Background: an optimization exercise with open tools, aiming at small area and a short achievable clock period. Do not read the settings as production practice.
RTL that was checked went through simulation tests only; none was proved equivalent to the original.
Some runs may be left out. An edit can pass the tests and still lose a function that they never use.
Only the layout flow was run in runs 4 and 5; the RTL was not checked for function there.

==> design/flow/design.v <==
module sh4a_mac(
    input clk,
    input [31:0] mul_src1,
    input [31:0] mul_src2,
    input [63:0] add_src1,
    input [63:0] add_src2,
    output reg [63:0] result
);
reg [63:0] add_src1_latch;
reg [63:0] add_src2_latch;
reg [63:0] result_stage1;
always @(posedge clk) begin
    result_stage1 <= (mul_src1 * mul_src2);
    add_src1_latch <= add_src1;
    add_src2_latch <= add_src2;
end
always @(posedge clk) begin
    result <= result_stage1 + add_src1_latch + add_src2_latch;
end
endmodule
==> design/flow/run.sh <==
#!/bin/bash
# synth_recipe.tcl (not shown) runs the flow's synth.tcl, then flattens the netlist and writes it again
# the make line also repeats each setting of config.mk as NAME=value (left out here)
make -C /OpenROAD-flow-scripts/flow DESIGN_CONFIG=/design/flow/config.mk WORK_HOME=/design/flow/orfs CLKGATE_MAP_FILE= SYNTH_SCRIPT=/design/flow/synth_recipe.tcl finish
==> design/flow/config.mk <==
export PLATFORM = sky130hd
export DESIGN_NAME = sh4a_mac
export DESIGN_NICKNAME = sh4a_mac
export VERILOG_FILES = /design/flow/design.v
export SDC_FILE = /design/flow/constraint.sdc
export NUM_CORES = 4
export LEC_CHECK = 0
export CAP_MARGIN = 20
export CORE_MARGIN = 2
export CORE_UTILIZATION = 40
export SLEW_MARGIN = 20
==> design/flow/constraint.sdc <==
create_clock -name core_clock -period 9.5 [get_ports {clk}]
set_input_delay 1.9000 -clock core_clock [delete_from_list [all_inputs] [get_ports {clk}]]
set_output_delay 1.9000 -clock core_clock [all_outputs]
set_load 0.01 [all_outputs]
Run 1, M1 wires:
Scale: 1 px per um.
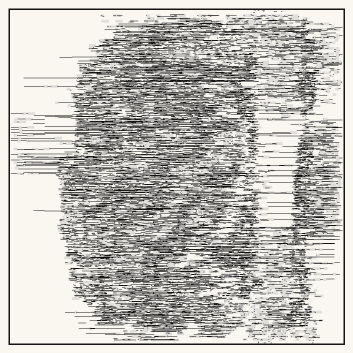
longest straight run: 79.1 um
main direction: horizontal
wire length on this layer: 56.7 mm

Run 1, met3 routing:
Scale: 1.5 px per um.
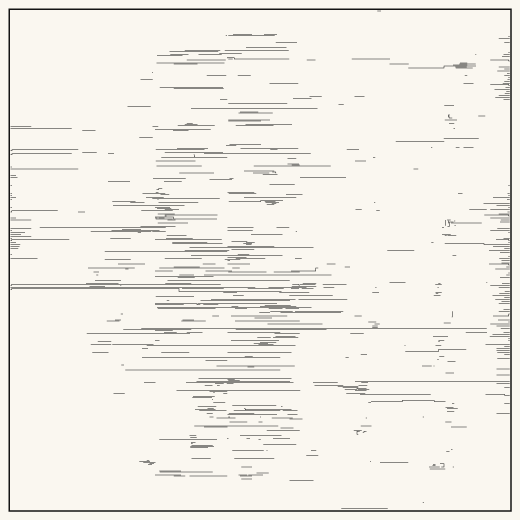
longest straight run: 230 um
share of all routed wire: 7.6%

==> reports/qor.csv, run 1 <==
stage,metric,value,unit
outcome,outcome,"complete, no violations",
synth,synth_fp_nets,6023,
floorplan,floorplan.rows,120,
synth,synth.yosys.seq_area_share,0.1180,
global_routing,antenna_found_initial,8,
sta,fmaxAchievable,109.9,MHz
critical_path,end_kind,flop,
route,drc,0,
clocking,clkTransAtPathRegs,70,ps
global_routing,overall_routing_resource_usage,0.2182,
critical_path,worst-setup-path-type,in2reg,
sta,fin_ws,404.5,ps
min_path,hold_start,result_stage1[0]$_DFF_P_,
synth,async_flop_share,0,
synth,post_syn_area,0.04342,mm^2
critical_path,cp.arrival,9510,ps
global_routing,grt_start_max_net_pins,33,
finish,fill_cells,10190,
finish,number_of_nets_in_the_finished_design,6235,
finish,most-common-layout-cells,"fa_1, inv_1, and2_1",
critical_path,critPathLaunchType,input port,
finish,multiInputGateArea,0.03407,mm^2
global_routing,grt_first_pass_wirelength,190100,um
sta,number_of_pins_with_negative_max_slew_slack_in_the_final_report,0,
global_routing,gr-total-overflow,0,
clocking,cts_inserted_buffers,23,
sta,report.final.setup_viol,0,
placed_design,gp_routability_congestion,0.8861,
route,drt_pass1_iterations,5,
route,vias_per_cell,4.989,
route,detailedRoute.firstIterationViolations,2201,
sta,setup_repair_after_global_routing_missed_its_margin,no,
critical_path,cp_cell_sequence,clkdlybuf4s50_1 -> buf_4 -> nand2_1 -> fa_1 -> fa_1 -> inv_1 -> fa_1 -> fa_1 -> fa_1 -> fa_1 -> fa_1 -> inv_1 -> fa_1 -> inv_1 -> ha_1 -> a21o_1 -> a21oi_1 -> o21ai_0 -> a221oi_1 -> o31ai_4 -> a221oi_4 -> o31ai_1 -> xor2_1,
synth,postSynthRegisterBits,256,
clocking,h-tree-depth,1,
synth,postSynthAreaPerCell,9.554,um^2
critical_path,crit_path_max_incr_delay,850,ps
flow_run,maxCapViolations,0,
synth,synth_ff_type,dfxtp_1,
clocking,postCtsResizedCells,0,
synth,netlist_instances,4545,
finish,area_growth,13.56,%
route,via_count,30819,
clocking,cts_tree,yes,
finish,post_route_cells_drive_above_1_share,0.05175,
critical_path,r2r-end,result[63]$_DFF_P_,
floorplan,design.core.area,0.1074,mm^2
floorplan,floorplan.initialDensity,0.4045,
critical_path,critical_path.startpoint,mul_src2[19],
critical_path,critPathRequiredTime,9910,ps
clocking,clockBufferDepth,3,
clocking,root_buffer,clkbuf_16,
clocking,postCtsSetupBuffers,0,
floorplan,boundaryPins,257,
Run 1, power grid:
Scale: 1.5 px per um. Pins as bars on the die edge. Tap cells in grey.
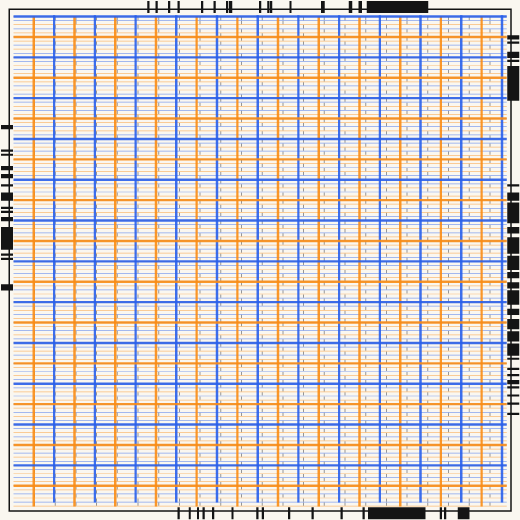
| net | colour |
|---|---|
| VDD | blue |
| VSS | orange |
met1 rails: 121
met4 straps: 24

-- run 1: routing by layer --
metal / part of all wire / vias up / GRT usage
li1: - / 14050 / -
met1: 0.48 / 15644 / 0.3290
met2: 0.43 / 1005 / 0.3340
met3: 0.076 / 108 / 0.03564
met4: 0.013 / 12 / 0.03495
met5: 0.00058 / - / 0
-- run 1: cell usage after synthesis (5+ instances only) --
library cell  count  area (um^2)
nor3_1           21        105.1
xnor2_1          75        656.9
dfxtp_1         256         5125
o21ai_1          11        55.05
nor2b_1           7        43.79
ha_1            325         4066
xor2_1           46        402.9
o21a_1           11        82.58
a21o_1           81        608.1
nand2_1         549         2061
inv_1           886         3326
o21ai_0          53        265.3
o21bai_1         22        165.2
and3_1           19        118.9
a31oi_1          19        118.9
o31ai_1          11        82.58
buf_2            11        55.05
nor2_1           61        229.0
o211ai_1         10        75.07
a211oi_1          5        37.54
nand4_1          33        206.5
a21oi_1         136        680.7
a21boi_1          5        37.54
fa_1            960        19220
and4_1            6        52.55
and2_1          581         3635
clkbuf_1        223        837.1
nand2b_1          5        31.28
a21oi_2           5        43.79
nand3_1          26        130.1
-- run 1: final cells by class --
class,count,area share
clock buffer,25,0.01203
sequential,256,0.1039
tap,1403,0.03560
clock inverter,16,0.004415
inverter,886,0.06744
multi-input combinational,3167,0.6910
antenna,2,0.0001015
timing repair buffer,423,0.08551
-- run 1: logic make-up after synthesis --
logic type / count (synthesis) / share of synthesized area
AND/OR/NAND/NOR: 1333 / 0.1567
adder cells (fa/ha/maj): 1285 / 0.5362
buffers and inverters: 1122 / 0.09733
AO/OA/AOI/OAI: 427 / 0.06705
flip-flops: 256 / 0.1180
XOR/XNOR: 121 / 0.02441
multiplexers: 1 / 0.0002305
-- run 1: sequential cells by signal, summed over array words and instances (netlist names) --
register,cells
result,64
result_stage1,64
add_src1_latch,64
add_src2_latch,64
-- run 1: critical path: cells and delay by family --
kind,cells,cell delay [ps]
compound gates,7,1600
xor+xnor,1,160
fa+ha+maj,9,4370
buf+inv,5,1340
simple gates,1,100
Run 1, zoomed window:
Region (225, 225) to (275, 275) um. Cells in grey, sequential cells in the stronger grey; small squares are vias.
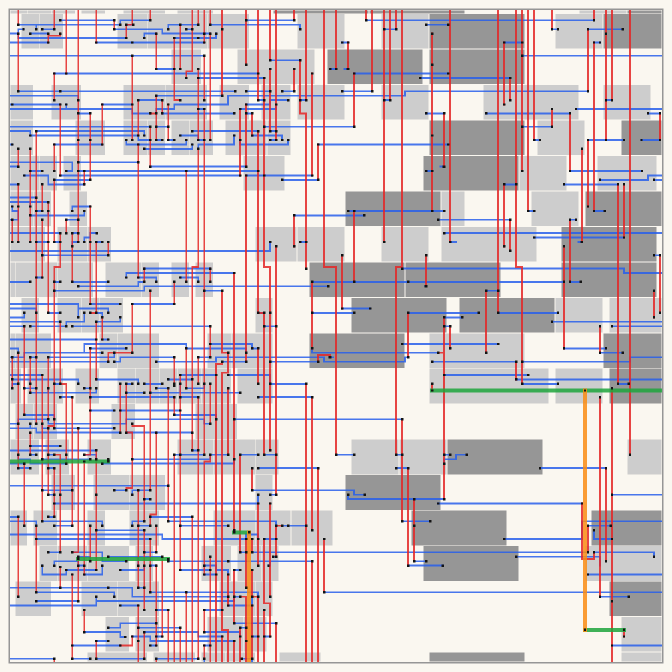

==> run 2: too many edits to list; what changed since run 1 <==
design/flow/design.v: 20 -> 2564 lines; modules unchanged: 0
  sh4a_mac: edited, 20 -> 2564 lines
==> design/flow/flow/run.sh (new file) <==
#!/bin/bash
# Standard ORFS layout, with Yosys's pre-mapping ABC pass skipped (so the
# full-adder extraction sees clean polarities) and a tighter repair target.
set -euo pipefail
bash standard.sh SYNTH_ARGS=-noabc SETUP_SLACK_MARGIN=5 finish > standard.log 2>&1
==> design/flow/standard.sh (new file) <==
#!/bin/bash
# synth_recipe.tcl (not shown) runs the flow's synth.tcl, then flattens the netlist and writes it again
# the make line also repeats each setting of config.mk as NAME=value (left out here)
make -C /OpenROAD-flow-scripts/flow DESIGN_CONFIG=/design/flow/config.mk WORK_HOME=/design/flow/orfs CLKGATE_MAP_FILE= SYNTH_SCRIPT=/design/flow/synth_recipe.tcl "${@:-finish}"
removed: design/flow/run.sh
Run 2, zoomed window:
Region (201, 201) to (251, 251) um. Cells in grey, sequential cells in the stronger grey; small squares are vias.
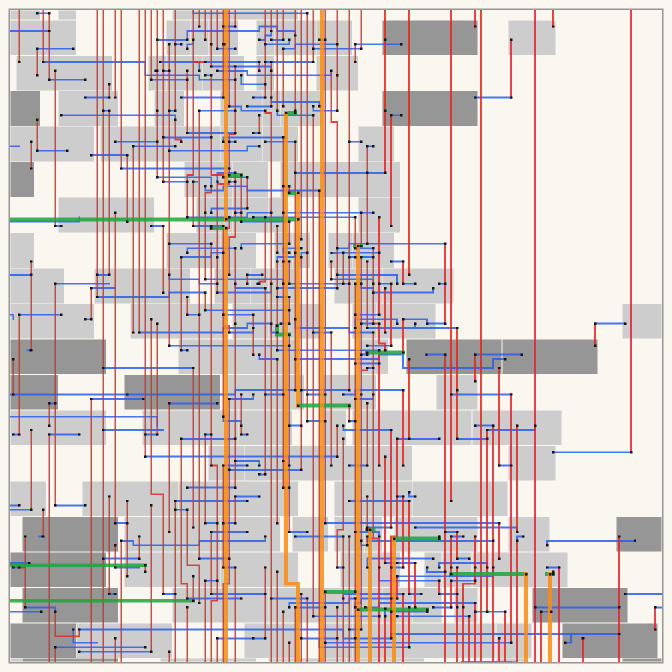
| layer | colour |
|---|---|
| metal 4 | orange |
| metal 3 | green |
| metal 2 | red |
| metal 1 | blue |
sequential cells in the window: 13
most frequent: fa_1 (13), dfxtp_1 (13), buf_4 (10)
cells with their middle in the window: 110
netlist names of flops here include: result (6)

Run 2, met3 routing:
Scale: 1.5 px per um.
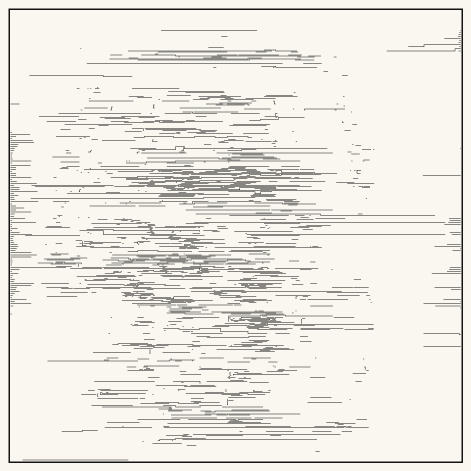
nets with wire on the layer: 507
longest straight run: 167 um
share of all routed wire: 11%

Run 2, clock wiring as the flow saved it:
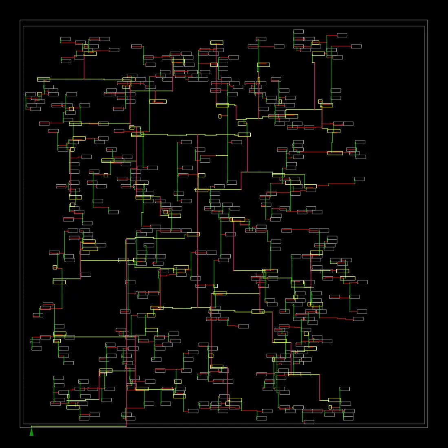
sequential cell count: 406
Clock Latency Late Sink: 620 ps
Layout clock buffers: 59

==> reports/qor.csv, run 2 <==
stage,metric,value,unit,change
global_routing,overall_routing_resource_usage,0.2865,,was 0.2182
sta,number_of_pins_with_negative_max_slew_slack_in_the_final_report,0,,unchanged
finish,post_route_cells_drive_above_1_share,0.1233,,was 0.05175
global_routing,antenna_found_initial,2,,was 8
synth,post_syn_area,0.03528,mm^2,was 0.04342 mm^2
clocking,clockBufferDepth,3,,unchanged
placed_design,gp_routability_congestion,0.8788,,was 0.8861
synth,synth_commonest_cells,"fa_1, xnor2_1, a22oi_1",,"was fa_1, inv_1, and2_1"
synth,postSynthAreaPerCell,10.99,um^2,was 9.554 um^2
floorplan,floorplan.initialDensity,0.4054,,was 0.4045
synth,netlist_instances,3210,,was 4545
route,detailedRoute.firstIterationViolations,3091,,was 2201
critical_path,critPathLaunchType,flop,,was input port
synth,leading_post_synthesis_cells_by_cell_area,"fa_1, dfxtp_1, xnor2_1",,"was fa_1, dfxtp_1, ha_1"
critical_path,r2r-end,result[57]$_DFF_P_,,was result[63]$_DFF_P_
finish,most-common-layout-cells,"fa_1, xnor2_1, a22oi_1",,"was fa_1, inv_1, and2_1"
outcome,outcome,"complete, no violations",,unchanged
sta,fmaxAchievable,206.1,MHz,was 109.9 MHz
global_routing,grt_start_max_net_pins,65,,was 33
synth,synth_ff_type,dfxtp_1,,unchanged
finish,number_of_nets_in_the_finished_design,4177,,was 6235
route,vias_per_cell,5.933,,was 4.989
synth,synth-compound-area-share,0.1558,,was 0.06705
finish,regMostFlops,result,,
clocking,clkTransAtPathRegs,60,ps,was 70 ps
floorplan,design.core.area,0.08702,mm^2,was 0.1074 mm^2
floorplan,floorplan.rows,108,,was 120
synth,synth_xor_xnor_area_share,0.1435,,was 0.02441
==> run 2: cell count changes after synthesis, sizes merged, moves of 54 or more <==
cell,previous run,this run
a21o,81,27
xnor2,75,525
nand2,550,101
dfxtp,256,406
inv,886,177
ha,325,126
fa,960,587
and2,581,40
clkbuf,224,279
a22oi,1,465
==> run 2: worst max-delay path by stage <==
| stage | from | to | slack (ps) |
|---|---|---|---|
| after global routing | r0_c37_2$_DFF_P_ | result[57]$_DFF_P_ | 4590 |
| after floorplan | r0_c31_0$_DFF_P_ | result[62]$_DFF_P_ | 4970 |
| final | r0_c38_2$_DFF_P_ | result[57]$_DFF_P_ | 4650 |
| after detailed placement | r0_c26_3$_DFF_P_ | result[61]$_DFF_P_ | 3860 |
| after global placement | r0_c33_0$_DFF_P_ | result[61]$_DFF_P_ | 3860 |
| after CTS | r0_c37_2$_DFF_P_ | result[57]$_DFF_P_ | 4710 |
==> run 2: metal layers <==
layer / track usage / part of all wire / wire length (um) / vias up
met3: 0.08052 / 0.11 / 14940 / 383
met2: 0.4402 / 0.44 / 58120 / 1796
met1: 0.3711 / 0.39 / 51210 / 13433
met5: 0 / 0.000084 / 11 / -
met4: 0.1418 / 0.054 / 7036 / 2
li1: - / - / - / 10884
==> run 2: per-stage QoR <==
stage	hold WS [ps]	instances	area (um^2)	util	worst slack, ps
finish	473.4	4466	41430	0.4761	4648
global route	498.8	4465	41430	0.4761	4590
CTS	485.2	4455	41090	0.4722	4706
detailed placement	448.7	4331	38170	0.4386	3864
global placement	461.4	4331	38170	0.4386	3859
floorplan	420.0	3210	35310	-	4971
==> run 2: repair_timing <==
item                                    CTS  global route
setup buffers                            34            10
hold buffers                              0             0
endpoints found under the setup margin  277           166
resized for setup                       186            48
pin swaps                                58            27
==> run 2: layout make-up <==
cell class                 instances  area, um^2
multi-input combinational       2302       26330
tap                             1155        1445
sequential                       406        8135
timing repair buffer             335        3147
clock buffer                      59        1334
inverter                         177       664.4
fill                            7939       45590
antenna                            1       2.502
clock inverter                    31       377.9
Run 2, M1 wires:
Scale: 1 px per um.
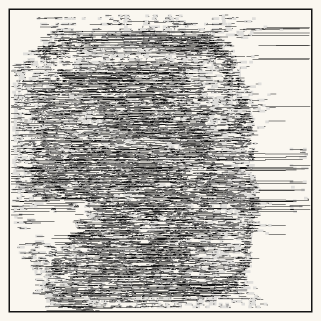

--- run 3 (diff from run 2) ---
==> design/flow/run.sh (new file) <==
#!/bin/bash
# synth_recipe.tcl (not shown) runs the flow's synth.tcl, then flattens the netlist and writes it again
# the make line also repeats each setting of config.mk as NAME=value (left out here)
make -C /OpenROAD-flow-scripts/flow DESIGN_CONFIG=/design/flow/config.mk WORK_HOME=/design/flow/orfs CLKGATE_MAP_FILE= SYNTH_SCRIPT=/design/flow/synth_recipe.tcl finish
--- a/design/flow/config.mk
+++ b/design/flow/config.mk
@@ -9,3 +9,4 @@
 export CORE_MARGIN = 2
 export CORE_UTILIZATION = 40
+export SETUP_SLACK_MARGIN = 5
 export SLEW_MARGIN = 20
removed: design/flow/flow/run.sh
removed: design/flow/standard.sh
Run 3, M1 wires:
Scale: 1 px per um.
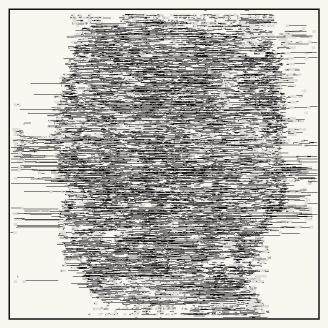
nets with wire on the layer: 4396
main direction: horizontal
wire length on this layer: 54.3 mm
longest straight run: 118 um

Run 3, power grid:
Scale: 1.5 px per um. Pins as bars on the die edge. Tap cells in grey.
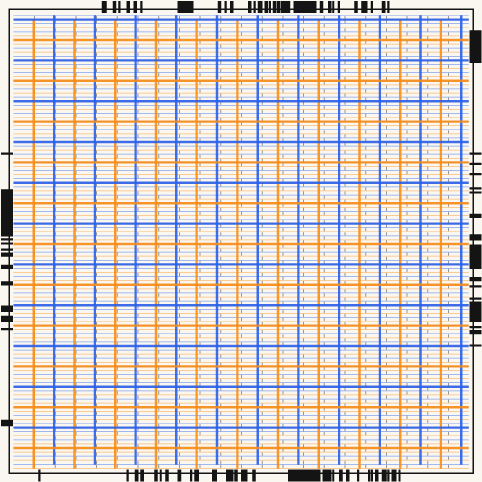
| net | colour |
|---|---|
| VDD | blue |
| VSS | orange |
tap cells: 1186
signal pins: 257

Run 3, clock wiring as the flow saved it:
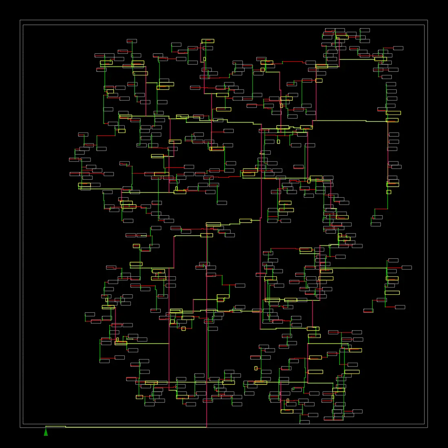
number of clock sinks: 406
cts bufs inserted: 49
Layout clock buffers: 64
clock tree skew after final layout: 16.26 ps

==> reports/qor.csv, run 3 <==
stage,metric,value,unit,change
outcome,outcome,"complete, no violations",,unchanged
finish,most-common-layout-cells,"inv_1, fa_1, xnor2_1",,"was fa_1, xnor2_1, a22oi_1"
critical_path,crit_path_max_incr_delay,610,ps,was 520 ps
synth,synth.yosys.seq_area_share,0.2194,,was 0.2304
global_routing,gr-total-overflow,0,,unchanged
synth,synth_commonest_cells,"inv_1, fa_1, xnor2_1",,"was fa_1, xnor2_1, a22oi_1"
floorplan,boundaryPins,257,,unchanged
sta,fin_ws,4798,ps,was 4648 ps
synth,postSynthAreaPerCell,9.963,um^2,was 10.99 um^2
placed_design,gp_routability_congestion,0.9297,,was 0.8788
synth,synth_top_cell_by_area,fa_1,,unchanged
finish,regMostFlops,result,,unchanged
synth,synth_ff_type,dfxtp_1,,unchanged
clocking,h-tree-depth,2,,unchanged
synth,leading_post_synthesis_cells_by_cell_area,"fa_1, dfxtp_1, xnor2_1",,unchanged
sta,fmaxAchievable,212.7,MHz,was 206.1 MHz
critical_path,cp.buffers_inverters,3,,was 1
synth,synth_fp_nets,4624,,was 4116
global_routing,overall_routing_resource_usage,0.2933,,was 0.2865
global_routing,grt_start_max_net_pins,65,,unchanged
critical_path,cp_cell_sequence,fa_1 -> fa_2 -> fa_2 -> fa_1 -> inv_2 -> fa_2 -> inv_2 -> ha_4 -> nand4_1 -> or2_4 -> buf_4 -> o41ai_4 -> a41oi_2 -> xnor2_2,,was fa_2 -> fa_2 -> fa_1 -> fa_1 -> fa_1 -> ha_4 -> and2_1 -> and3_1 -> a221oi_4 -> nand3_1 -> o31ai_2 -> o21ai_4 -> buf_12 -> and3_4 -> o22ai_2 -> xnor2_1
route,via_count,28913,,was 26498
clocking,clockBufferDepth,3,,unchanged
route,drt_pass1_iterations,6,,unchanged
floorplan,design.core.area,0.09166,mm^2,was 0.08702 mm^2
floorplan,floorplan.rows,111,,was 108
critical_path,path_delay_family,adder cells,,unchanged
sta,report.final.setup_viol,0,,unchanged
placed_design,dp_worst_setup_slack,3412,ps,was 3864 ps
route,detailedRoute.firstIterationViolations,3464,,was 3091
synth,netlist_instances,3718,,was 3210
synth,post_syn_area,0.03704,mm^2,was 0.03528 mm^2
synth,yosysMostFrequentCell,inv_1,,was fa_1
global_routing,antenna_found_initial,1,,was 2
finish,post_route_cells_drive_above_1_share,0.1135,,was 0.1233
clocking,clock_latency_late_sink,630,ps,was 620 ps
floorplan,floorplan.initialDensity,0.4041,,was 0.4054
global_routing,grt_first_pass_wirelength,201700,um,was 189500 um
==> run 3: cell families after synthesis <==
kind of cell               after synthesis  share of synthesized area
AOI/OAI and AO/OA                      767                     0.1470
xor gates and xnor gates               578                     0.1367
adders and majority gates              713                     0.3598
buffers and inverters                 1013                     0.1029
DFF                                    406                     0.2194
muxes                                   15                   0.004560
and+or+nand+nor                        226                    0.02972
==> run 3: cell type report <==
class,count,area [um^2]
diodes,2,5.005
well taps,1186,1484
repair buffers,385,3865
clock inverters,24,510.5
clock buffers,64,1385
fillers,8385,47230
flip-flops and latches,406,8140
multi-input cells,2303,26370
inverters,695,2671
==> run 3: worst paths after layout <==
kind,cells past startpoint,to,start,slack [ps]
max,14,result[55]$_DFF_P_,r0_c37_1$_DFF_P_,4800
min,1,result[0]$_DFF_P_,r0_c0_1$_DFF_P_,440
max reg2reg,14,result[55]$_DFF_P_,r0_c37_1$_DFF_P_,4800
min reg2reg,1,result[0]$_DFF_P_,r0_c0_1$_DFF_P_,440
==> run 3: through the flow <==
step / area [um^2] / util / cells / hold WS, ps
after floorplan: 37190 / - / 3718 / 420.0
after CTS: 43770 / 0.4776 / 5030 / 446.2
after detailed placement: 40310 / 0.4397 / 4898 / 433.4
after global routing: 44430 / 0.4847 / 5064 / 453.9
after global placement: 40310 / 0.4397 / 4898 / 432.6
final: 44430 / 0.4847 / 5065 / 444.3
==> run 3: per-layer routing <==
layer,share of wire,GRT usage,vias to the layer above
met2,0.43,0.4437,1976
met5,0,0,-
li1,-,-,12048
met1,0.39,0.3780,14417
met3,0.13,0.09531,472
met4,0.056,0.1412,0
==> run 3: worst reg2reg max path, cell delays in order, from the launching register on <==
cell and delay [ps]:
dfxtp_2 320, fa_1 540, fa_2 380, fa_2 360
fa_1 520, inv_2 40, fa_2 610, inv_2 70
ha_4 310, nand4_1 140, or2_4 310, buf_4 160
o41ai_4 430, a41oi_2 200, xnor2_2 180
==> run 3: repair_timing <==
action | 4_1_cts | 5_1_grt
setup endpoints to repair | 326 | 103
cloned | 7 | 2
buffers inserted | 37 | 31
gates resized for setup | 218 | 85
pin swaps | 71 | 67
--- run 4 (diff from run 3) ---
--- a/design/flow/design.v
+++ b/design/flow/design.v
@@ -5,5 +5,5 @@
     input [63:0] add_src1,
     input [63:0] add_src2,
-    output reg [63:0] result
+    output [63:0] result
 );
 wire one0 = mul_src2[0] ^ 1'b0;
@@ -2561,4 +2561,110 @@
 wire [63:0] t_s = {w1864, w1863, w1860, w1859, w1852, w1851, w1844, w1843, w1832, w1831, w1820, w1819, w1808, w1807, w1792, w1791, w1774, w1773, w1754, w1753, w1734, w1733, w1710, w1709, w1686, w1685, w1658, w1657, w1630, w1616, w1602, w1599, w1576, w1564, w1552, w1540, w1530, w1520, w1510, w1500, w1492, w1484, w1476, w1468, w1460, w1454, w1448, w1442, w1439, w1430, w1426, w1422, w1418, w1415, w1412, w1410, w1408, r0_c6_3, r0_c5_0, r0_c4_0, r0_c3_0, r0_c2_0, r0_c1_0, r0_c0_0};
 wire [63:0] t_c = {w1865, w1862, w1861, w1856, w1855, w1848, w1847, w1838, w1837, w1826, w1825, w1814, w1813, w1800, w1799, w1782, w1781, w1764, w1763, w1744, w1743, w1722, w1721, w1698, w1697, w1672, w1671, w1644, w1643, w1629, w1615, w1601, w1587, w1575, w1563, w1551, w1539, w1529, w1519, w1509, w1499, w1491, w1483, w1475, w1467, w1459, w1453, w1447, w1441, w1435, w1429, w1425, w1421, w1417, w1413, w1411, w1409, w1407, r0_c5_1, r0_c4_1, r0_c3_1, r0_c2_1, r0_c1_1, r0_c0_1};
-always @(posedge clk) result <= t_s + t_c;
+wire [40:0] lo_sum = {1'b0, t_s[39:0]} + {1'b0, t_c[39:0]};
+reg [39:0] res_lo;
+reg res_cin;
+reg hs_40;
+reg hs_41;
+reg hs_42;
+reg hs_43;
+reg hs_44;
+reg hs_45;
+reg hs_46;
+reg hs_47;
+reg hs_48;
+reg hs_49;
+reg hs_50;
+reg hs_51;
+reg hs_52;
+reg hs_53;
+reg hs_54;
+reg hs_55;
+reg hs_56;
+reg hs_57;
+reg hs_58;
+reg hs_59;
+reg hs_60;
+reg hs_61;
+reg hs_62;
+reg hs_63;
+reg hc_40;
+reg hc_41;
+reg hc_42;
+reg hc_43;
+reg hc_44;
+reg hc_45;
+reg hc_46;
+reg hc_47;
+reg hc_48;
+reg hc_49;
+reg hc_50;
+reg hc_51;
+reg hc_52;
+reg hc_53;
+reg hc_54;
+reg hc_55;
+reg hc_56;
+reg hc_57;
+reg hc_58;
+reg hc_59;
+reg hc_60;
+reg hc_61;
+reg hc_62;
+reg hc_63;
+always @(posedge clk) begin
+    res_lo <= lo_sum[39:0];
+    res_cin <= lo_sum[40];
+    hs_40 <= t_s[40];
+    hs_41 <= t_s[41];
+    hs_42 <= t_s[42];
+    hs_43 <= t_s[43];
+    hs_44 <= t_s[44];
+    hs_45 <= t_s[45];
+    hs_46 <= t_s[46];
+    hs_47 <= t_s[47];
+    hs_48 <= t_s[48];
+    hs_49 <= t_s[49];
+    hs_50 <= t_s[50];
+    hs_51 <= t_s[51];
+    hs_52 <= t_s[52];
+    hs_53 <= t_s[53];
+    hs_54 <= t_s[54];
+    hs_55 <= t_s[55];
+    hs_56 <= t_s[56];
+    hs_57 <= t_s[57];
+    hs_58 <= t_s[58];
+    hs_59 <= t_s[59];
+    hs_60 <= t_s[60];
+    hs_61 <= t_s[61];
+    hs_62 <= t_s[62];
+    hs_63 <= t_s[63];
+    hc_40 <= t_c[40];
+    hc_41 <= t_c[41];
+    hc_42 <= t_c[42];
+    hc_43 <= t_c[43];
+    hc_44 <= t_c[44];
+    hc_45 <= t_c[45];
+    hc_46 <= t_c[46];
+    hc_47 <= t_c[47];
+    hc_48 <= t_c[48];
+    hc_49 <= t_c[49];
+    hc_50 <= t_c[50];
+    hc_51 <= t_c[51];
+    hc_52 <= t_c[52];
+    hc_53 <= t_c[53];
+    hc_54 <= t_c[54];
+    hc_55 <= t_c[55];
+    hc_56 <= t_c[56];
+    hc_57 <= t_c[57];
+    hc_58 <= t_c[58];
+    hc_59 <= t_c[59];
+    hc_60 <= t_c[60];
+    hc_61 <= t_c[61];
+    hc_62 <= t_c[62];
+    hc_63 <= t_c[63];
+end
+wire [23:0] hi_s = {hs_63, hs_62, hs_61, hs_60, hs_59, hs_58, hs_57, hs_56, hs_55, hs_54, hs_53, hs_52, hs_51, hs_50, hs_49, hs_48, hs_47, hs_46, hs_45, hs_44, hs_43, hs_42, hs_41, hs_40};
+wire [23:0] hi_c = {hc_63, hc_62, hc_61, hc_60, hc_59, hc_58, hc_57, hc_56, hc_55, hc_54, hc_53, hc_52, hc_51, hc_50, hc_49, hc_48, hc_47, hc_46, hc_45, hc_44, hc_43, hc_42, hc_41, hc_40};
+wire [24:0] hi_sum = {hi_s, res_cin} + {hi_c, res_cin};
+assign result = {hi_sum[24:1], res_lo};
 endmodule
==> design/flow/flow/run.sh (new file) <==
#!/bin/bash
# Standard ORFS layout, with Yosys's pre-mapping ABC pass skipped (so the
# full-adder extraction sees clean polarities) and a tighter repair target.
set -euo pipefail
bash standard.sh SYNTH_ARGS=-noabc SETUP_SLACK_MARGIN=5 finish > standard.log 2>&1
==> design/flow/standard.sh (new file) <==
#!/bin/bash
# synth_recipe.tcl (not shown) runs the flow's synth.tcl, then flattens the netlist and writes it again
# the make line also repeats each setting of config.mk as NAME=value (left out here)
make -C /OpenROAD-flow-scripts/flow DESIGN_CONFIG=/design/flow/config.mk WORK_HOME=/design/flow/orfs CLKGATE_MAP_FILE= SYNTH_SCRIPT=/design/flow/synth_recipe.tcl "${@:-finish}"
--- a/design/flow/config.mk
+++ b/design/flow/config.mk
@@ -9,4 +9,3 @@
 export CORE_MARGIN = 2
 export CORE_UTILIZATION = 40
-export SETUP_SLACK_MARGIN = 5
 export SLEW_MARGIN = 20
removed: design/flow/run.sh
Run 4, met3 routing:
Scale: 1.5 px per um.
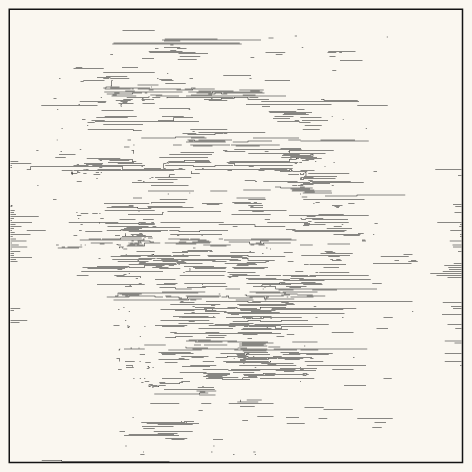
total routed wirelength: 126600 um
vias after detailed routing: 25812
met3 track demand over resource in global routing: 0.06347

Run 4, M1 wires:
Scale: 1 px per um.
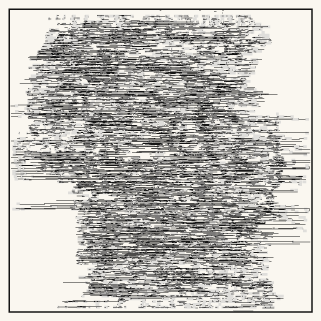
met1 Resource Use GR: 0.3566

==> reports/qor.csv, run 4 <==
stage,metric,value,unit,change
placed_design,place_inst,4289,,was 4898
synth,netlist_instances,3140,,was 3718
global_routing,grt_start_max_net_pins,49,,was 65
critical_path,end_kind,primary output,,was flop
synth,postSynthRegisterBits,431,,was 406
finish,post_route_standard_cell_area_excluding_fillers,0.04109,mm^2,was 0.04443 mm^2
critical_path,path_delay_family,compound AO/OA/AOI/OAI gates,,was adder cells
global_routing,globalRoute.busiestLayer,met2,,unchanged
critical_path,crit_path_max_incr_delay,410,ps,was 610 ps
sta,fin_worst_skew,24.21,ps,was 16.26 ps
placed_design,dp_worst_setup_slack,3673,ps,was 3412 ps
finish,largest_register_ffs,40,,was 64
placed_design,detailed_place.area,0.03844,mm^2,was 0.04031 mm^2
critical_path,critPathLaunchType,flop,,unchanged
outcome,outcome,"complete, no violations",,unchanged
route,vias_per_cell,5.842,,was 5.708
synth,async_flop_share,0,,unchanged
sta,fmaxAchievable,195.1,MHz,was 212.7 MHz
route,detailedRoute.firstIterationViolations,2662,,was 3464
finish,diodes,0,,was 2
finish,post_route_cells_drive_above_1_share,0.09623,,was 0.1135
finish,most-common-layout-cells,"fa_1, xnor2_1, a22oi_1",,"was inv_1, fa_1, xnor2_1"
sta,fin_ws,4375,ps,was 4798 ps
clocking,h-tree-depth,2,,unchanged
synth,synth_largest_type_area_fraction,0.3332,,was 0.3172
sta,hold_ws,432.6,ps,was 444.3 ps
synth,post_syn_area,0.03533,mm^2,was 0.03704 mm^2
critical_path,worst-setup-path-type,reg2out,,was reg2reg
clocking,root_buffer,clkbuf_16,,unchanged
clocking,clock_latency_late_sink,620,ps,was 630 ps
synth,synth_top_cell_by_area,fa_1,,unchanged
Run 4, power grid:
Scale: 1.5 px per um. Pins as bars on the die edge. Tap cells in grey.
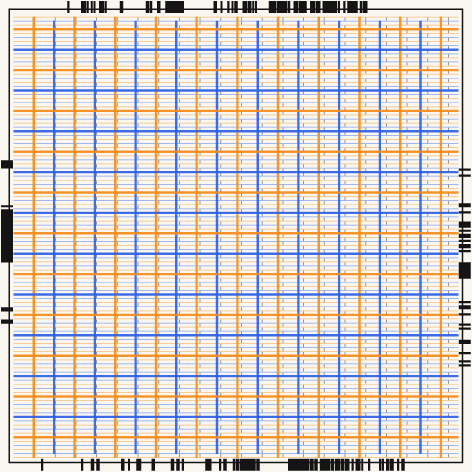
| net | colour |
|---|---|
| VSS | orange |
| VDD | blue |
met4 straps: 21
signal pins: 257

[run 4: layout make-up]
| type | count | area, um^2 | share of cell area |
|---|---|---|---|
| Timing Repair inverter | 1 | 5.005 | 0.0001218 |
| Inverter | 174 | 660.6 | 0.01608 |
| Clock buffer | 76 | 1587 | 0.03861 |
| Tap cell | 1155 | 1445 | 0.03517 |
| Timing Repair Buffer | 331 | 3008 | 0.07321 |
| Multi-Input combinational cell | 2227 | 25410 | 0.6183 |
| Clock inverter | 23 | 347.8 | 0.008466 |
| Sequential cell | 431 | 8630 | 0.2100 |
[run 4: final timing paths]
kind,start,end,slack (ps),cells after the start
setup / recovery,hc_40$_DFF_P_,result[57],4370,11
hold / removal,r0_c63_0$_DFF_P_,hc_63$_DFF_P_,430,1
setup reg to reg,r0_c19_0$_DFF_P_,res_cin$_DFF_P_,5080,14
hold reg to reg,r0_c63_0$_DFF_P_,hc_63$_DFF_P_,430,1
[run 4: kinds of logic (layout without fill, tap and decap cells)]
| family | Yosys count | after routing | synth area share |
|---|---|---|---|
| and+or+nand+nor | 206 | 206 | 0.02865 |
| xor gates and xnor gates | 572 | 572 | 0.1418 |
| adders and majority gates | 714 | 714 | 0.3778 |
| buffers and inverters | 482 | 605 | 0.05132 |
| AOI/OAI and AO/OA | 717 | 717 | 0.1505 |
| DFF | 431 | 431 | 0.2442 |
| muxes | 18 | 18 | 0.005667 |
[run 4: through the flow]
step	util
floorplan	-
global placement	0.4411
detailed placement	0.4411
CTS	0.4686
global route	0.4714
finish	0.4714
[run 4: what timing repair did]
item,4_1_cts,5_1_grt
gates resized for setup,139,37
cloned,1,0
pin swaps,28,14
endpoints found under the setup margin,290,105
buffers inserted,17,12
[run 4: per-layer routing]
metal,vias up,wire [um]
li1,10680,-
met1,13153,48860
met2,1618,59380
met3,361,12580
met4,0,5771
met5,-,0
[run 4: worst reg2reg max path, delay by kind of cell (launching register included)]
family	cells	cell delay, ps
buffers and inverters	2	340
flip-flops	1	310
AO/OA/AOI/OAI	5	1270
AND/OR/NAND/NOR	3	520
adder cells (fa/ha/maj)	4	1900
--- run 5 (diff from run 4) ---
==> design/flow/flow/run.sh (replaced) <==
#!/bin/bash
# Standard ORFS layout, with Yosys's pre-mapping ABC pass skipped (so the
# full-adder extraction sees clean polarities), a tighter repair target and
# plain buffers on the ports.
set -euo pipefail
bash standard.sh SYNTH_ARGS=-noabc SETUP_SLACK_MARGIN=5 \
  "BUFFER_PORTS_ARGS=-buffer_cell sky130_fd_sc_hd__buf_1" finish > standard.log 2>&1
Run 5, clock wiring as the flow saved it:
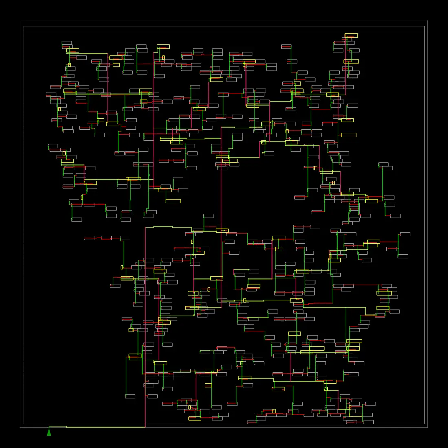
number of clock sinks: 431
sequential cell count: 431
Layout clock buffers: 70

Run 5, met3 routing:
Scale: 1.5 px per um.
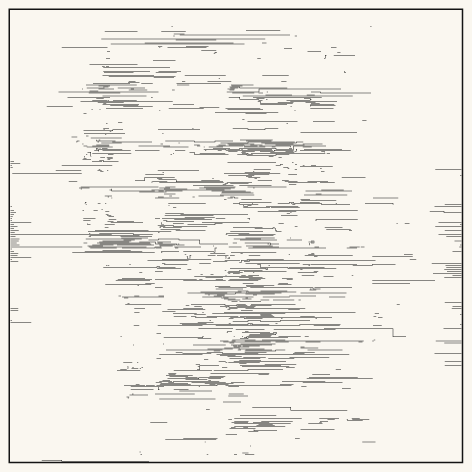
main direction: horizontal
share of all routed wire: 10%
nets with wire on the layer: 395

Run 5, zoomed window:
Region (201, 201) to (251, 251) um. Cells in grey, sequential cells in the stronger grey; small squares are vias.
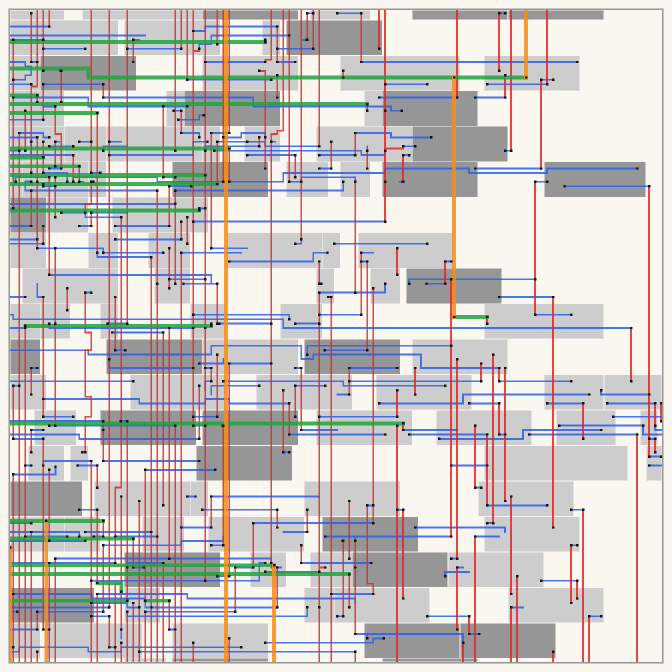
| layer | colour |
|---|---|
| metal 3 | green |
| metal 2 | red |
| metal 1 | blue |
| metal 4 | orange |
cells with their middle in the window: 90
most frequent: fa_1 (27), dfxtp_1 (20), a22oi_1 (9)
sequential cells in the window: 21

==> reports/qor.csv, run 5 <==
stage,metric,value,unit,change
sta,setup_repair_after_global_routing_missed_its_margin,yes,,unchanged
route,postRouteWirelength,123000,um,was 126600 um
synth,post_syn_area,0.03533,mm^2,unchanged
global_routing,grt_first_pass_wirelength,178800,um,was 184600 um
global_routing,overall_routing_resource_usage,0.2678,,was 0.2774
floorplan,design.core.area,0.08716,mm^2,unchanged
critical_path,critical_path.startpoint,hs_40$_DFF_P_,,was hc_40$_DFF_P_
critical_path,end_kind,primary output,,unchanged
synth,area_share_of_and_or_nand_nor_cells_after_synthesis,0.02865,,unchanged
min_path,hold_start,r0_c63_0$_DFF_P_,,unchanged
finish,area_growth,11.88,%,was 16.31%
synth,main_combinational_cell_family_by_area_after_synthesis,adder cells,,unchanged
synth,synth-compound-area-share,0.1505,,unchanged
sta,hold_ws,430.7,ps,was 432.6 ps
outcome,outcome,"complete, no violations",,unchanged
clocking,h-tree-depth,2,,unchanged
synth,yosys-mux-area-fraction,0.005667,,unchanged
flow_run,maxCapViolations,0,,unchanged
synth,synth_top_cell_by_area,fa_1,,unchanged
floorplan,floorplan.initialDensity,0.4053,,unchanged
placed_design,place_inst,4293,,was 4289
clocking,cts_inserted_buffers,51,,was 54
clocking,cts_tree,yes,,unchanged
critical_path,timing.rr.start,r0_c24_3$_DFF_P_,,was r0_c19_0$_DFF_P_
floorplan,boundaryPins,257,,unchanged
synth,async_flop_share,0,,unchanged
synth,leading_post_synthesis_cells_by_cell_area,"fa_1, dfxtp_1, xnor2_1",,unchanged
route,vias_per_cell,5.811,,was 5.842
floorplan,floorplan.rows,108,,unchanged
clocking,clkTransAtPathRegs,60,ps,about the same
synth,synth_fp_nets,4047,,unchanged
synth,postSynthRegisterBits,431,,unchanged
critical_path,cp.arrival,3200,ps,was 3230 ps
finish,multiInputGateArea,0.02542,mm^2,was 0.02541 mm^2
clocking,clock_latency_late_sink,620,ps,about the same
finish,ff_latch_area,0.008632,mm^2,was 0.008630 mm^2
route,drc,0,,unchanged
synth,yosysMostFrequentCell,fa_1,,unchanged
global_routing,globalRoute.busiestLayer,met2,,unchanged
route,drt_pass1_iterations,7,,was 6
route,via_count,25592,,was 25812
synth,synth_adder_area_share,0.3778,,unchanged
global_routing,gr-total-overflow,0,,unchanged
global_routing,antenna_found_initial,1,,was 0
synth,synth_largest_type_area_fraction,0.3332,,unchanged
## run 5: final timing paths
check | to | slack, ps | cells past startpoint
min reg2reg | hc_63$_DFF_P_ | 430 | 1
max reg2reg | res_cin$_DFF_P_ | 5090 | 13
min | hc_63$_DFF_P_ | 430 | 1
max | result[57] | 4400 | 11
## run 5: cell type report
type	count	area share
multi-input cells	2227	0.6430
flip-flops and latches	431	0.2184
repair buffers	326	0.04147
well taps	1155	0.03656
clock buffers	70	0.03561
inverters	174	0.01662
clock inverters	20	0.008167
repair inverters	1	0.0001266
## run 5: logic make-up (layout without fill, tap and decap cells)
family,after synthesis,after routing
AO/OA/AOI/OAI,717,717
adder cells (fa/ha/maj),714,714
XOR/XNOR,572,572
buffers and inverters,482,591
flip-flops,431,431
AND/OR/NAND/NOR,206,206
multiplexers,18,18
## run 5: worst max-delay path, stage by stage, from the launching register on
cell and delay [ps]:
dfxtp_2 330, fa_2 410, a21oi_4 230, o21ai_4 90, a2111oi_4 400, nor2_4 90, a31oi_4 190, buf_12 150
o21bai_4 80, or4_1 420, nand3_2 90, buf_6 100
## run 5: metrics by stage
step,util,worst slack (ps),instance area [um^2]
after CTS,0.4494,4430,39170
after global placement,0.4247,3418,37020
after global routing,0.4535,4299,39520
after floorplan,-,5045,35330
final,0.4535,4402,39520
after detailed placement,0.4247,3397,37020
## run 5: what timing repair did
action / in CTS / in global routing
pin swaps: 19 / 27
setup buffers: 9 / 11
resized for setup: 71 / 61
setup endpoints to repair: 306 / 128
gates cloned: 1 / 0
hold buffers: 0 / 0
## run 5: routing by layer
layer  vias up  part of all wire
met3       318              0.10
met2      1609              0.47
met1     13004              0.39
met5         -          0.000065
li1      10659                 -
met4         2             0.039
## Run 6: large edit since run 5, in outline
design/flow/design.v: 2670 -> 2437 lines; modules unchanged: 0
  sh4a_mac: edited, 2670 -> 2437 lines
==> design/flow/flow/run.sh (replaced) <==
#!/bin/bash
# The standard ORFS layout (standard.sh) with three settings changed:
#  - SYNTH_ARGS=-noabc: skip the ABC pass inside Yosys's generic synth script, so
#    the full-adder extraction that follows sees the carry-save tree with clean
#    polarities (otherwise it adds hundreds of inverters around the adder cells);
#    the registers and the final technology mapping are unchanged.
#  - SETUP_SLACK_MARGIN=5: repair timing against a tighter target.
#  - port buffers are plain buf_1 cells (every port still gets its own buffer).
set -euo pipefail
bash standard.sh SYNTH_ARGS=-noabc SETUP_SLACK_MARGIN=5 \
  "BUFFER_PORTS_ARGS=-buffer_cell sky130_fd_sc_hd__buf_1" finish > standard.log 2>&1
==> reports/qor.csv, run 6 <==
stage,metric,value,unit,change
floorplan,floorplan.initialDensity,0.4048,,was 0.4053
clocking,root_buffer,clkbuf_16,,unchanged
critical_path,critPathRequiredTime,9950,ps,was 7600 ps
finish,fin_util,0.4688,,was 0.4535
sta,fin_worst_skew,30.75,ps,was 36.52 ps
finish,largest_register_ffs,48,,was 40
flow_run,maxCapViolations,0,,unchanged
clocking,ctsHoldBuffers,0,,unchanged
global_routing,antenna_found_initial,5,,was 1
clocking,cts_tree,yes,,unchanged
global_routing,grt_start_max_net_pins,51,,was 62
sta,fmaxAchievable,223.2,MHz,was 196.1 MHz
synth,yosysMostFrequentCell,fa_1,,unchanged
synth,netlist_instances,3204,,was 3140
floorplan,boundaryPins,257,,unchanged
outcome,outcome,"complete, no violations",,unchanged
global_routing,gr-total-overflow,0,,unchanged
synth,postSynthAreaPerCell,10.77,um^2,was 11.25 um^2
synth,synth_largest_type_area_fraction,0.3416,,was 0.3332
route,detailedRoute.firstIterationViolations,3049,,was 2787
floorplan,design.core.area,0.08528,mm^2,was 0.08716 mm^2
route,drt_pass1_iterations,6,,was 7
critical_path,cp.arrival,4930,ps,was 3200 ps
finish,most-common-layout-cells,"xnor2_1, fa_1, a22oi_1, dfxtp_1, buf_1",,"was fa_1, xnor2_1, a22oi_1"
clocking,h-tree-depth,2,,unchanged
synth,leading_post_synthesis_cells_by_cell_area,"fa_1, dfxtp_1, xnor2_1",,unchanged
## run 6: cell types whose count changed after synthesis, sizes merged, moves of 19 or more
cell   change
xor2      -23
nand2     +27
dfxtp     -78
a21oi     +30
o21ai     +27
o31ai     -21
mux2i     +19
## run 6: stage by stage
stage	setup WS (ps)	hold slack [ps]	cells
final	5020	443.1	4471
after global routing	4957	461.2	4468
after CTS	5005	443.5	4430
after detailed placement	3319	433.1	4332
after global placement	3355	428.8	4332
after floorplan	4963	420.0	3204
## run 6: kinds of logic after synthesis
| family | count (synthesis) | synth area share |
|---|---|---|
| buf+inv | 511 | 0.05712 |
| compound gates | 755 | 0.1575 |
| fa+ha+maj | 716 | 0.3876 |
| xor+xnor | 555 | 0.1408 |
| mux | 52 | 0.01620 |
| simple gates | 262 | 0.03610 |
| flops | 353 | 0.2047 |
## run 6: final cells by class
cell class | count | area [um^2]
clock inverters | 20 | 320.3
diodes | 5 | 12.51
flip-flops and latches | 353 | 7067
well taps | 1144 | 1431
repair buffers | 355 | 2357
clock buffers | 64 | 1373
fillers | 7928 | 45300
inverters | 189 | 713.2
multi-input cells | 2341 | 26710
## run 6: metal layers
metal | vias up | track usage | wire, um
met5 | - | 0 | 22
met4 | 4 | 0.1240 | 6130
li1 | 10898 | - | -
met2 | 1837 | 0.4282 | 56810
met3 | 400 | 0.09502 | 17200
met1 | 13499 | 0.3745 | 51140
## run 6: what timing repair did
item / 4_1_cts / 5_1_grt
buffers inserted: 14 / 30
cloned: 0 / 6
endpoints found under the setup margin: 248 / 116
resized for setup: 70 / 38
pin swaps: 10 / 11
## run 6: path summary, 6_finish.rpt
kind         slack [ps]  cells after the start             start           endpoint
max reg2reg        5100                     12  r0_c34_1$_DFF_P_    res_cin$_DFF_P_
min reg2reg         440                      1   r0_c0_1$_DFF_P_  res_lo[0]$_DFF_P_
max                5020                     10       mul_src2[5]   r0_c23_4$_DFF_P_
min                 440                      1   r0_c0_1$_DFF_P_  res_lo[0]$_DFF_P_
Run 6, zoomed window:
Region (198, 198) to (248, 248) um. Cells in grey, sequential cells in the stronger grey; small squares are vias.
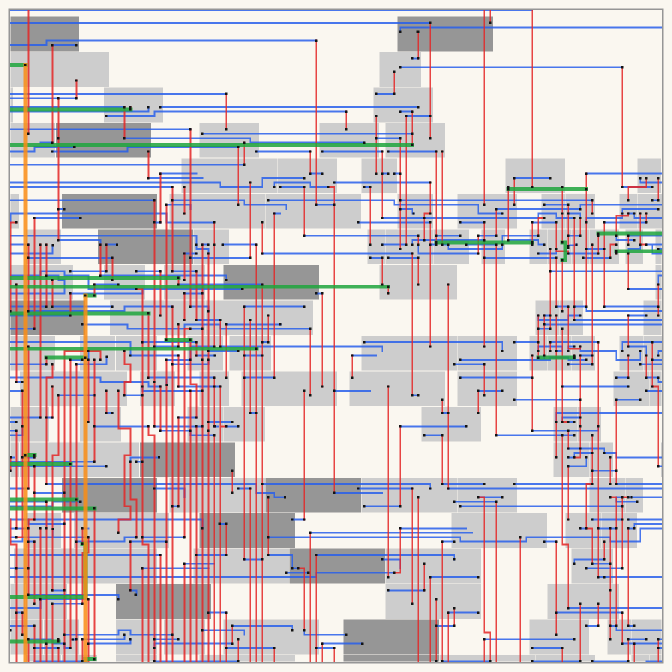
| layer | colour |
|---|---|
| metal 1 | blue |
| metal 2 | red |
| metal 3 | green |
| metal 4 | orange |
cells with their middle in the window: 107
sequential cells in the window: 14
most frequent: fa_1 (16), dfxtp_1 (14), ha_1 (13)

Run 6, met3 routing:
Scale: 1.5 px per um.
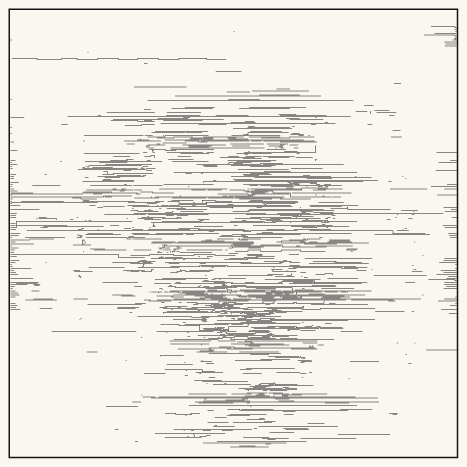
longest straight run: 189 um
wire length on this layer: 17200 um
share of all routed wire: 13%
main direction: horizontal
nets with wire on the layer: 518

Run 6, power grid:
Scale: 1.5 px per um. Pins as bars on the die edge. Tap cells in grey.
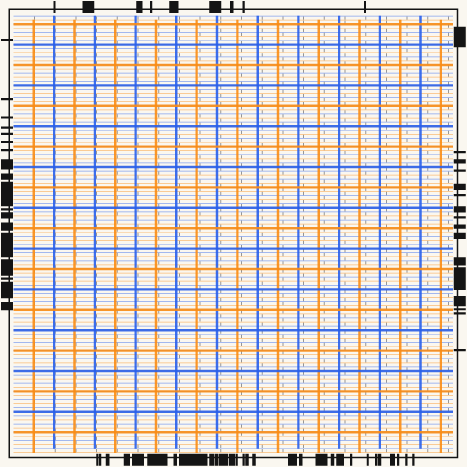
| net | colour |
|---|---|
| VSS | orange |
| VDD | blue |
signal pins: 257
met1 rails: 108
met4 straps: 21
rows: 107
tap cells: 1144

Run 6, M1 wires:
Scale: 1 px per um.
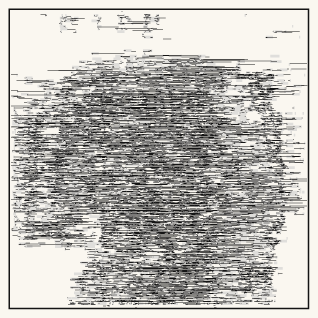

--- run 7 (diff from run 6) ---
--- a/design/flow/design.v
+++ b/design/flow/design.v
@@ -2421,16 +2421,16 @@
 wire [63:0] t_s = {r0_c63_0, w1864, w1861, w1860, w1857, w1856, w1849, w1848, w1841, w1840, w1833, w1832, w1825, w1824, w1813, w1812, w1801, w1800, w1787, w1786, w1771, w1770, w1755, w1754, w1735, w1734, w1715, w1714, w1695, w1685, w1675, w1672, w1657, w1649, w1641, w1633, w1625, w1617, w1609, w1603, w1597, w1591, w1588, w1579, w1575, w1571, w1567, w1563, w1560, w1557, w1555, w1553, w1551, w1549, w1547, w1545, r0_c7_3, r0_c6_0, r0_c5_0, r0_c4_0, r0_c3_0, r0_c2_0, r0_c1_0, r0_c0_0};
 wire [63:0] t_c = {w1865, w1863, w1862, w1859, w1858, w1853, w1852, w1845, w1844, w1837, w1836, w1829, w1828, w1819, w1818, w1807, w1806, w1793, w1792, w1779, w1778, w1763, w1762, w1745, w1744, w1725, w1724, w1705, w1704, w1694, w1684, w1674, w1664, w1656, w1648, w1640, w1632, w1624, w1616, w1608, w1602, w1596, w1590, w1584, w1578, w1574, w1570, w1566, w1562, w1558, w1556, w1554, w1552, w1550, w1548, w1546, w1544, r0_c6_1, r0_c5_1, r0_c4_1, r0_c3_1, r0_c2_1, r0_c1_1, r0_c0_1};
-wire [48:0] lo_sum = {1'b0, t_s[47:0]} + {1'b0, t_c[47:0]};
-wire [15:0] hi_sum0 = t_s[63:48] + t_c[63:48];
-wire [16:0] hi_sum1_w = {t_s[63:48], 1'b1} + {t_c[63:48], 1'b1};
-reg [47:0] res_lo;
+wire [56:0] lo_sum = {1'b0, t_s[55:0]} + {1'b0, t_c[55:0]};
+wire [7:0] hi_sum0 = t_s[63:56] + t_c[63:56];
+wire [8:0] hi_sum1_w = {t_s[63:56], 1'b1} + {t_c[63:56], 1'b1};
+reg [55:0] res_lo;
 reg res_cin;
-reg [15:0] res_hi0;
-reg [15:0] res_hi1;
+reg [7:0] res_hi0;
+reg [7:0] res_hi1;
 always @(posedge clk) begin
-    res_lo <= lo_sum[47:0];
-    res_cin <= lo_sum[48];
+    res_lo <= lo_sum[55:0];
+    res_cin <= lo_sum[56];
     res_hi0 <= hi_sum0;
-    res_hi1 <= hi_sum1_w[16:1];
+    res_hi1 <= hi_sum1_w[8:1];
 end
 assign result = {res_cin ? res_hi1 : res_hi0, res_lo};
==> design/flow/flow/run.sh (replaced) <==
#!/bin/bash
# The standard ORFS layout (standard.sh) with these settings changed:
#  - SYNTH_ARGS=-noabc: skip the ABC pass inside Yosys's generic synth script, so
#    the full-adder extraction that follows sees the carry-save tree with clean
#    polarities (otherwise it adds hundreds of inverters around the adder cells);
#    the registers and the final technology mapping are unchanged.
#  - SETUP_SLACK_MARGIN=5: repair timing against a tighter target.
#  - port buffers are plain buf_1 cells (every port still gets its own buffer).
#  - a denser floorplan (CORE_UTILIZATION 65, PLACE_DENSITY 0.76).
set -euo pipefail
bash standard.sh SYNTH_ARGS=-noabc SETUP_SLACK_MARGIN=5 \
  "BUFFER_PORTS_ARGS=-buffer_cell sky130_fd_sc_hd__buf_1" \
  CORE_UTILIZATION=65 PLACE_DENSITY=0.76 finish > standard.log 2>&1
Run 7, M1 wires:
Scale: 1.5 px per um.
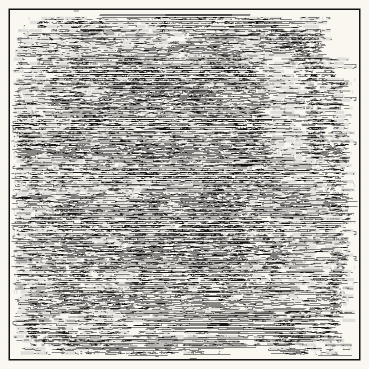
total routed wirelength: 127200 um
vias after detailed routing: 27859

Run 7, zoomed window:
Region (150, 150) to (200, 200) um. Cells in grey, sequential cells in the stronger grey; small squares are vias.
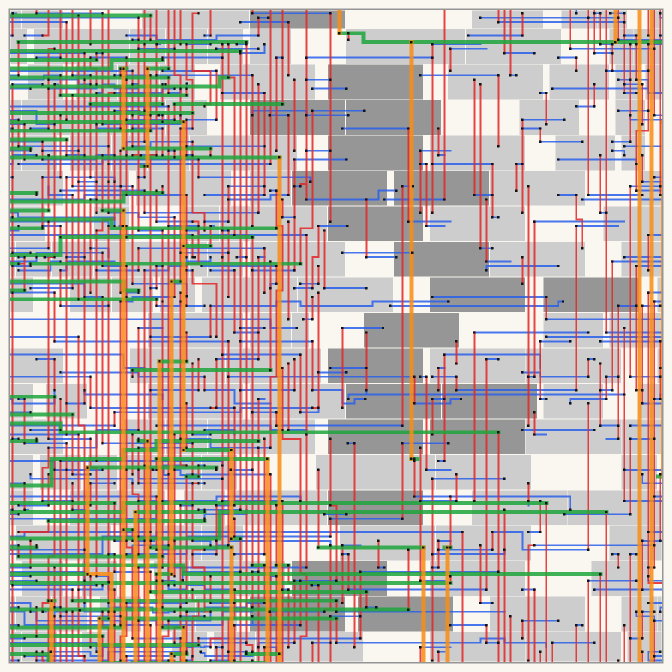

Run 7, clock wiring as the flow saved it:
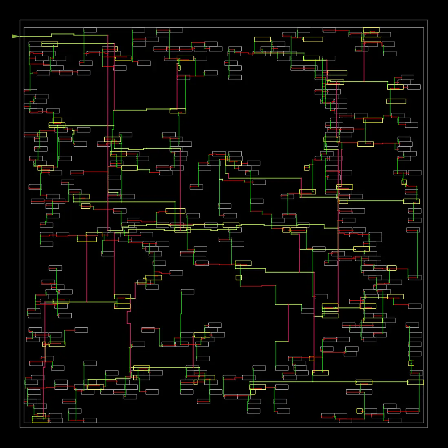
sequential cell count: 345
cts bufs inserted: 42
Layout clock buffers: 54

==> reports/qor.csv, run 7 <==
stage,metric,value,unit,change
synth,netlist_instances,3138,,was 3204
sta,fin_ws,4914,ps,was 5020 ps
clocking,h-tree-depth,2,,unchanged
critical_path,crit_path_max_incr_delay,540,ps,was 560 ps
clocking,root_buffer,clkbuf_16,,unchanged
synth,postSynthAreaPerCell,10.84,um^2,was 10.77 um^2
global_routing,grt_use_met3,0.1596,,was 0.09502
synth,postSynthRegisterBits,345,,was 353
sta,fmaxAchievable,218.1,MHz,was 223.2 MHz
finish,regMostFlops,res_lo,,unchanged
clocking,clkTransAtPathRegs,70,ps,was 60 ps
route,drc,0,,unchanged
critical_path,cp.buffers_inverters,4,,was 3
floorplan,floorplan.initialDensity,0.6602,,was 0.4048
global_routing,grtUsageMet1,0.5679,,was 0.3745
finish,most-common-layout-cells,"xnor2_1, fa_1, dfxtp_1",,"was xnor2_1, fa_1, a22oi_1, dfxtp_1, buf_1"
global_routing,grt_start_max_net_pins,69,,was 51
clocking,clockBufferDepth,3,,unchanged
outcome,outcome,"complete, no violations",,unchanged
critical_path,path_delay_family,adder cells,,unchanged
synth,synth_ff_type,dfxtp_1,,unchanged
sta,fin_worst_skew,26.95,ps,was 30.75 ps
placed_design,dp_worst_setup_slack,3398,ps,was 3319 ps
clocking,clock_latency_late_sink,620,ps,was 600 ps
run 7: cell types whose count changed in the layout (fill, tap and decap cells not counted), moves of 17 or more:
cell     before  now
a22o_1       18    1
mux2i_1      21    0
nand2_1      99   80
nand3_1      28    9
nor2_1       48   30
o21ai_0      50   26
o22ai_1       2   28
run 7: path summary, 6_finish.rpt:
| kind | startpoint | endpoint | depth (start not counted) | slack (ps) |
|---|---|---|---|---|
| worst max-delay path | mul_src2[7] | r0_c40_5$_DFF_P_ | 11 | 4910 |
| worst min-delay path | r0_c0_1$_DFF_P_ | res_lo[0]$_DFF_P_ | 1 | 450 |
| worst max register to register | r0_c36_0$_DFF_P_ | res_lo[53]$_DFF_P_ | 15 | 5030 |
| worst min register to register | r0_c0_1$_DFF_P_ | res_lo[0]$_DFF_P_ | 1 | 450 |
run 7: logic make-up after synthesis:
group,after synthesis,share of synthesized area
compound gates,747,0.1584
xor+xnor,579,0.1491
fa+ha+maj,716,0.3934
buf+inv,511,0.05673
flops,345,0.2031
mux,23,0.007616
simple gates,217,0.03160
run 7: per-layer routing:
layer	vias to the layer above	routed length, um
li1	10735	-
met1	13675	43390
met2	2622	53000
met3	815	20820
met4	12	9787
met5	-	211
run 7: area by class of cell:
| type | count | area (um^2) | share of cell area |
|---|---|---|---|
| diodes | 2 | 5.005 | 0.0001276 |
| clock buffers | 54 | 1220 | 0.03109 |
| clock inverters | 19 | 322.8 | 0.008228 |
| inverters | 186 | 700.7 | 0.01786 |
| multi-input cells | 2289 | 26640 | 0.6791 |
| flip-flops and latches | 345 | 6907 | 0.1760 |
| well taps | 680 | 850.8 | 0.02169 |
| repair buffers | 373 | 2582 | 0.06582 |
run 7: repair_timing:
action / in CTS / in global routing
endpoints found under the hold margin: 0 / 0
endpoints found under the setup margin: 262 / 113
pin swaps: 8 / 11
resized for setup: 93 / 59
buffers inserted: 19 / 38
gates cloned: 2 / 16
run 7: stage by stage:
step           cell area [um^2]  instances
2_1_floorplan             35310       3138
3_3_place_gp              35890       3798
3_5_place_dp              35890       3798
4_1_cts                   38220       3892
5_1_grt                   39230       3947
6_report                  39230       3948
--- run 8 (diff from run 7) ---
--- a/design/flow/flow/run.sh
+++ b/design/flow/flow/run.sh
@@ -5,9 +5,9 @@
 #    polarities (otherwise it adds hundreds of inverters around the adder cells);
 #    the registers and the final technology mapping are unchanged.
-#  - SETUP_SLACK_MARGIN=5: repair timing against a tighter target.
+#  - SETUP_SLACK_MARGIN=4.9: repair timing against a tighter target.
 #  - port buffers are plain buf_1 cells (every port still gets its own buffer).
 #  - a denser floorplan (CORE_UTILIZATION 65, PLACE_DENSITY 0.76).
 set -euo pipefail
-bash standard.sh SYNTH_ARGS=-noabc SETUP_SLACK_MARGIN=5 \
+bash standard.sh SYNTH_ARGS=-noabc SETUP_SLACK_MARGIN=4.9 \
   "BUFFER_PORTS_ARGS=-buffer_cell sky130_fd_sc_hd__buf_1" \
   CORE_UTILIZATION=65 PLACE_DENSITY=0.76 finish > standard.log 2>&1
Run 8, zoomed window:
Region (150, 150) to (200, 200) um. Cells in grey, sequential cells in the stronger grey; small squares are vias.
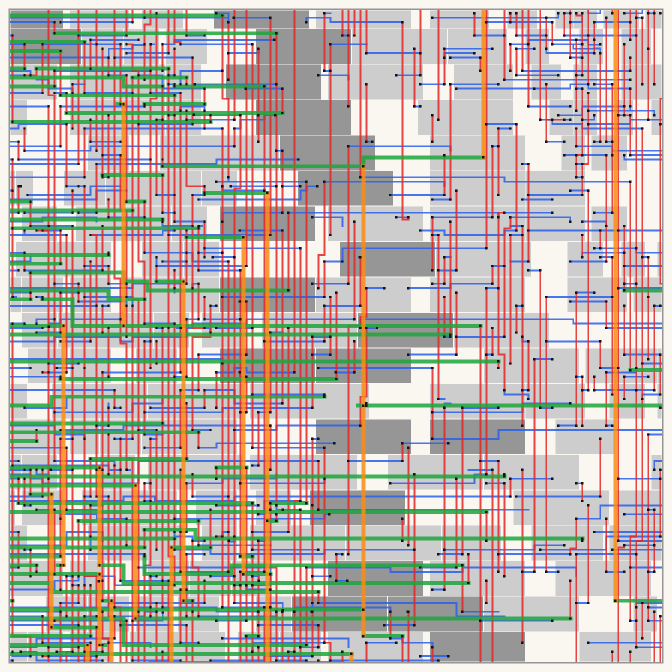
| layer | colour |
|---|---|
| metal 2 | red |
| metal 4 | orange |
| metal 3 | green |
| metal 1 | blue |
most frequent: fa_1 (40), xnor2_1 (22), dfxtp_1 (21)
cells with their middle in the window: 145
sequential cells in the window: 21

Run 8, power grid:
Scale: 2 px per um. Pins as bars on the die edge. Tap cells in grey.
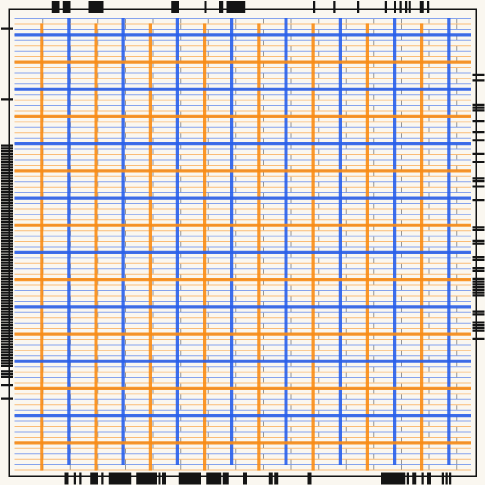
| net | colour |
|---|---|
| VSS | orange |
| VDD | blue |
met4 straps: 16
rows: 83

Run 8, M1 wires:
Scale: 1.5 px per um.
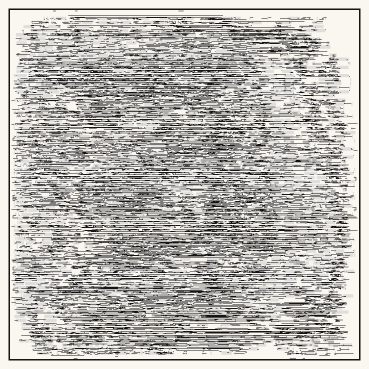
met1 Resource Use GR: 0.5603
vias after detailed routing: 27556

==> reports/qor.csv, run 8 <==
stage,metric,value,unit,change
finish,diodes,3,,was 2
global_routing,grt_start_max_net_pins,69,,unchanged
critical_path,worst_path_max_delay_cell,mux2_8,,was fa_1
placed_design,place_inst,3814,,was 3798
synth,post_syn_area,0.03401,mm^2,unchanged
flow_run,maxCapViolations,0,,unchanged
critical_path,r2r_slack,4980,ps,was 5030 ps
critical_path,crit_path_frequent_cell,fa_1,,unchanged
outcome,outcome,"complete, no violations",,unchanged
clocking,cts_tree,yes,,unchanged
critical_path,cp.arrival,5090,ps,was 5070 ps
route,drt_pass1_iterations,10,,was 14
min_path,timing.hold.worst_endpoint,res_lo[0]$_DFF_P_,,unchanged
clocking,clkTransAtPathRegs,60,ps,was 70 ps
synth,postSynthRegisterBits,345,,unchanged
floorplan,design.core.area,0.05151,mm^2,unchanged
finish,top_regs,"res_lo (56), res_hi0 (8), res_hi1 (8)",,unchanged
floorplan,floorplan.rows,83,,unchanged
floorplan,tapCellCount,680,,unchanged
global_routing,gr-total-overflow,0,,unchanged
finish,seq_cell_count,345,,unchanged
synth,yosysMostFrequentCell,fa_1,,unchanged
critical_path,worstRegToRegCells,13,,was 15
synth,postSynthAreaPerCell,10.84,um^2,unchanged
finish,regMostFlops,res_lo,,unchanged
critical_path,timing.rr.start,r0_c33_0$_DFF_P_,,was r0_c36_0$_DFF_P_
-- run 8: changes by cell type in the layout (fill, tap and decap cells not counted), sizes merged, moves of 2 or more --
| cell | before | now |
|---|---|---|
| buf | 336 | 325 |
| bufinv | 8 | 4 |
| inv | 189 | 186 |
| clkbuf | 90 | 86 |
| mux2 | 30 | 25 |
| clkinvlp | 4 | 2 |
-- run 8: kinds of logic after synthesis --
group / Yosys count / share of synthesized area
simple gates: 217 / 0.03160
xor+xnor: 579 / 0.1491
mux: 23 / 0.007616
compound gates: 747 / 0.1584
buf+inv: 511 / 0.05673
fa+ha+maj: 716 / 0.3934
flops: 345 / 0.2031
-- run 8: critical path: cells and delay by family --
| kind | cells | cell delay (ps) |
|---|---|---|
| fa+ha+maj | 3 | 1470 |
| buf+inv | 3 | 750 |
| compound gates | 1 | 240 |
| xor+xnor | 1 | 130 |
| mux | 1 | 540 |
-- run 8: worst max path at each step --
stage                          to  cells after the start
2_1_floorplan    r0_c19_3$_DFF_P_                     11
3_3_place_gp     r0_c44_4$_DFF_P_                      9
3_5_place_dp     r0_c42_4$_DFF_P_                      8
4_1_cts          r0_c26_5$_DFF_P_                      8
5_1_grt        res_lo[53]$_DFF_P_                     15
6_report         r0_c26_5$_DFF_P_                      9
-- run 8: through the flow --
step	area (um^2)	worst slack, ps	util	hold WS [ps]
after floorplan	34310	4886	-	420.0
after global placement	35260	3710	0.6846	444.1
after detailed placement	35260	3660	0.6846	465.5
after CTS	37030	4901	0.7189	484.4
after global routing	37670	4819	0.7313	493.9
final	37670	4853	0.7314	492.5
-- run 8: routing by layer --
layer | share of wire | track usage | up-vias
met5 | 0.000081 | 0 | -
met4 | 0.068 | 0.2317 | 2
met3 | 0.16 | 0.1739 | 754
met2 | 0.42 | 0.6585 | 2567
met1 | 0.35 | 0.5603 | 13571
li1 | - | - | 10662
-- run 8: timing repair --
| action | 4_1_cts | 5_1_grt |
|---|---|---|
| setup endpoints to repair | 247 | 104 |
| gates cloned | 0 | 8 |
| gates resized for setup | 70 | 55 |
| pin swaps | 1 | 8 |
| buffers inserted | 0 | 20 |
Run 8, met3 routing:
Scale: 2 px per um.
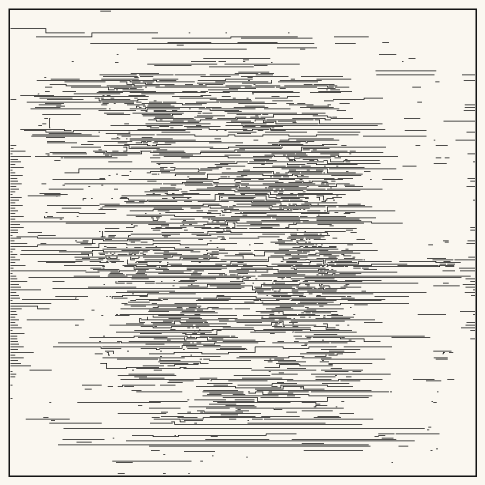

## Run 9: large edit since run 8, in outline
design/flow/design.v: 2437 -> 2905 lines; modules unchanged: 0
  sh4a_mac: edited, 2437 -> 2905 lines
==> design/flow/flow/run.sh (replaced) <==
#!/bin/bash
# The standard ORFS layout (standard.sh) with these settings changed:
#  - SYNTH_ARGS=-noabc: skip the ABC pass inside Yosys's generic synth script, so
#    the full-adder extraction that follows sees the carry-save tree with clean
#    polarities (otherwise it adds hundreds of inverters around the adder cells);
#    the registers and the final technology mapping are unchanged.
#  - ABC_AREA=1: the final ABC mapping uses ORFS's other script (gives faster adders).
#  - SETUP_SLACK_MARGIN=5.3: repair timing against a tighter target.
#  - port buffers are plain buf_1 cells (every port still gets its own buffer).

set -euo pipefail
bash standard.sh SYNTH_ARGS=-noabc ABC_AREA=1 SETUP_SLACK_MARGIN=5.3 \
  "BUFFER_PORTS_ARGS=-buffer_cell sky130_fd_sc_hd__buf_1" finish > standard.log 2>&1
Run 9, met3 routing:
Scale: 1.5 px per um.
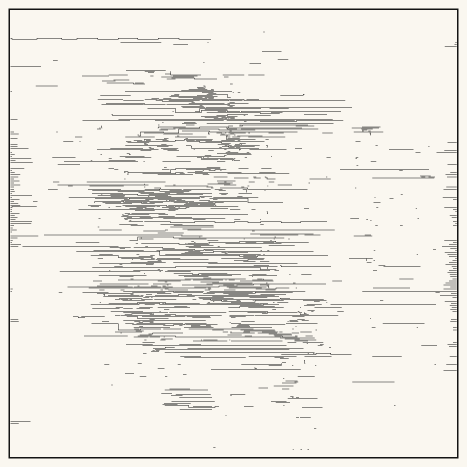
longest straight run: 143 um
share of all routed wire: 11%
nets with wire on the layer: 558
wire length on this layer: 13900 um

Run 9, zoomed window:
Region (198, 198) to (248, 248) um. Cells in grey, sequential cells in the stronger grey; small squares are vias.
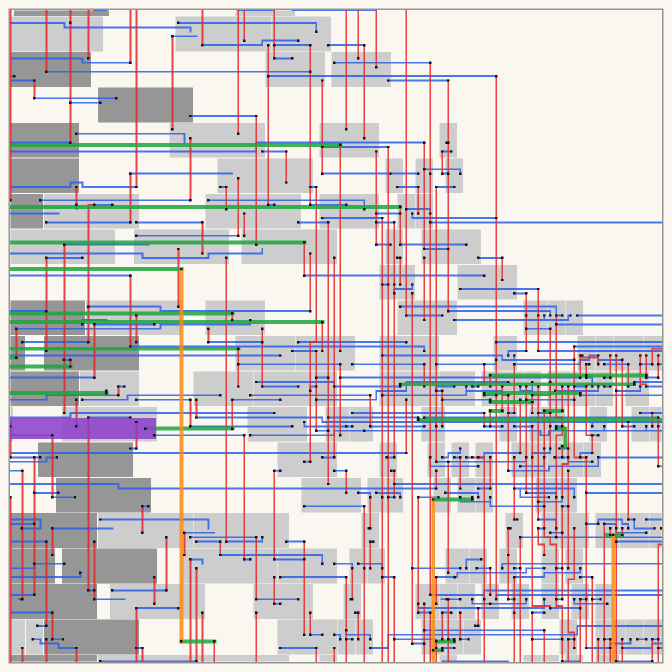

Run 9, power grid:
Scale: 1.5 px per um. Pins as bars on the die edge. Tap cells in grey.
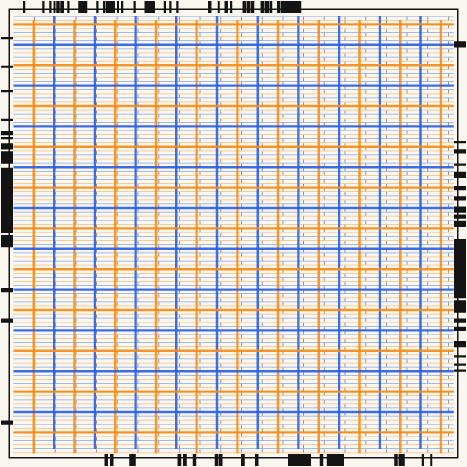
| net | colour |
|---|---|
| VDD | blue |
| VSS | orange |
rows: 107
met1 rails: 108

==> reports/qor.csv, run 9 <==
stage,metric,value,unit,change
sta,setup_repair_after_global_routing_missed_its_margin,yes,,unchanged
outcome,outcome,"complete, no violations",,unchanged
finish,area_growth,17.01,%,was 10.78%
critical_path,worst_path_max_delay_cell,a22oi_2,,was mux2_8
synth,netlist_instances,3695,,was 3138
min_path,timing.hold.worst_endpoint,res_lo[0]$_DFF_P_,,unchanged
floorplan,boundaryPins,257,,unchanged
route,met2RoutedLength,58140,um,was 52050 um
critical_path,cp_cell_sequence,clkbuf_4 -> buf_12 -> ha_4 -> nand2_4 -> nand2_8 -> a22oi_2 -> fa_2 -> inv_1 -> fa_2 -> fa_2 -> fa_1,,was clkbuf_2 -> buf_4 -> buf_8 -> mux2_8 -> a22oi_1 -> xnor2_1 -> fa_1 -> fa_1 -> fa_1
clocking,cts_inserted_buffers,39,,was 42
route,drc,0,,unchanged
finish,fill_cells,8218,,was 3694
route,vias_per_cell,5.543,,was 7.031
synth,synth_fp_nets,4636,,was 4047
global_routing,use_met2,0.4509,,was 0.6585
sta,number_of_pins_with_negative_max_slew_slack_in_the_final_report,0,,unchanged
floorplan,floorplan.initialDensity,0.4046,,was 0.6602
clocking,root_buffer,clkbuf_16,,unchanged
critical_path,timing.rr.start,r0_c32_0$_DFF_P_,,was r0_c33_0$_DFF_P_
finish,number_of_nets_in_the_finished_design,4836,,was 4115
synth,async_flop_share,0,,unchanged
global_routing,grt_first_pass_wirelength,187200,um,was 175400 um
sta,fmaxAchievable,235.1,MHz,was 215.2 MHz
synth,synth_largest_type_area_fraction,0.3412,,was 0.3467
synth,synth_commonest_cells,"fa_1, nand2_1, inv_1",,"was fa_1, xnor2_1, a22oi_1"
synth,postSynthRegisterBits,315,,was 345
floorplan,floorplan.rows,107,,was 83
clocking,clkTransAtPathRegs,60,ps,about the same
route,detailedRoute.firstIterationViolations,2898,,was 3849
synth,synth_ff_type,dfxtp_1,,unchanged
placed_design,gp_routability_congestion,0.9606,,was 0.9806
critical_path,critPathRequiredTime,9950,ps,about the same
route,drt_pass1_iterations,6,,was 10
global_routing,overall_routing_resource_usage,0.2848,,was 0.4429
sta,fin_worst_skew,49.98,ps,was 25.42 ps
min_path,hold_path_depth,1,,unchanged
critical_path,crit_path_frequent_cell,fa_2,,was fa_1
sta,report.final.setup_viol,0,,unchanged
flow_run,maxCapViolations,0,,unchanged
clocking,clockBufferDepth,3,,unchanged
floorplan,design.core.area,0.08541,mm^2,was 0.05151 mm^2
route,dr_wl_met3,13920,um,was 20100 um
critical_path,crit_path_max_incr_delay,480,ps,was 540 ps
route,postRouteWirelength,129700,um,was 123200 um
min_path,hold_start,r0_c0_0$_DFF_P_,,was r0_c0_1$_DFF_P_
run 9: changes by cell type after synthesis, sizes merged, moves of 47 or more:
cell	delta
nand2	+476
o22ai	+450
a22oi	-448
inv	+317
clkbuf	-212
buf	+108
nor2	+95
xnor2	-73
nand3	+52
a21oi	-47
run 9: kinds of logic after synthesis:
kind of cell / after synthesis / share of synthesized area
xor gates and xnor gates: 529 / 0.1341
muxes: 8 / 0.002607
adders and majority gates: 748 / 0.3988
and+or+nand+nor: 789 / 0.09512
buffers and inverters: 726 / 0.08382
DFF: 315 / 0.1825
AOI/OAI and AO/OA: 580 / 0.1031
run 9: layout make-up:
class / instances / area (um^2) / area share
Multi-Input combinational cell: 2654 / 26550 / 0.6567
Sequential cell: 315 / 6306 / 0.1560
Timing Repair Buffer: 369 / 2497 / 0.06177
Inverter: 505 / 2238 / 0.05536
Tap cell: 1144 / 1431 / 0.03540
Clock buffer: 53 / 1089 / 0.02692
Clock inverter: 19 / 226.5 / 0.005601
Timing Repair inverter: 11 / 88.84 / 0.002197
Antenna cell: 1 / 2.502 / 0.00006189
run 9: stage by stage:
stage | instances | utilization | worst slack [ps]
2_1_floorplan | 3695 | - | 5179
3_3_place_gp | 4924 | 0.4364 | 3893
4_1_cts | 5052 | 0.4688 | 5263
3_5_place_dp | 4924 | 0.4364 | 3919
6_report | 5071 | 0.4734 | 5246
5_1_grt | 5070 | 0.4734 | 5280
run 9: repair_timing:
action | 4_1_cts | 5_1_grt
endpoints found under the setup margin | 212 | 67
resized for setup | 159 | 82
setup buffers | 39 | 9
gates cloned | 17 | 9
hold endpoints to repair | 0 | 0
pin swaps | 6 | 21
run 9: how the worst max path moves through the flow:
stage                       end         start  depth (start not counted)
4_1_cts        r0_c46_3$_DFF_P_  mul_src2[13]                         12
3_3_place_gp   r0_c15_2$_DFF_P_  mul_src2[13]                          9
5_1_grt        r0_c25_4$_DFF_P_   mul_src2[7]                          9
2_1_floorplan  r0_c29_4$_DFF_P_   mul_src2[1]                         13
6_report       r0_c47_2$_DFF_P_  mul_src2[11]                         11
3_5_place_dp   r0_c46_3$_DFF_P_  mul_src2[15]                         11
Run 9, clock wiring as the flow saved it:
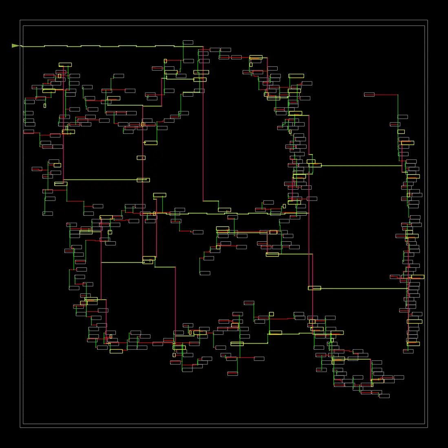

--- run 10 (diff from run 9) ---
--- a/design/flow/flow/run.sh
+++ b/design/flow/flow/run.sh
@@ -8,6 +8,7 @@
 #  - SETUP_SLACK_MARGIN=5.3: repair timing against a tighter target.
 #  - port buffers are plain buf_1 cells (every port still gets its own buffer).
-
+#  - a denser floorplan (CORE_UTILIZATION 60, PLACE_DENSITY 0.72).
 set -euo pipefail
 bash standard.sh SYNTH_ARGS=-noabc ABC_AREA=1 SETUP_SLACK_MARGIN=5.3 \
-  "BUFFER_PORTS_ARGS=-buffer_cell sky130_fd_sc_hd__buf_1" finish > standard.log 2>&1
+  "BUFFER_PORTS_ARGS=-buffer_cell sky130_fd_sc_hd__buf_1" \
+  CORE_UTILIZATION=60 PLACE_DENSITY=0.72 finish > standard.log 2>&1
Run 10, clock wiring as the flow saved it:
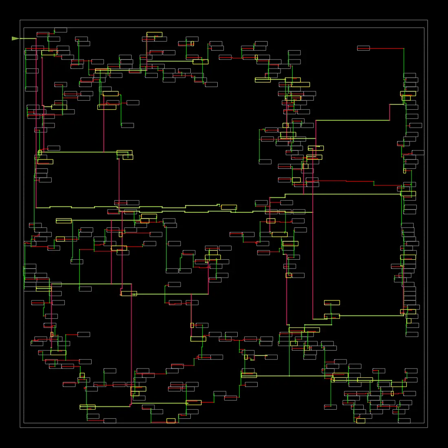
sequential cell count: 315
clock tree skew after final layout: 50.94 ps

Run 10, M1 wires:
Scale: 1.5 px per um.
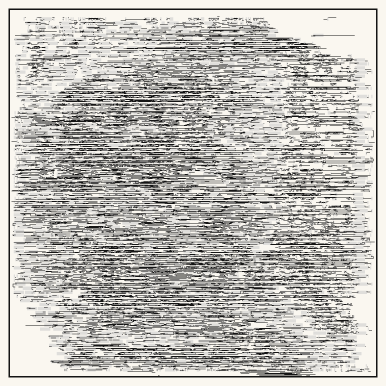
total routed wirelength: 119200 um
met1 Resource Use GR: 0.4914
vias after detailed routing: 28634

==> reports/qor.csv, run 10 <==
stage,metric,value,unit,change
outcome,outcome,"complete, no violations",,unchanged
critical_path,timing.rr.start,r0_c32_0$_DFF_P_,,unchanged
sta,report.final.setup_viol,0,,unchanged
synth,synth_fp_nets,4636,,unchanged
synth,synth_largest_type_area_fraction,0.3412,,unchanged
sta,number_of_pins_with_negative_max_slew_slack_in_the_final_report,0,,unchanged
finish,post_route_standard_cell_area_excluding_fillers,0.03962,mm^2,was 0.04043 mm^2
synth,netlist_instances,3695,,unchanged
critical_path,critPathRequiredTime,10020,ps,was 9950 ps
placed_design,detailed_place.area,0.03678,mm^2,was 0.03728 mm^2
synth,synth.yosys.seq_area_share,0.1825,,unchanged
critical_path,cp.arrival,4800,ps,was 4700 ps
placed_design,gp_routability_congestion,0.9934,,was 0.9606
floorplan,floorplan.initialDensity,0.6093,,was 0.4046
clocking,cts.sinks,315,,unchanged
sta,fmaxAchievable,233.8,MHz,was 235.1 MHz
global_routing,grt_first_pass_wirelength,175600,um,was 187200 um
clocking,root_buffer,clkbuf_16,,unchanged
critical_path,end_kind,flop,,unchanged
flow_run,maxCapViolations,0,,unchanged
critical_path,critPathLaunchType,input port,,unchanged
clocking,clkTransAtPathRegs,60,ps,about the same
global_routing,gr-total-overflow,0,,unchanged
route,drt_pass1_iterations,8,,was 6
synth,postSynthAreaPerCell,9.352,um^2,unchanged
finish,regMostFlops,res_lo,,unchanged
route,detailedRoute.firstIterationViolations,3490,,was 2898
clocking,cts_tree,yes,,unchanged
synth,async_flop_share,0,,unchanged
sta,fin_ws,5222,ps,was 5246 ps
placed_design,dp_worst_setup_slack,3827,ps,was 3919 ps
finish,fill_cells,4486,,was 8218
global_routing,antenna_found_initial,7,,was 6
finish,multiInputGateArea,0.02644,mm^2,was 0.02655 mm^2
finish,most-common-layout-cells,"nand2_1, fa_1, xnor2_1",,"was fa_1, nand2_1, xnor2_1"
clocking,clock_latency_late_sink,610,ps,was 600 ps
clocking,h-tree-depth,2,,unchanged
floorplan,design.core.area,0.05671,mm^2,was 0.08541 mm^2
synth,yosysMostFrequentCell,fa_1,,unchanged
finish,largest_register_ffs,56,,unchanged
floorplan,boundaryPins,257,,unchanged
Run 10, zoomed window:
Region (158, 158) to (208, 208) um. Cells in grey, sequential cells in the stronger grey; small squares are vias.
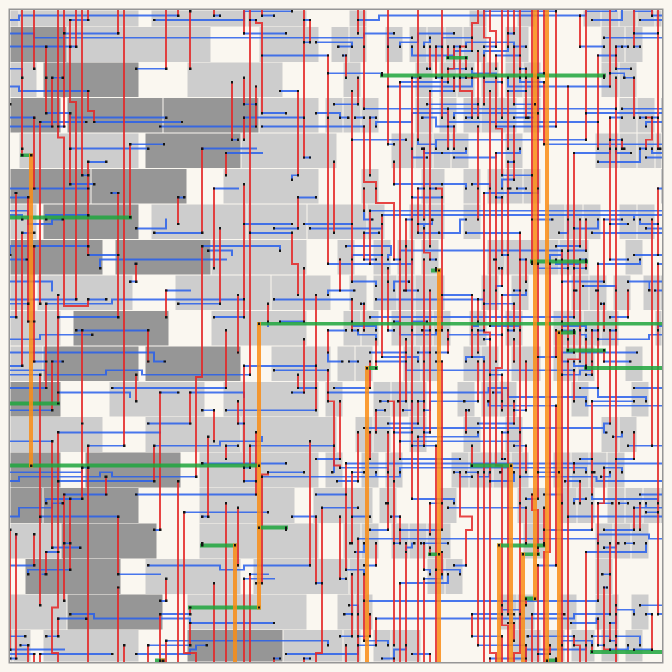

run 10: cell counts after synthesis:
No cell type changed its count.
run 10: worst paths after layout:
check                            end  slack, ps  cells after the start
setup / recovery    r0_c33_4$_DFF_P_       5220                     12
hold / removal     res_lo[0]$_DFF_P_        460                      1
setup reg to reg  res_lo[50]$_DFF_P_       5460                     13
hold reg to reg    res_lo[0]$_DFF_P_        460                      1
run 10: kinds of logic (layout without fill, tap and decap cells):
| group | count (synthesis) | after routing | share of synthesized area |
|---|---|---|---|
| mux | 8 | 8 | 0.002607 |
| other cells | 0 | 4 | 0 |
| buf+inv | 726 | 940 | 0.08382 |
| xor+xnor | 529 | 529 | 0.1341 |
| compound gates | 580 | 580 | 0.1031 |
| flops | 315 | 315 | 0.1825 |
| simple gates | 789 | 789 | 0.09512 |
| fa+ha+maj | 748 | 748 | 0.3988 |
run 10: area by class of cell:
class | instances | area share
antenna | 4 | 0.0002527
clock buffer | 54 | 0.02887
clock inverter | 15 | 0.004106
inverter | 505 | 0.05597
multi-input combinational | 2654 | 0.6673
sequential | 315 | 0.1592
tap | 756 | 0.02388
timing repair buffer | 360 | 0.05922
timing repair inverter | 6 | 0.001200
run 10: stage by stage:
step,instances,util
6_report,4669,0.6985
2_1_floorplan,3695,-
3_3_place_gp,4535,0.6486
3_5_place_dp,4535,0.6486
4_1_cts,4641,0.6925
5_1_grt,4666,0.6984
run 10: critical path: stages:
cell and delay, ps:
clkbuf_4 170, buf_12 140, buf_4 150, ha_2 210, nand2_1 110, nand2_4 140
inv_16 140, o22ai_2 90, fa_2 430, fa_2 370, fa_2 410, fa_2 530
run 10: what timing repair did:
action / in CTS / in global routing
setup buffers: 24 / 18
pin swaps: 4 / 7
setup endpoints to repair: 221 / 61
cloned: 13 / 6
gates resized for setup: 141 / 57
run 10: layer usage:
layer  up-vias  routed length [um]  track usage
met2      2044               52400       0.6149
li1      12273                   -            -
met3       543               14900       0.1178
met4         6                9414       0.2543
met5         -                  40            0
met1     13768               42460       0.4914
--- run 11 (diff from run 10) ---
==> design/flow/flow/run.sh (replaced) <==
#!/bin/bash
# The standard ORFS layout (standard.sh) with these settings changed:
#  - SYNTH_ARGS=-noabc: skip the ABC pass inside Yosys's generic synth script, so
#    the full-adder extraction that follows sees the carry-save tree with clean
#    polarities (otherwise it adds hundreds of inverters around the adder cells);
#    the registers and the final technology mapping are unchanged.
#  - ABC_AREA=1: the final ABC mapping uses ORFS's other script (gives faster adders).
#  - SETUP_SLACK_MARGIN=5.4: repair timing against a tighter target.
#  - port buffers are plain buf_1 cells (every port still gets its own buffer).

set -euo pipefail
bash standard.sh SYNTH_ARGS=-noabc ABC_AREA=1 SETUP_SLACK_MARGIN=5.4 \
  "BUFFER_PORTS_ARGS=-buffer_cell sky130_fd_sc_hd__buf_1" finish > standard.log 2>&1
Run 11, zoomed window:
Region (198, 198) to (248, 248) um. Cells in grey, sequential cells in the stronger grey; small squares are vias.
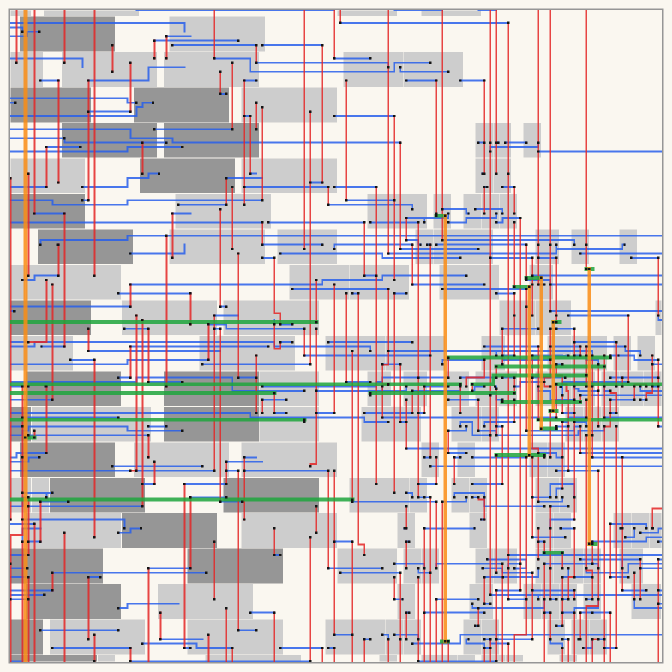
| layer | colour |
|---|---|
| metal 3 | green |
| metal 2 | red |
| metal 1 | blue |
| metal 4 | orange |
most frequent: nand2_1 (29), fa_1 (19), dfxtp_1 (19)
sequential cells in the window: 19
cells with their middle in the window: 132

Run 11, clock wiring as the flow saved it:
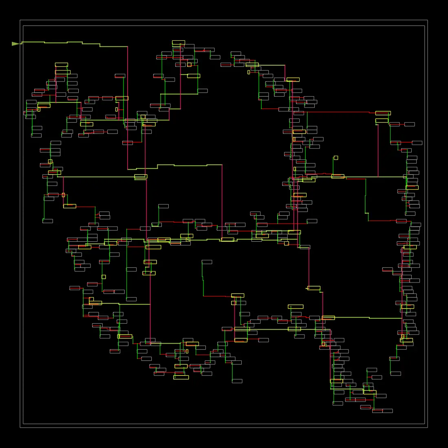
Layout clock buffers: 47
number of clock sinks: 315
clock tree skew after final layout: 19.59 ps

==> reports/qor.csv, run 11 <==
stage,metric,value,unit,change
synth,netlist_instances,3695,,unchanged
finish,largest_register_ffs,56,,unchanged
sta,setup_repair_after_global_routing_missed_its_margin,yes,,unchanged
finish,post_route_cells_drive_above_1_share,0.1858,,was 0.1238
synth,synth.yosys.seq_area_share,0.1825,,unchanged
critical_path,r2r-end,res_lo[42]$_DFF_P_,,was res_lo[50]$_DFF_P_
finish,fin_util,0.4912,,was 0.6985
route,via_count,28254,,was 28634
floorplan,boundaryPins,257,,unchanged
critical_path,end_kind,flop,,unchanged
finish,number_of_nets_in_the_finished_design,4863,,was 4822
sta,hold_ws,454.8,ps,was 463.7 ps
min_path,hold_start,r0_c0_1$_DFF_P_,,unchanged
finish,most-common-layout-cells,"nand2_1, fa_1, inv_1",,"was nand2_1, fa_1, xnor2_1"
finish,top_regs,"res_lo (56), res_hi0 (8), res_hi1 (8)",,unchanged
critical_path,r2r_slack,5580,ps,was 5460 ps
critical_path,critPathRequiredTime,10010,ps,was 10020 ps
synth,synth_commonest_cells,"fa_1, nand2_1, inv_1",,unchanged
finish,post_route_standard_cell_area_excluding_fillers,0.04195,mm^2,was 0.03962 mm^2
route,detailedRoute.firstIterationViolations,2905,,was 3490
synth,postSynthAreaPerCell,9.352,um^2,unchanged
clocking,cts_inserted_buffers,40,,was 39
route,drt_pass1_iterations,6,,was 8
route,drc,0,,unchanged
placed_design,dp_worst_setup_slack,3778,ps,was 3827 ps
finish,finalNonFillerCells,5092,,was 4669
clocking,clockBufferDepth,3,,unchanged
clocking,root_buffer,clkbuf_16,,unchanged
route,postRouteWirelength,130300,um,was 119200 um
floorplan,floorplan.rows,107,,was 87
critical_path,worst-setup-path-type,in2reg,,unchanged
flow_run,maxCapViolations,0,,unchanged
critical_path,critPathLaunchType,input port,,unchanged
floorplan,floorplan.initialDensity,0.4046,,was 0.6093
placed_design,gp_routability_congestion,0.9460,,was 0.9934
route,wl_per_cell,25.59,um,was 25.53 um
global_routing,use_met2,0.4560,,was 0.6149
critical_path,cp.arrival,4700,ps,was 4800 ps
clocking,clkTransAtPathRegs,60,ps,about the same
global_routing,grt_start_max_net_pins,36,,was 37
clocking,clock_latency_late_sink,580,ps,was 610 ps
finish,area_growth,21.40,%,was 14.64%
outcome,outcome,"complete, no violations",,unchanged
placed_design,detailed_place.area,0.03804,mm^2,was 0.03678 mm^2
sta,number_of_pins_with_negative_max_slew_slack_in_the_final_report,0,,unchanged
synth,synth_fp_nets,4636,,unchanged
min_path,timing.hold.worst_endpoint,res_lo[0]$_DFF_P_,,unchanged
synth,async_flop_share,0,,unchanged
global_routing,grt_first_pass_wirelength,190200,um,was 175600 um
synth,synth_largest_type_area_fraction,0.3412,,unchanged
critical_path,timing.rr.start,r0_c32_0$_DFF_P_,,unchanged
sta,fin_ws,5316,ps,was 5222 ps
global_routing,gr-total-overflow,0,,unchanged
clocking,cts_tree,yes,,unchanged
synth,yosysMostFrequentCell,fa_1,,unchanged
global_routing,globalRoute.busiestLayer,met2,,unchanged
Run 11, power grid:
Scale: 1.5 px per um. Pins as bars on the die edge. Tap cells in grey.
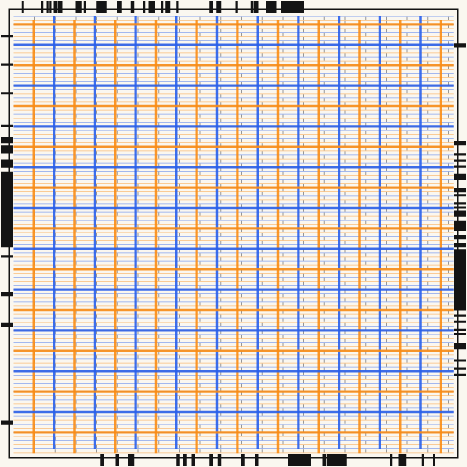
total core area: 0.08541 mm^2
horizontal die dimension: 297.9 um

[run 11: cell counts after synthesis]
Identical to the previous run, type by type.
[run 11: kinds of logic after synthesis]
kind of cell	count (synthesis)	synth area share
AND/OR/NAND/NOR	789	0.09512
adder cells (fa/ha/maj)	748	0.3988
buffers and inverters	726	0.08382
AO/OA/AOI/OAI	580	0.1031
XOR/XNOR	529	0.1341
flip-flops	315	0.1825
multiplexers	8	0.002607
[run 11: cell type report]
type	instances	area, um^2
Sequential cell	315	6306
Fill cell	8011	43460
Clock inverter	19	272.8
Antenna cell	2	5.005
Timing Repair Buffer	386	2734
Clock buffer	47	1049
Tap cell	1144	1431
Timing Repair inverter	20	212.7
Multi-Input combinational cell	2654	27690
Inverter	505	2248
[run 11: worst max-delay path: stages]
cell,delay [ps]
clkbuf_4,160
buf_12,140
ha_1,200
nand2_1,110
nand2_4,150
inv_16,140
o22ai_2,90
fa_2,440
fa_2,410
fa_2,400
fa_2,540
[run 11: routing by layer]
metal  up-vias  routed length [um]  part of all wire
met5         -                  37           0.00028
met4         6                7329             0.056
met3       365               13930              0.11
met2      1591               58310              0.45
met1     13905               50710              0.39
li1      12387                   -                 -
[run 11: how the worst max path moves through the flow]
stage	end	start	cells past startpoint
floorplan	r0_c29_4$_DFF_P_	mul_src2[1]	13
global placement	r0_c33_4$_DFF_P_	mul_src2[15]	12
detailed placement	r0_c29_4$_DFF_P_	mul_src2[15]	11
CTS	r0_c33_4$_DFF_P_	mul_src2[19]	11
global route	r0_c49_2$_DFF_P_	mul_src2[19]	12
finish	r0_c33_4$_DFF_P_	mul_src2[27]	11
[run 11: timing repair]
| item | in CTS | in global routing |
|---|---|---|
| resized for setup | 232 | 134 |
| endpoints found under the hold margin | 0 | 0 |
| buffers inserted | 43 | 22 |
| endpoints found under the setup margin | 225 | 76 |
| pin swaps | 11 | 24 |
| cloned | 29 | 6 |
| hold buffers | 0 | 0 |

## re-timing with driven ports
The flow's constraints put no driver on any port. The routed layouts listed below were extracted and timed again, unchanged, in two steps.
Step 1 (the two cells are an assumption about what drives the block):
set clk [get_ports {clk}]
set_driving_cell -lib_cell sky130_fd_sc_hd__clkbuf_16 $clk
set_driving_cell -lib_cell sky130_fd_sc_hd__buf_2 [delete_from_list [all_inputs] $clk]
Step 2 adds t to the input delays and takes it off the output delays; t is the mean of the earliest and latest rising clock arrival at the registers after step 1. Input paths then give back, and output paths get back, about the clock's delay inside the block.
Three values: no drivers, after step 1, after step 2; two values: the first two.
run	shift t [ns]	slack for setup (ns)	hold WS [ns]	clock arrival spread, ns	worst data-port slew with drivers (ns)
run 1	0.591	0.404 / 0.442 / -0.149	0.582 / 0.582 / 0.582	0.013 / 0.012	0.22
run 2	0.677	4.648 / 4.648 / 4.383	0.473 / 0.473 / 0.473	0.027 / 0.027	0.08
run 3	0.688	4.798 / 4.798 / 4.358	0.444 / 0.444 / 0.444	0.026 / 0.026	0.06
run 4	0.675	4.375 / 4.309 / 4.388	0.433 / 0.433 / 0.433	0.026 / 0.027	0.05
run 5	0.671	4.402 / 4.333 / 4.408	0.431 / 0.431 / 0.431	0.040 / 0.040	0.10
run 6	0.653	5.020 / 5.060 / 4.407	0.443 / 0.443 / 0.443	0.035 / 0.035	0.13
run 7	0.673	4.914 / 4.933 / 4.260	0.445 / 0.445 / 0.445	0.028 / 0.028	0.05
run 8	0.648	4.853 / 4.889 / 4.241	0.493 / 0.493 / 0.493	0.026 / 0.026	0.15
run 9	0.640	5.246 / 5.235 / 4.595	0.458 / 0.458 / 0.458	0.050 / 0.050	0.10
run 10	0.651	5.222 / 5.217 / 4.566	0.464 / 0.464 / 0.464	0.053 / 0.054	0.09
run 11	0.637	5.316 / 5.302 / 4.666	0.455 / 0.455 / 0.455	0.025 / 0.025	0.12
With both steps, setup timing fails in run 1, where it was met with ideal ports. For run 10, which loses most, drivers alone change the setup slack by -0.005 ns; drivers and shift together by -0.656 ns.
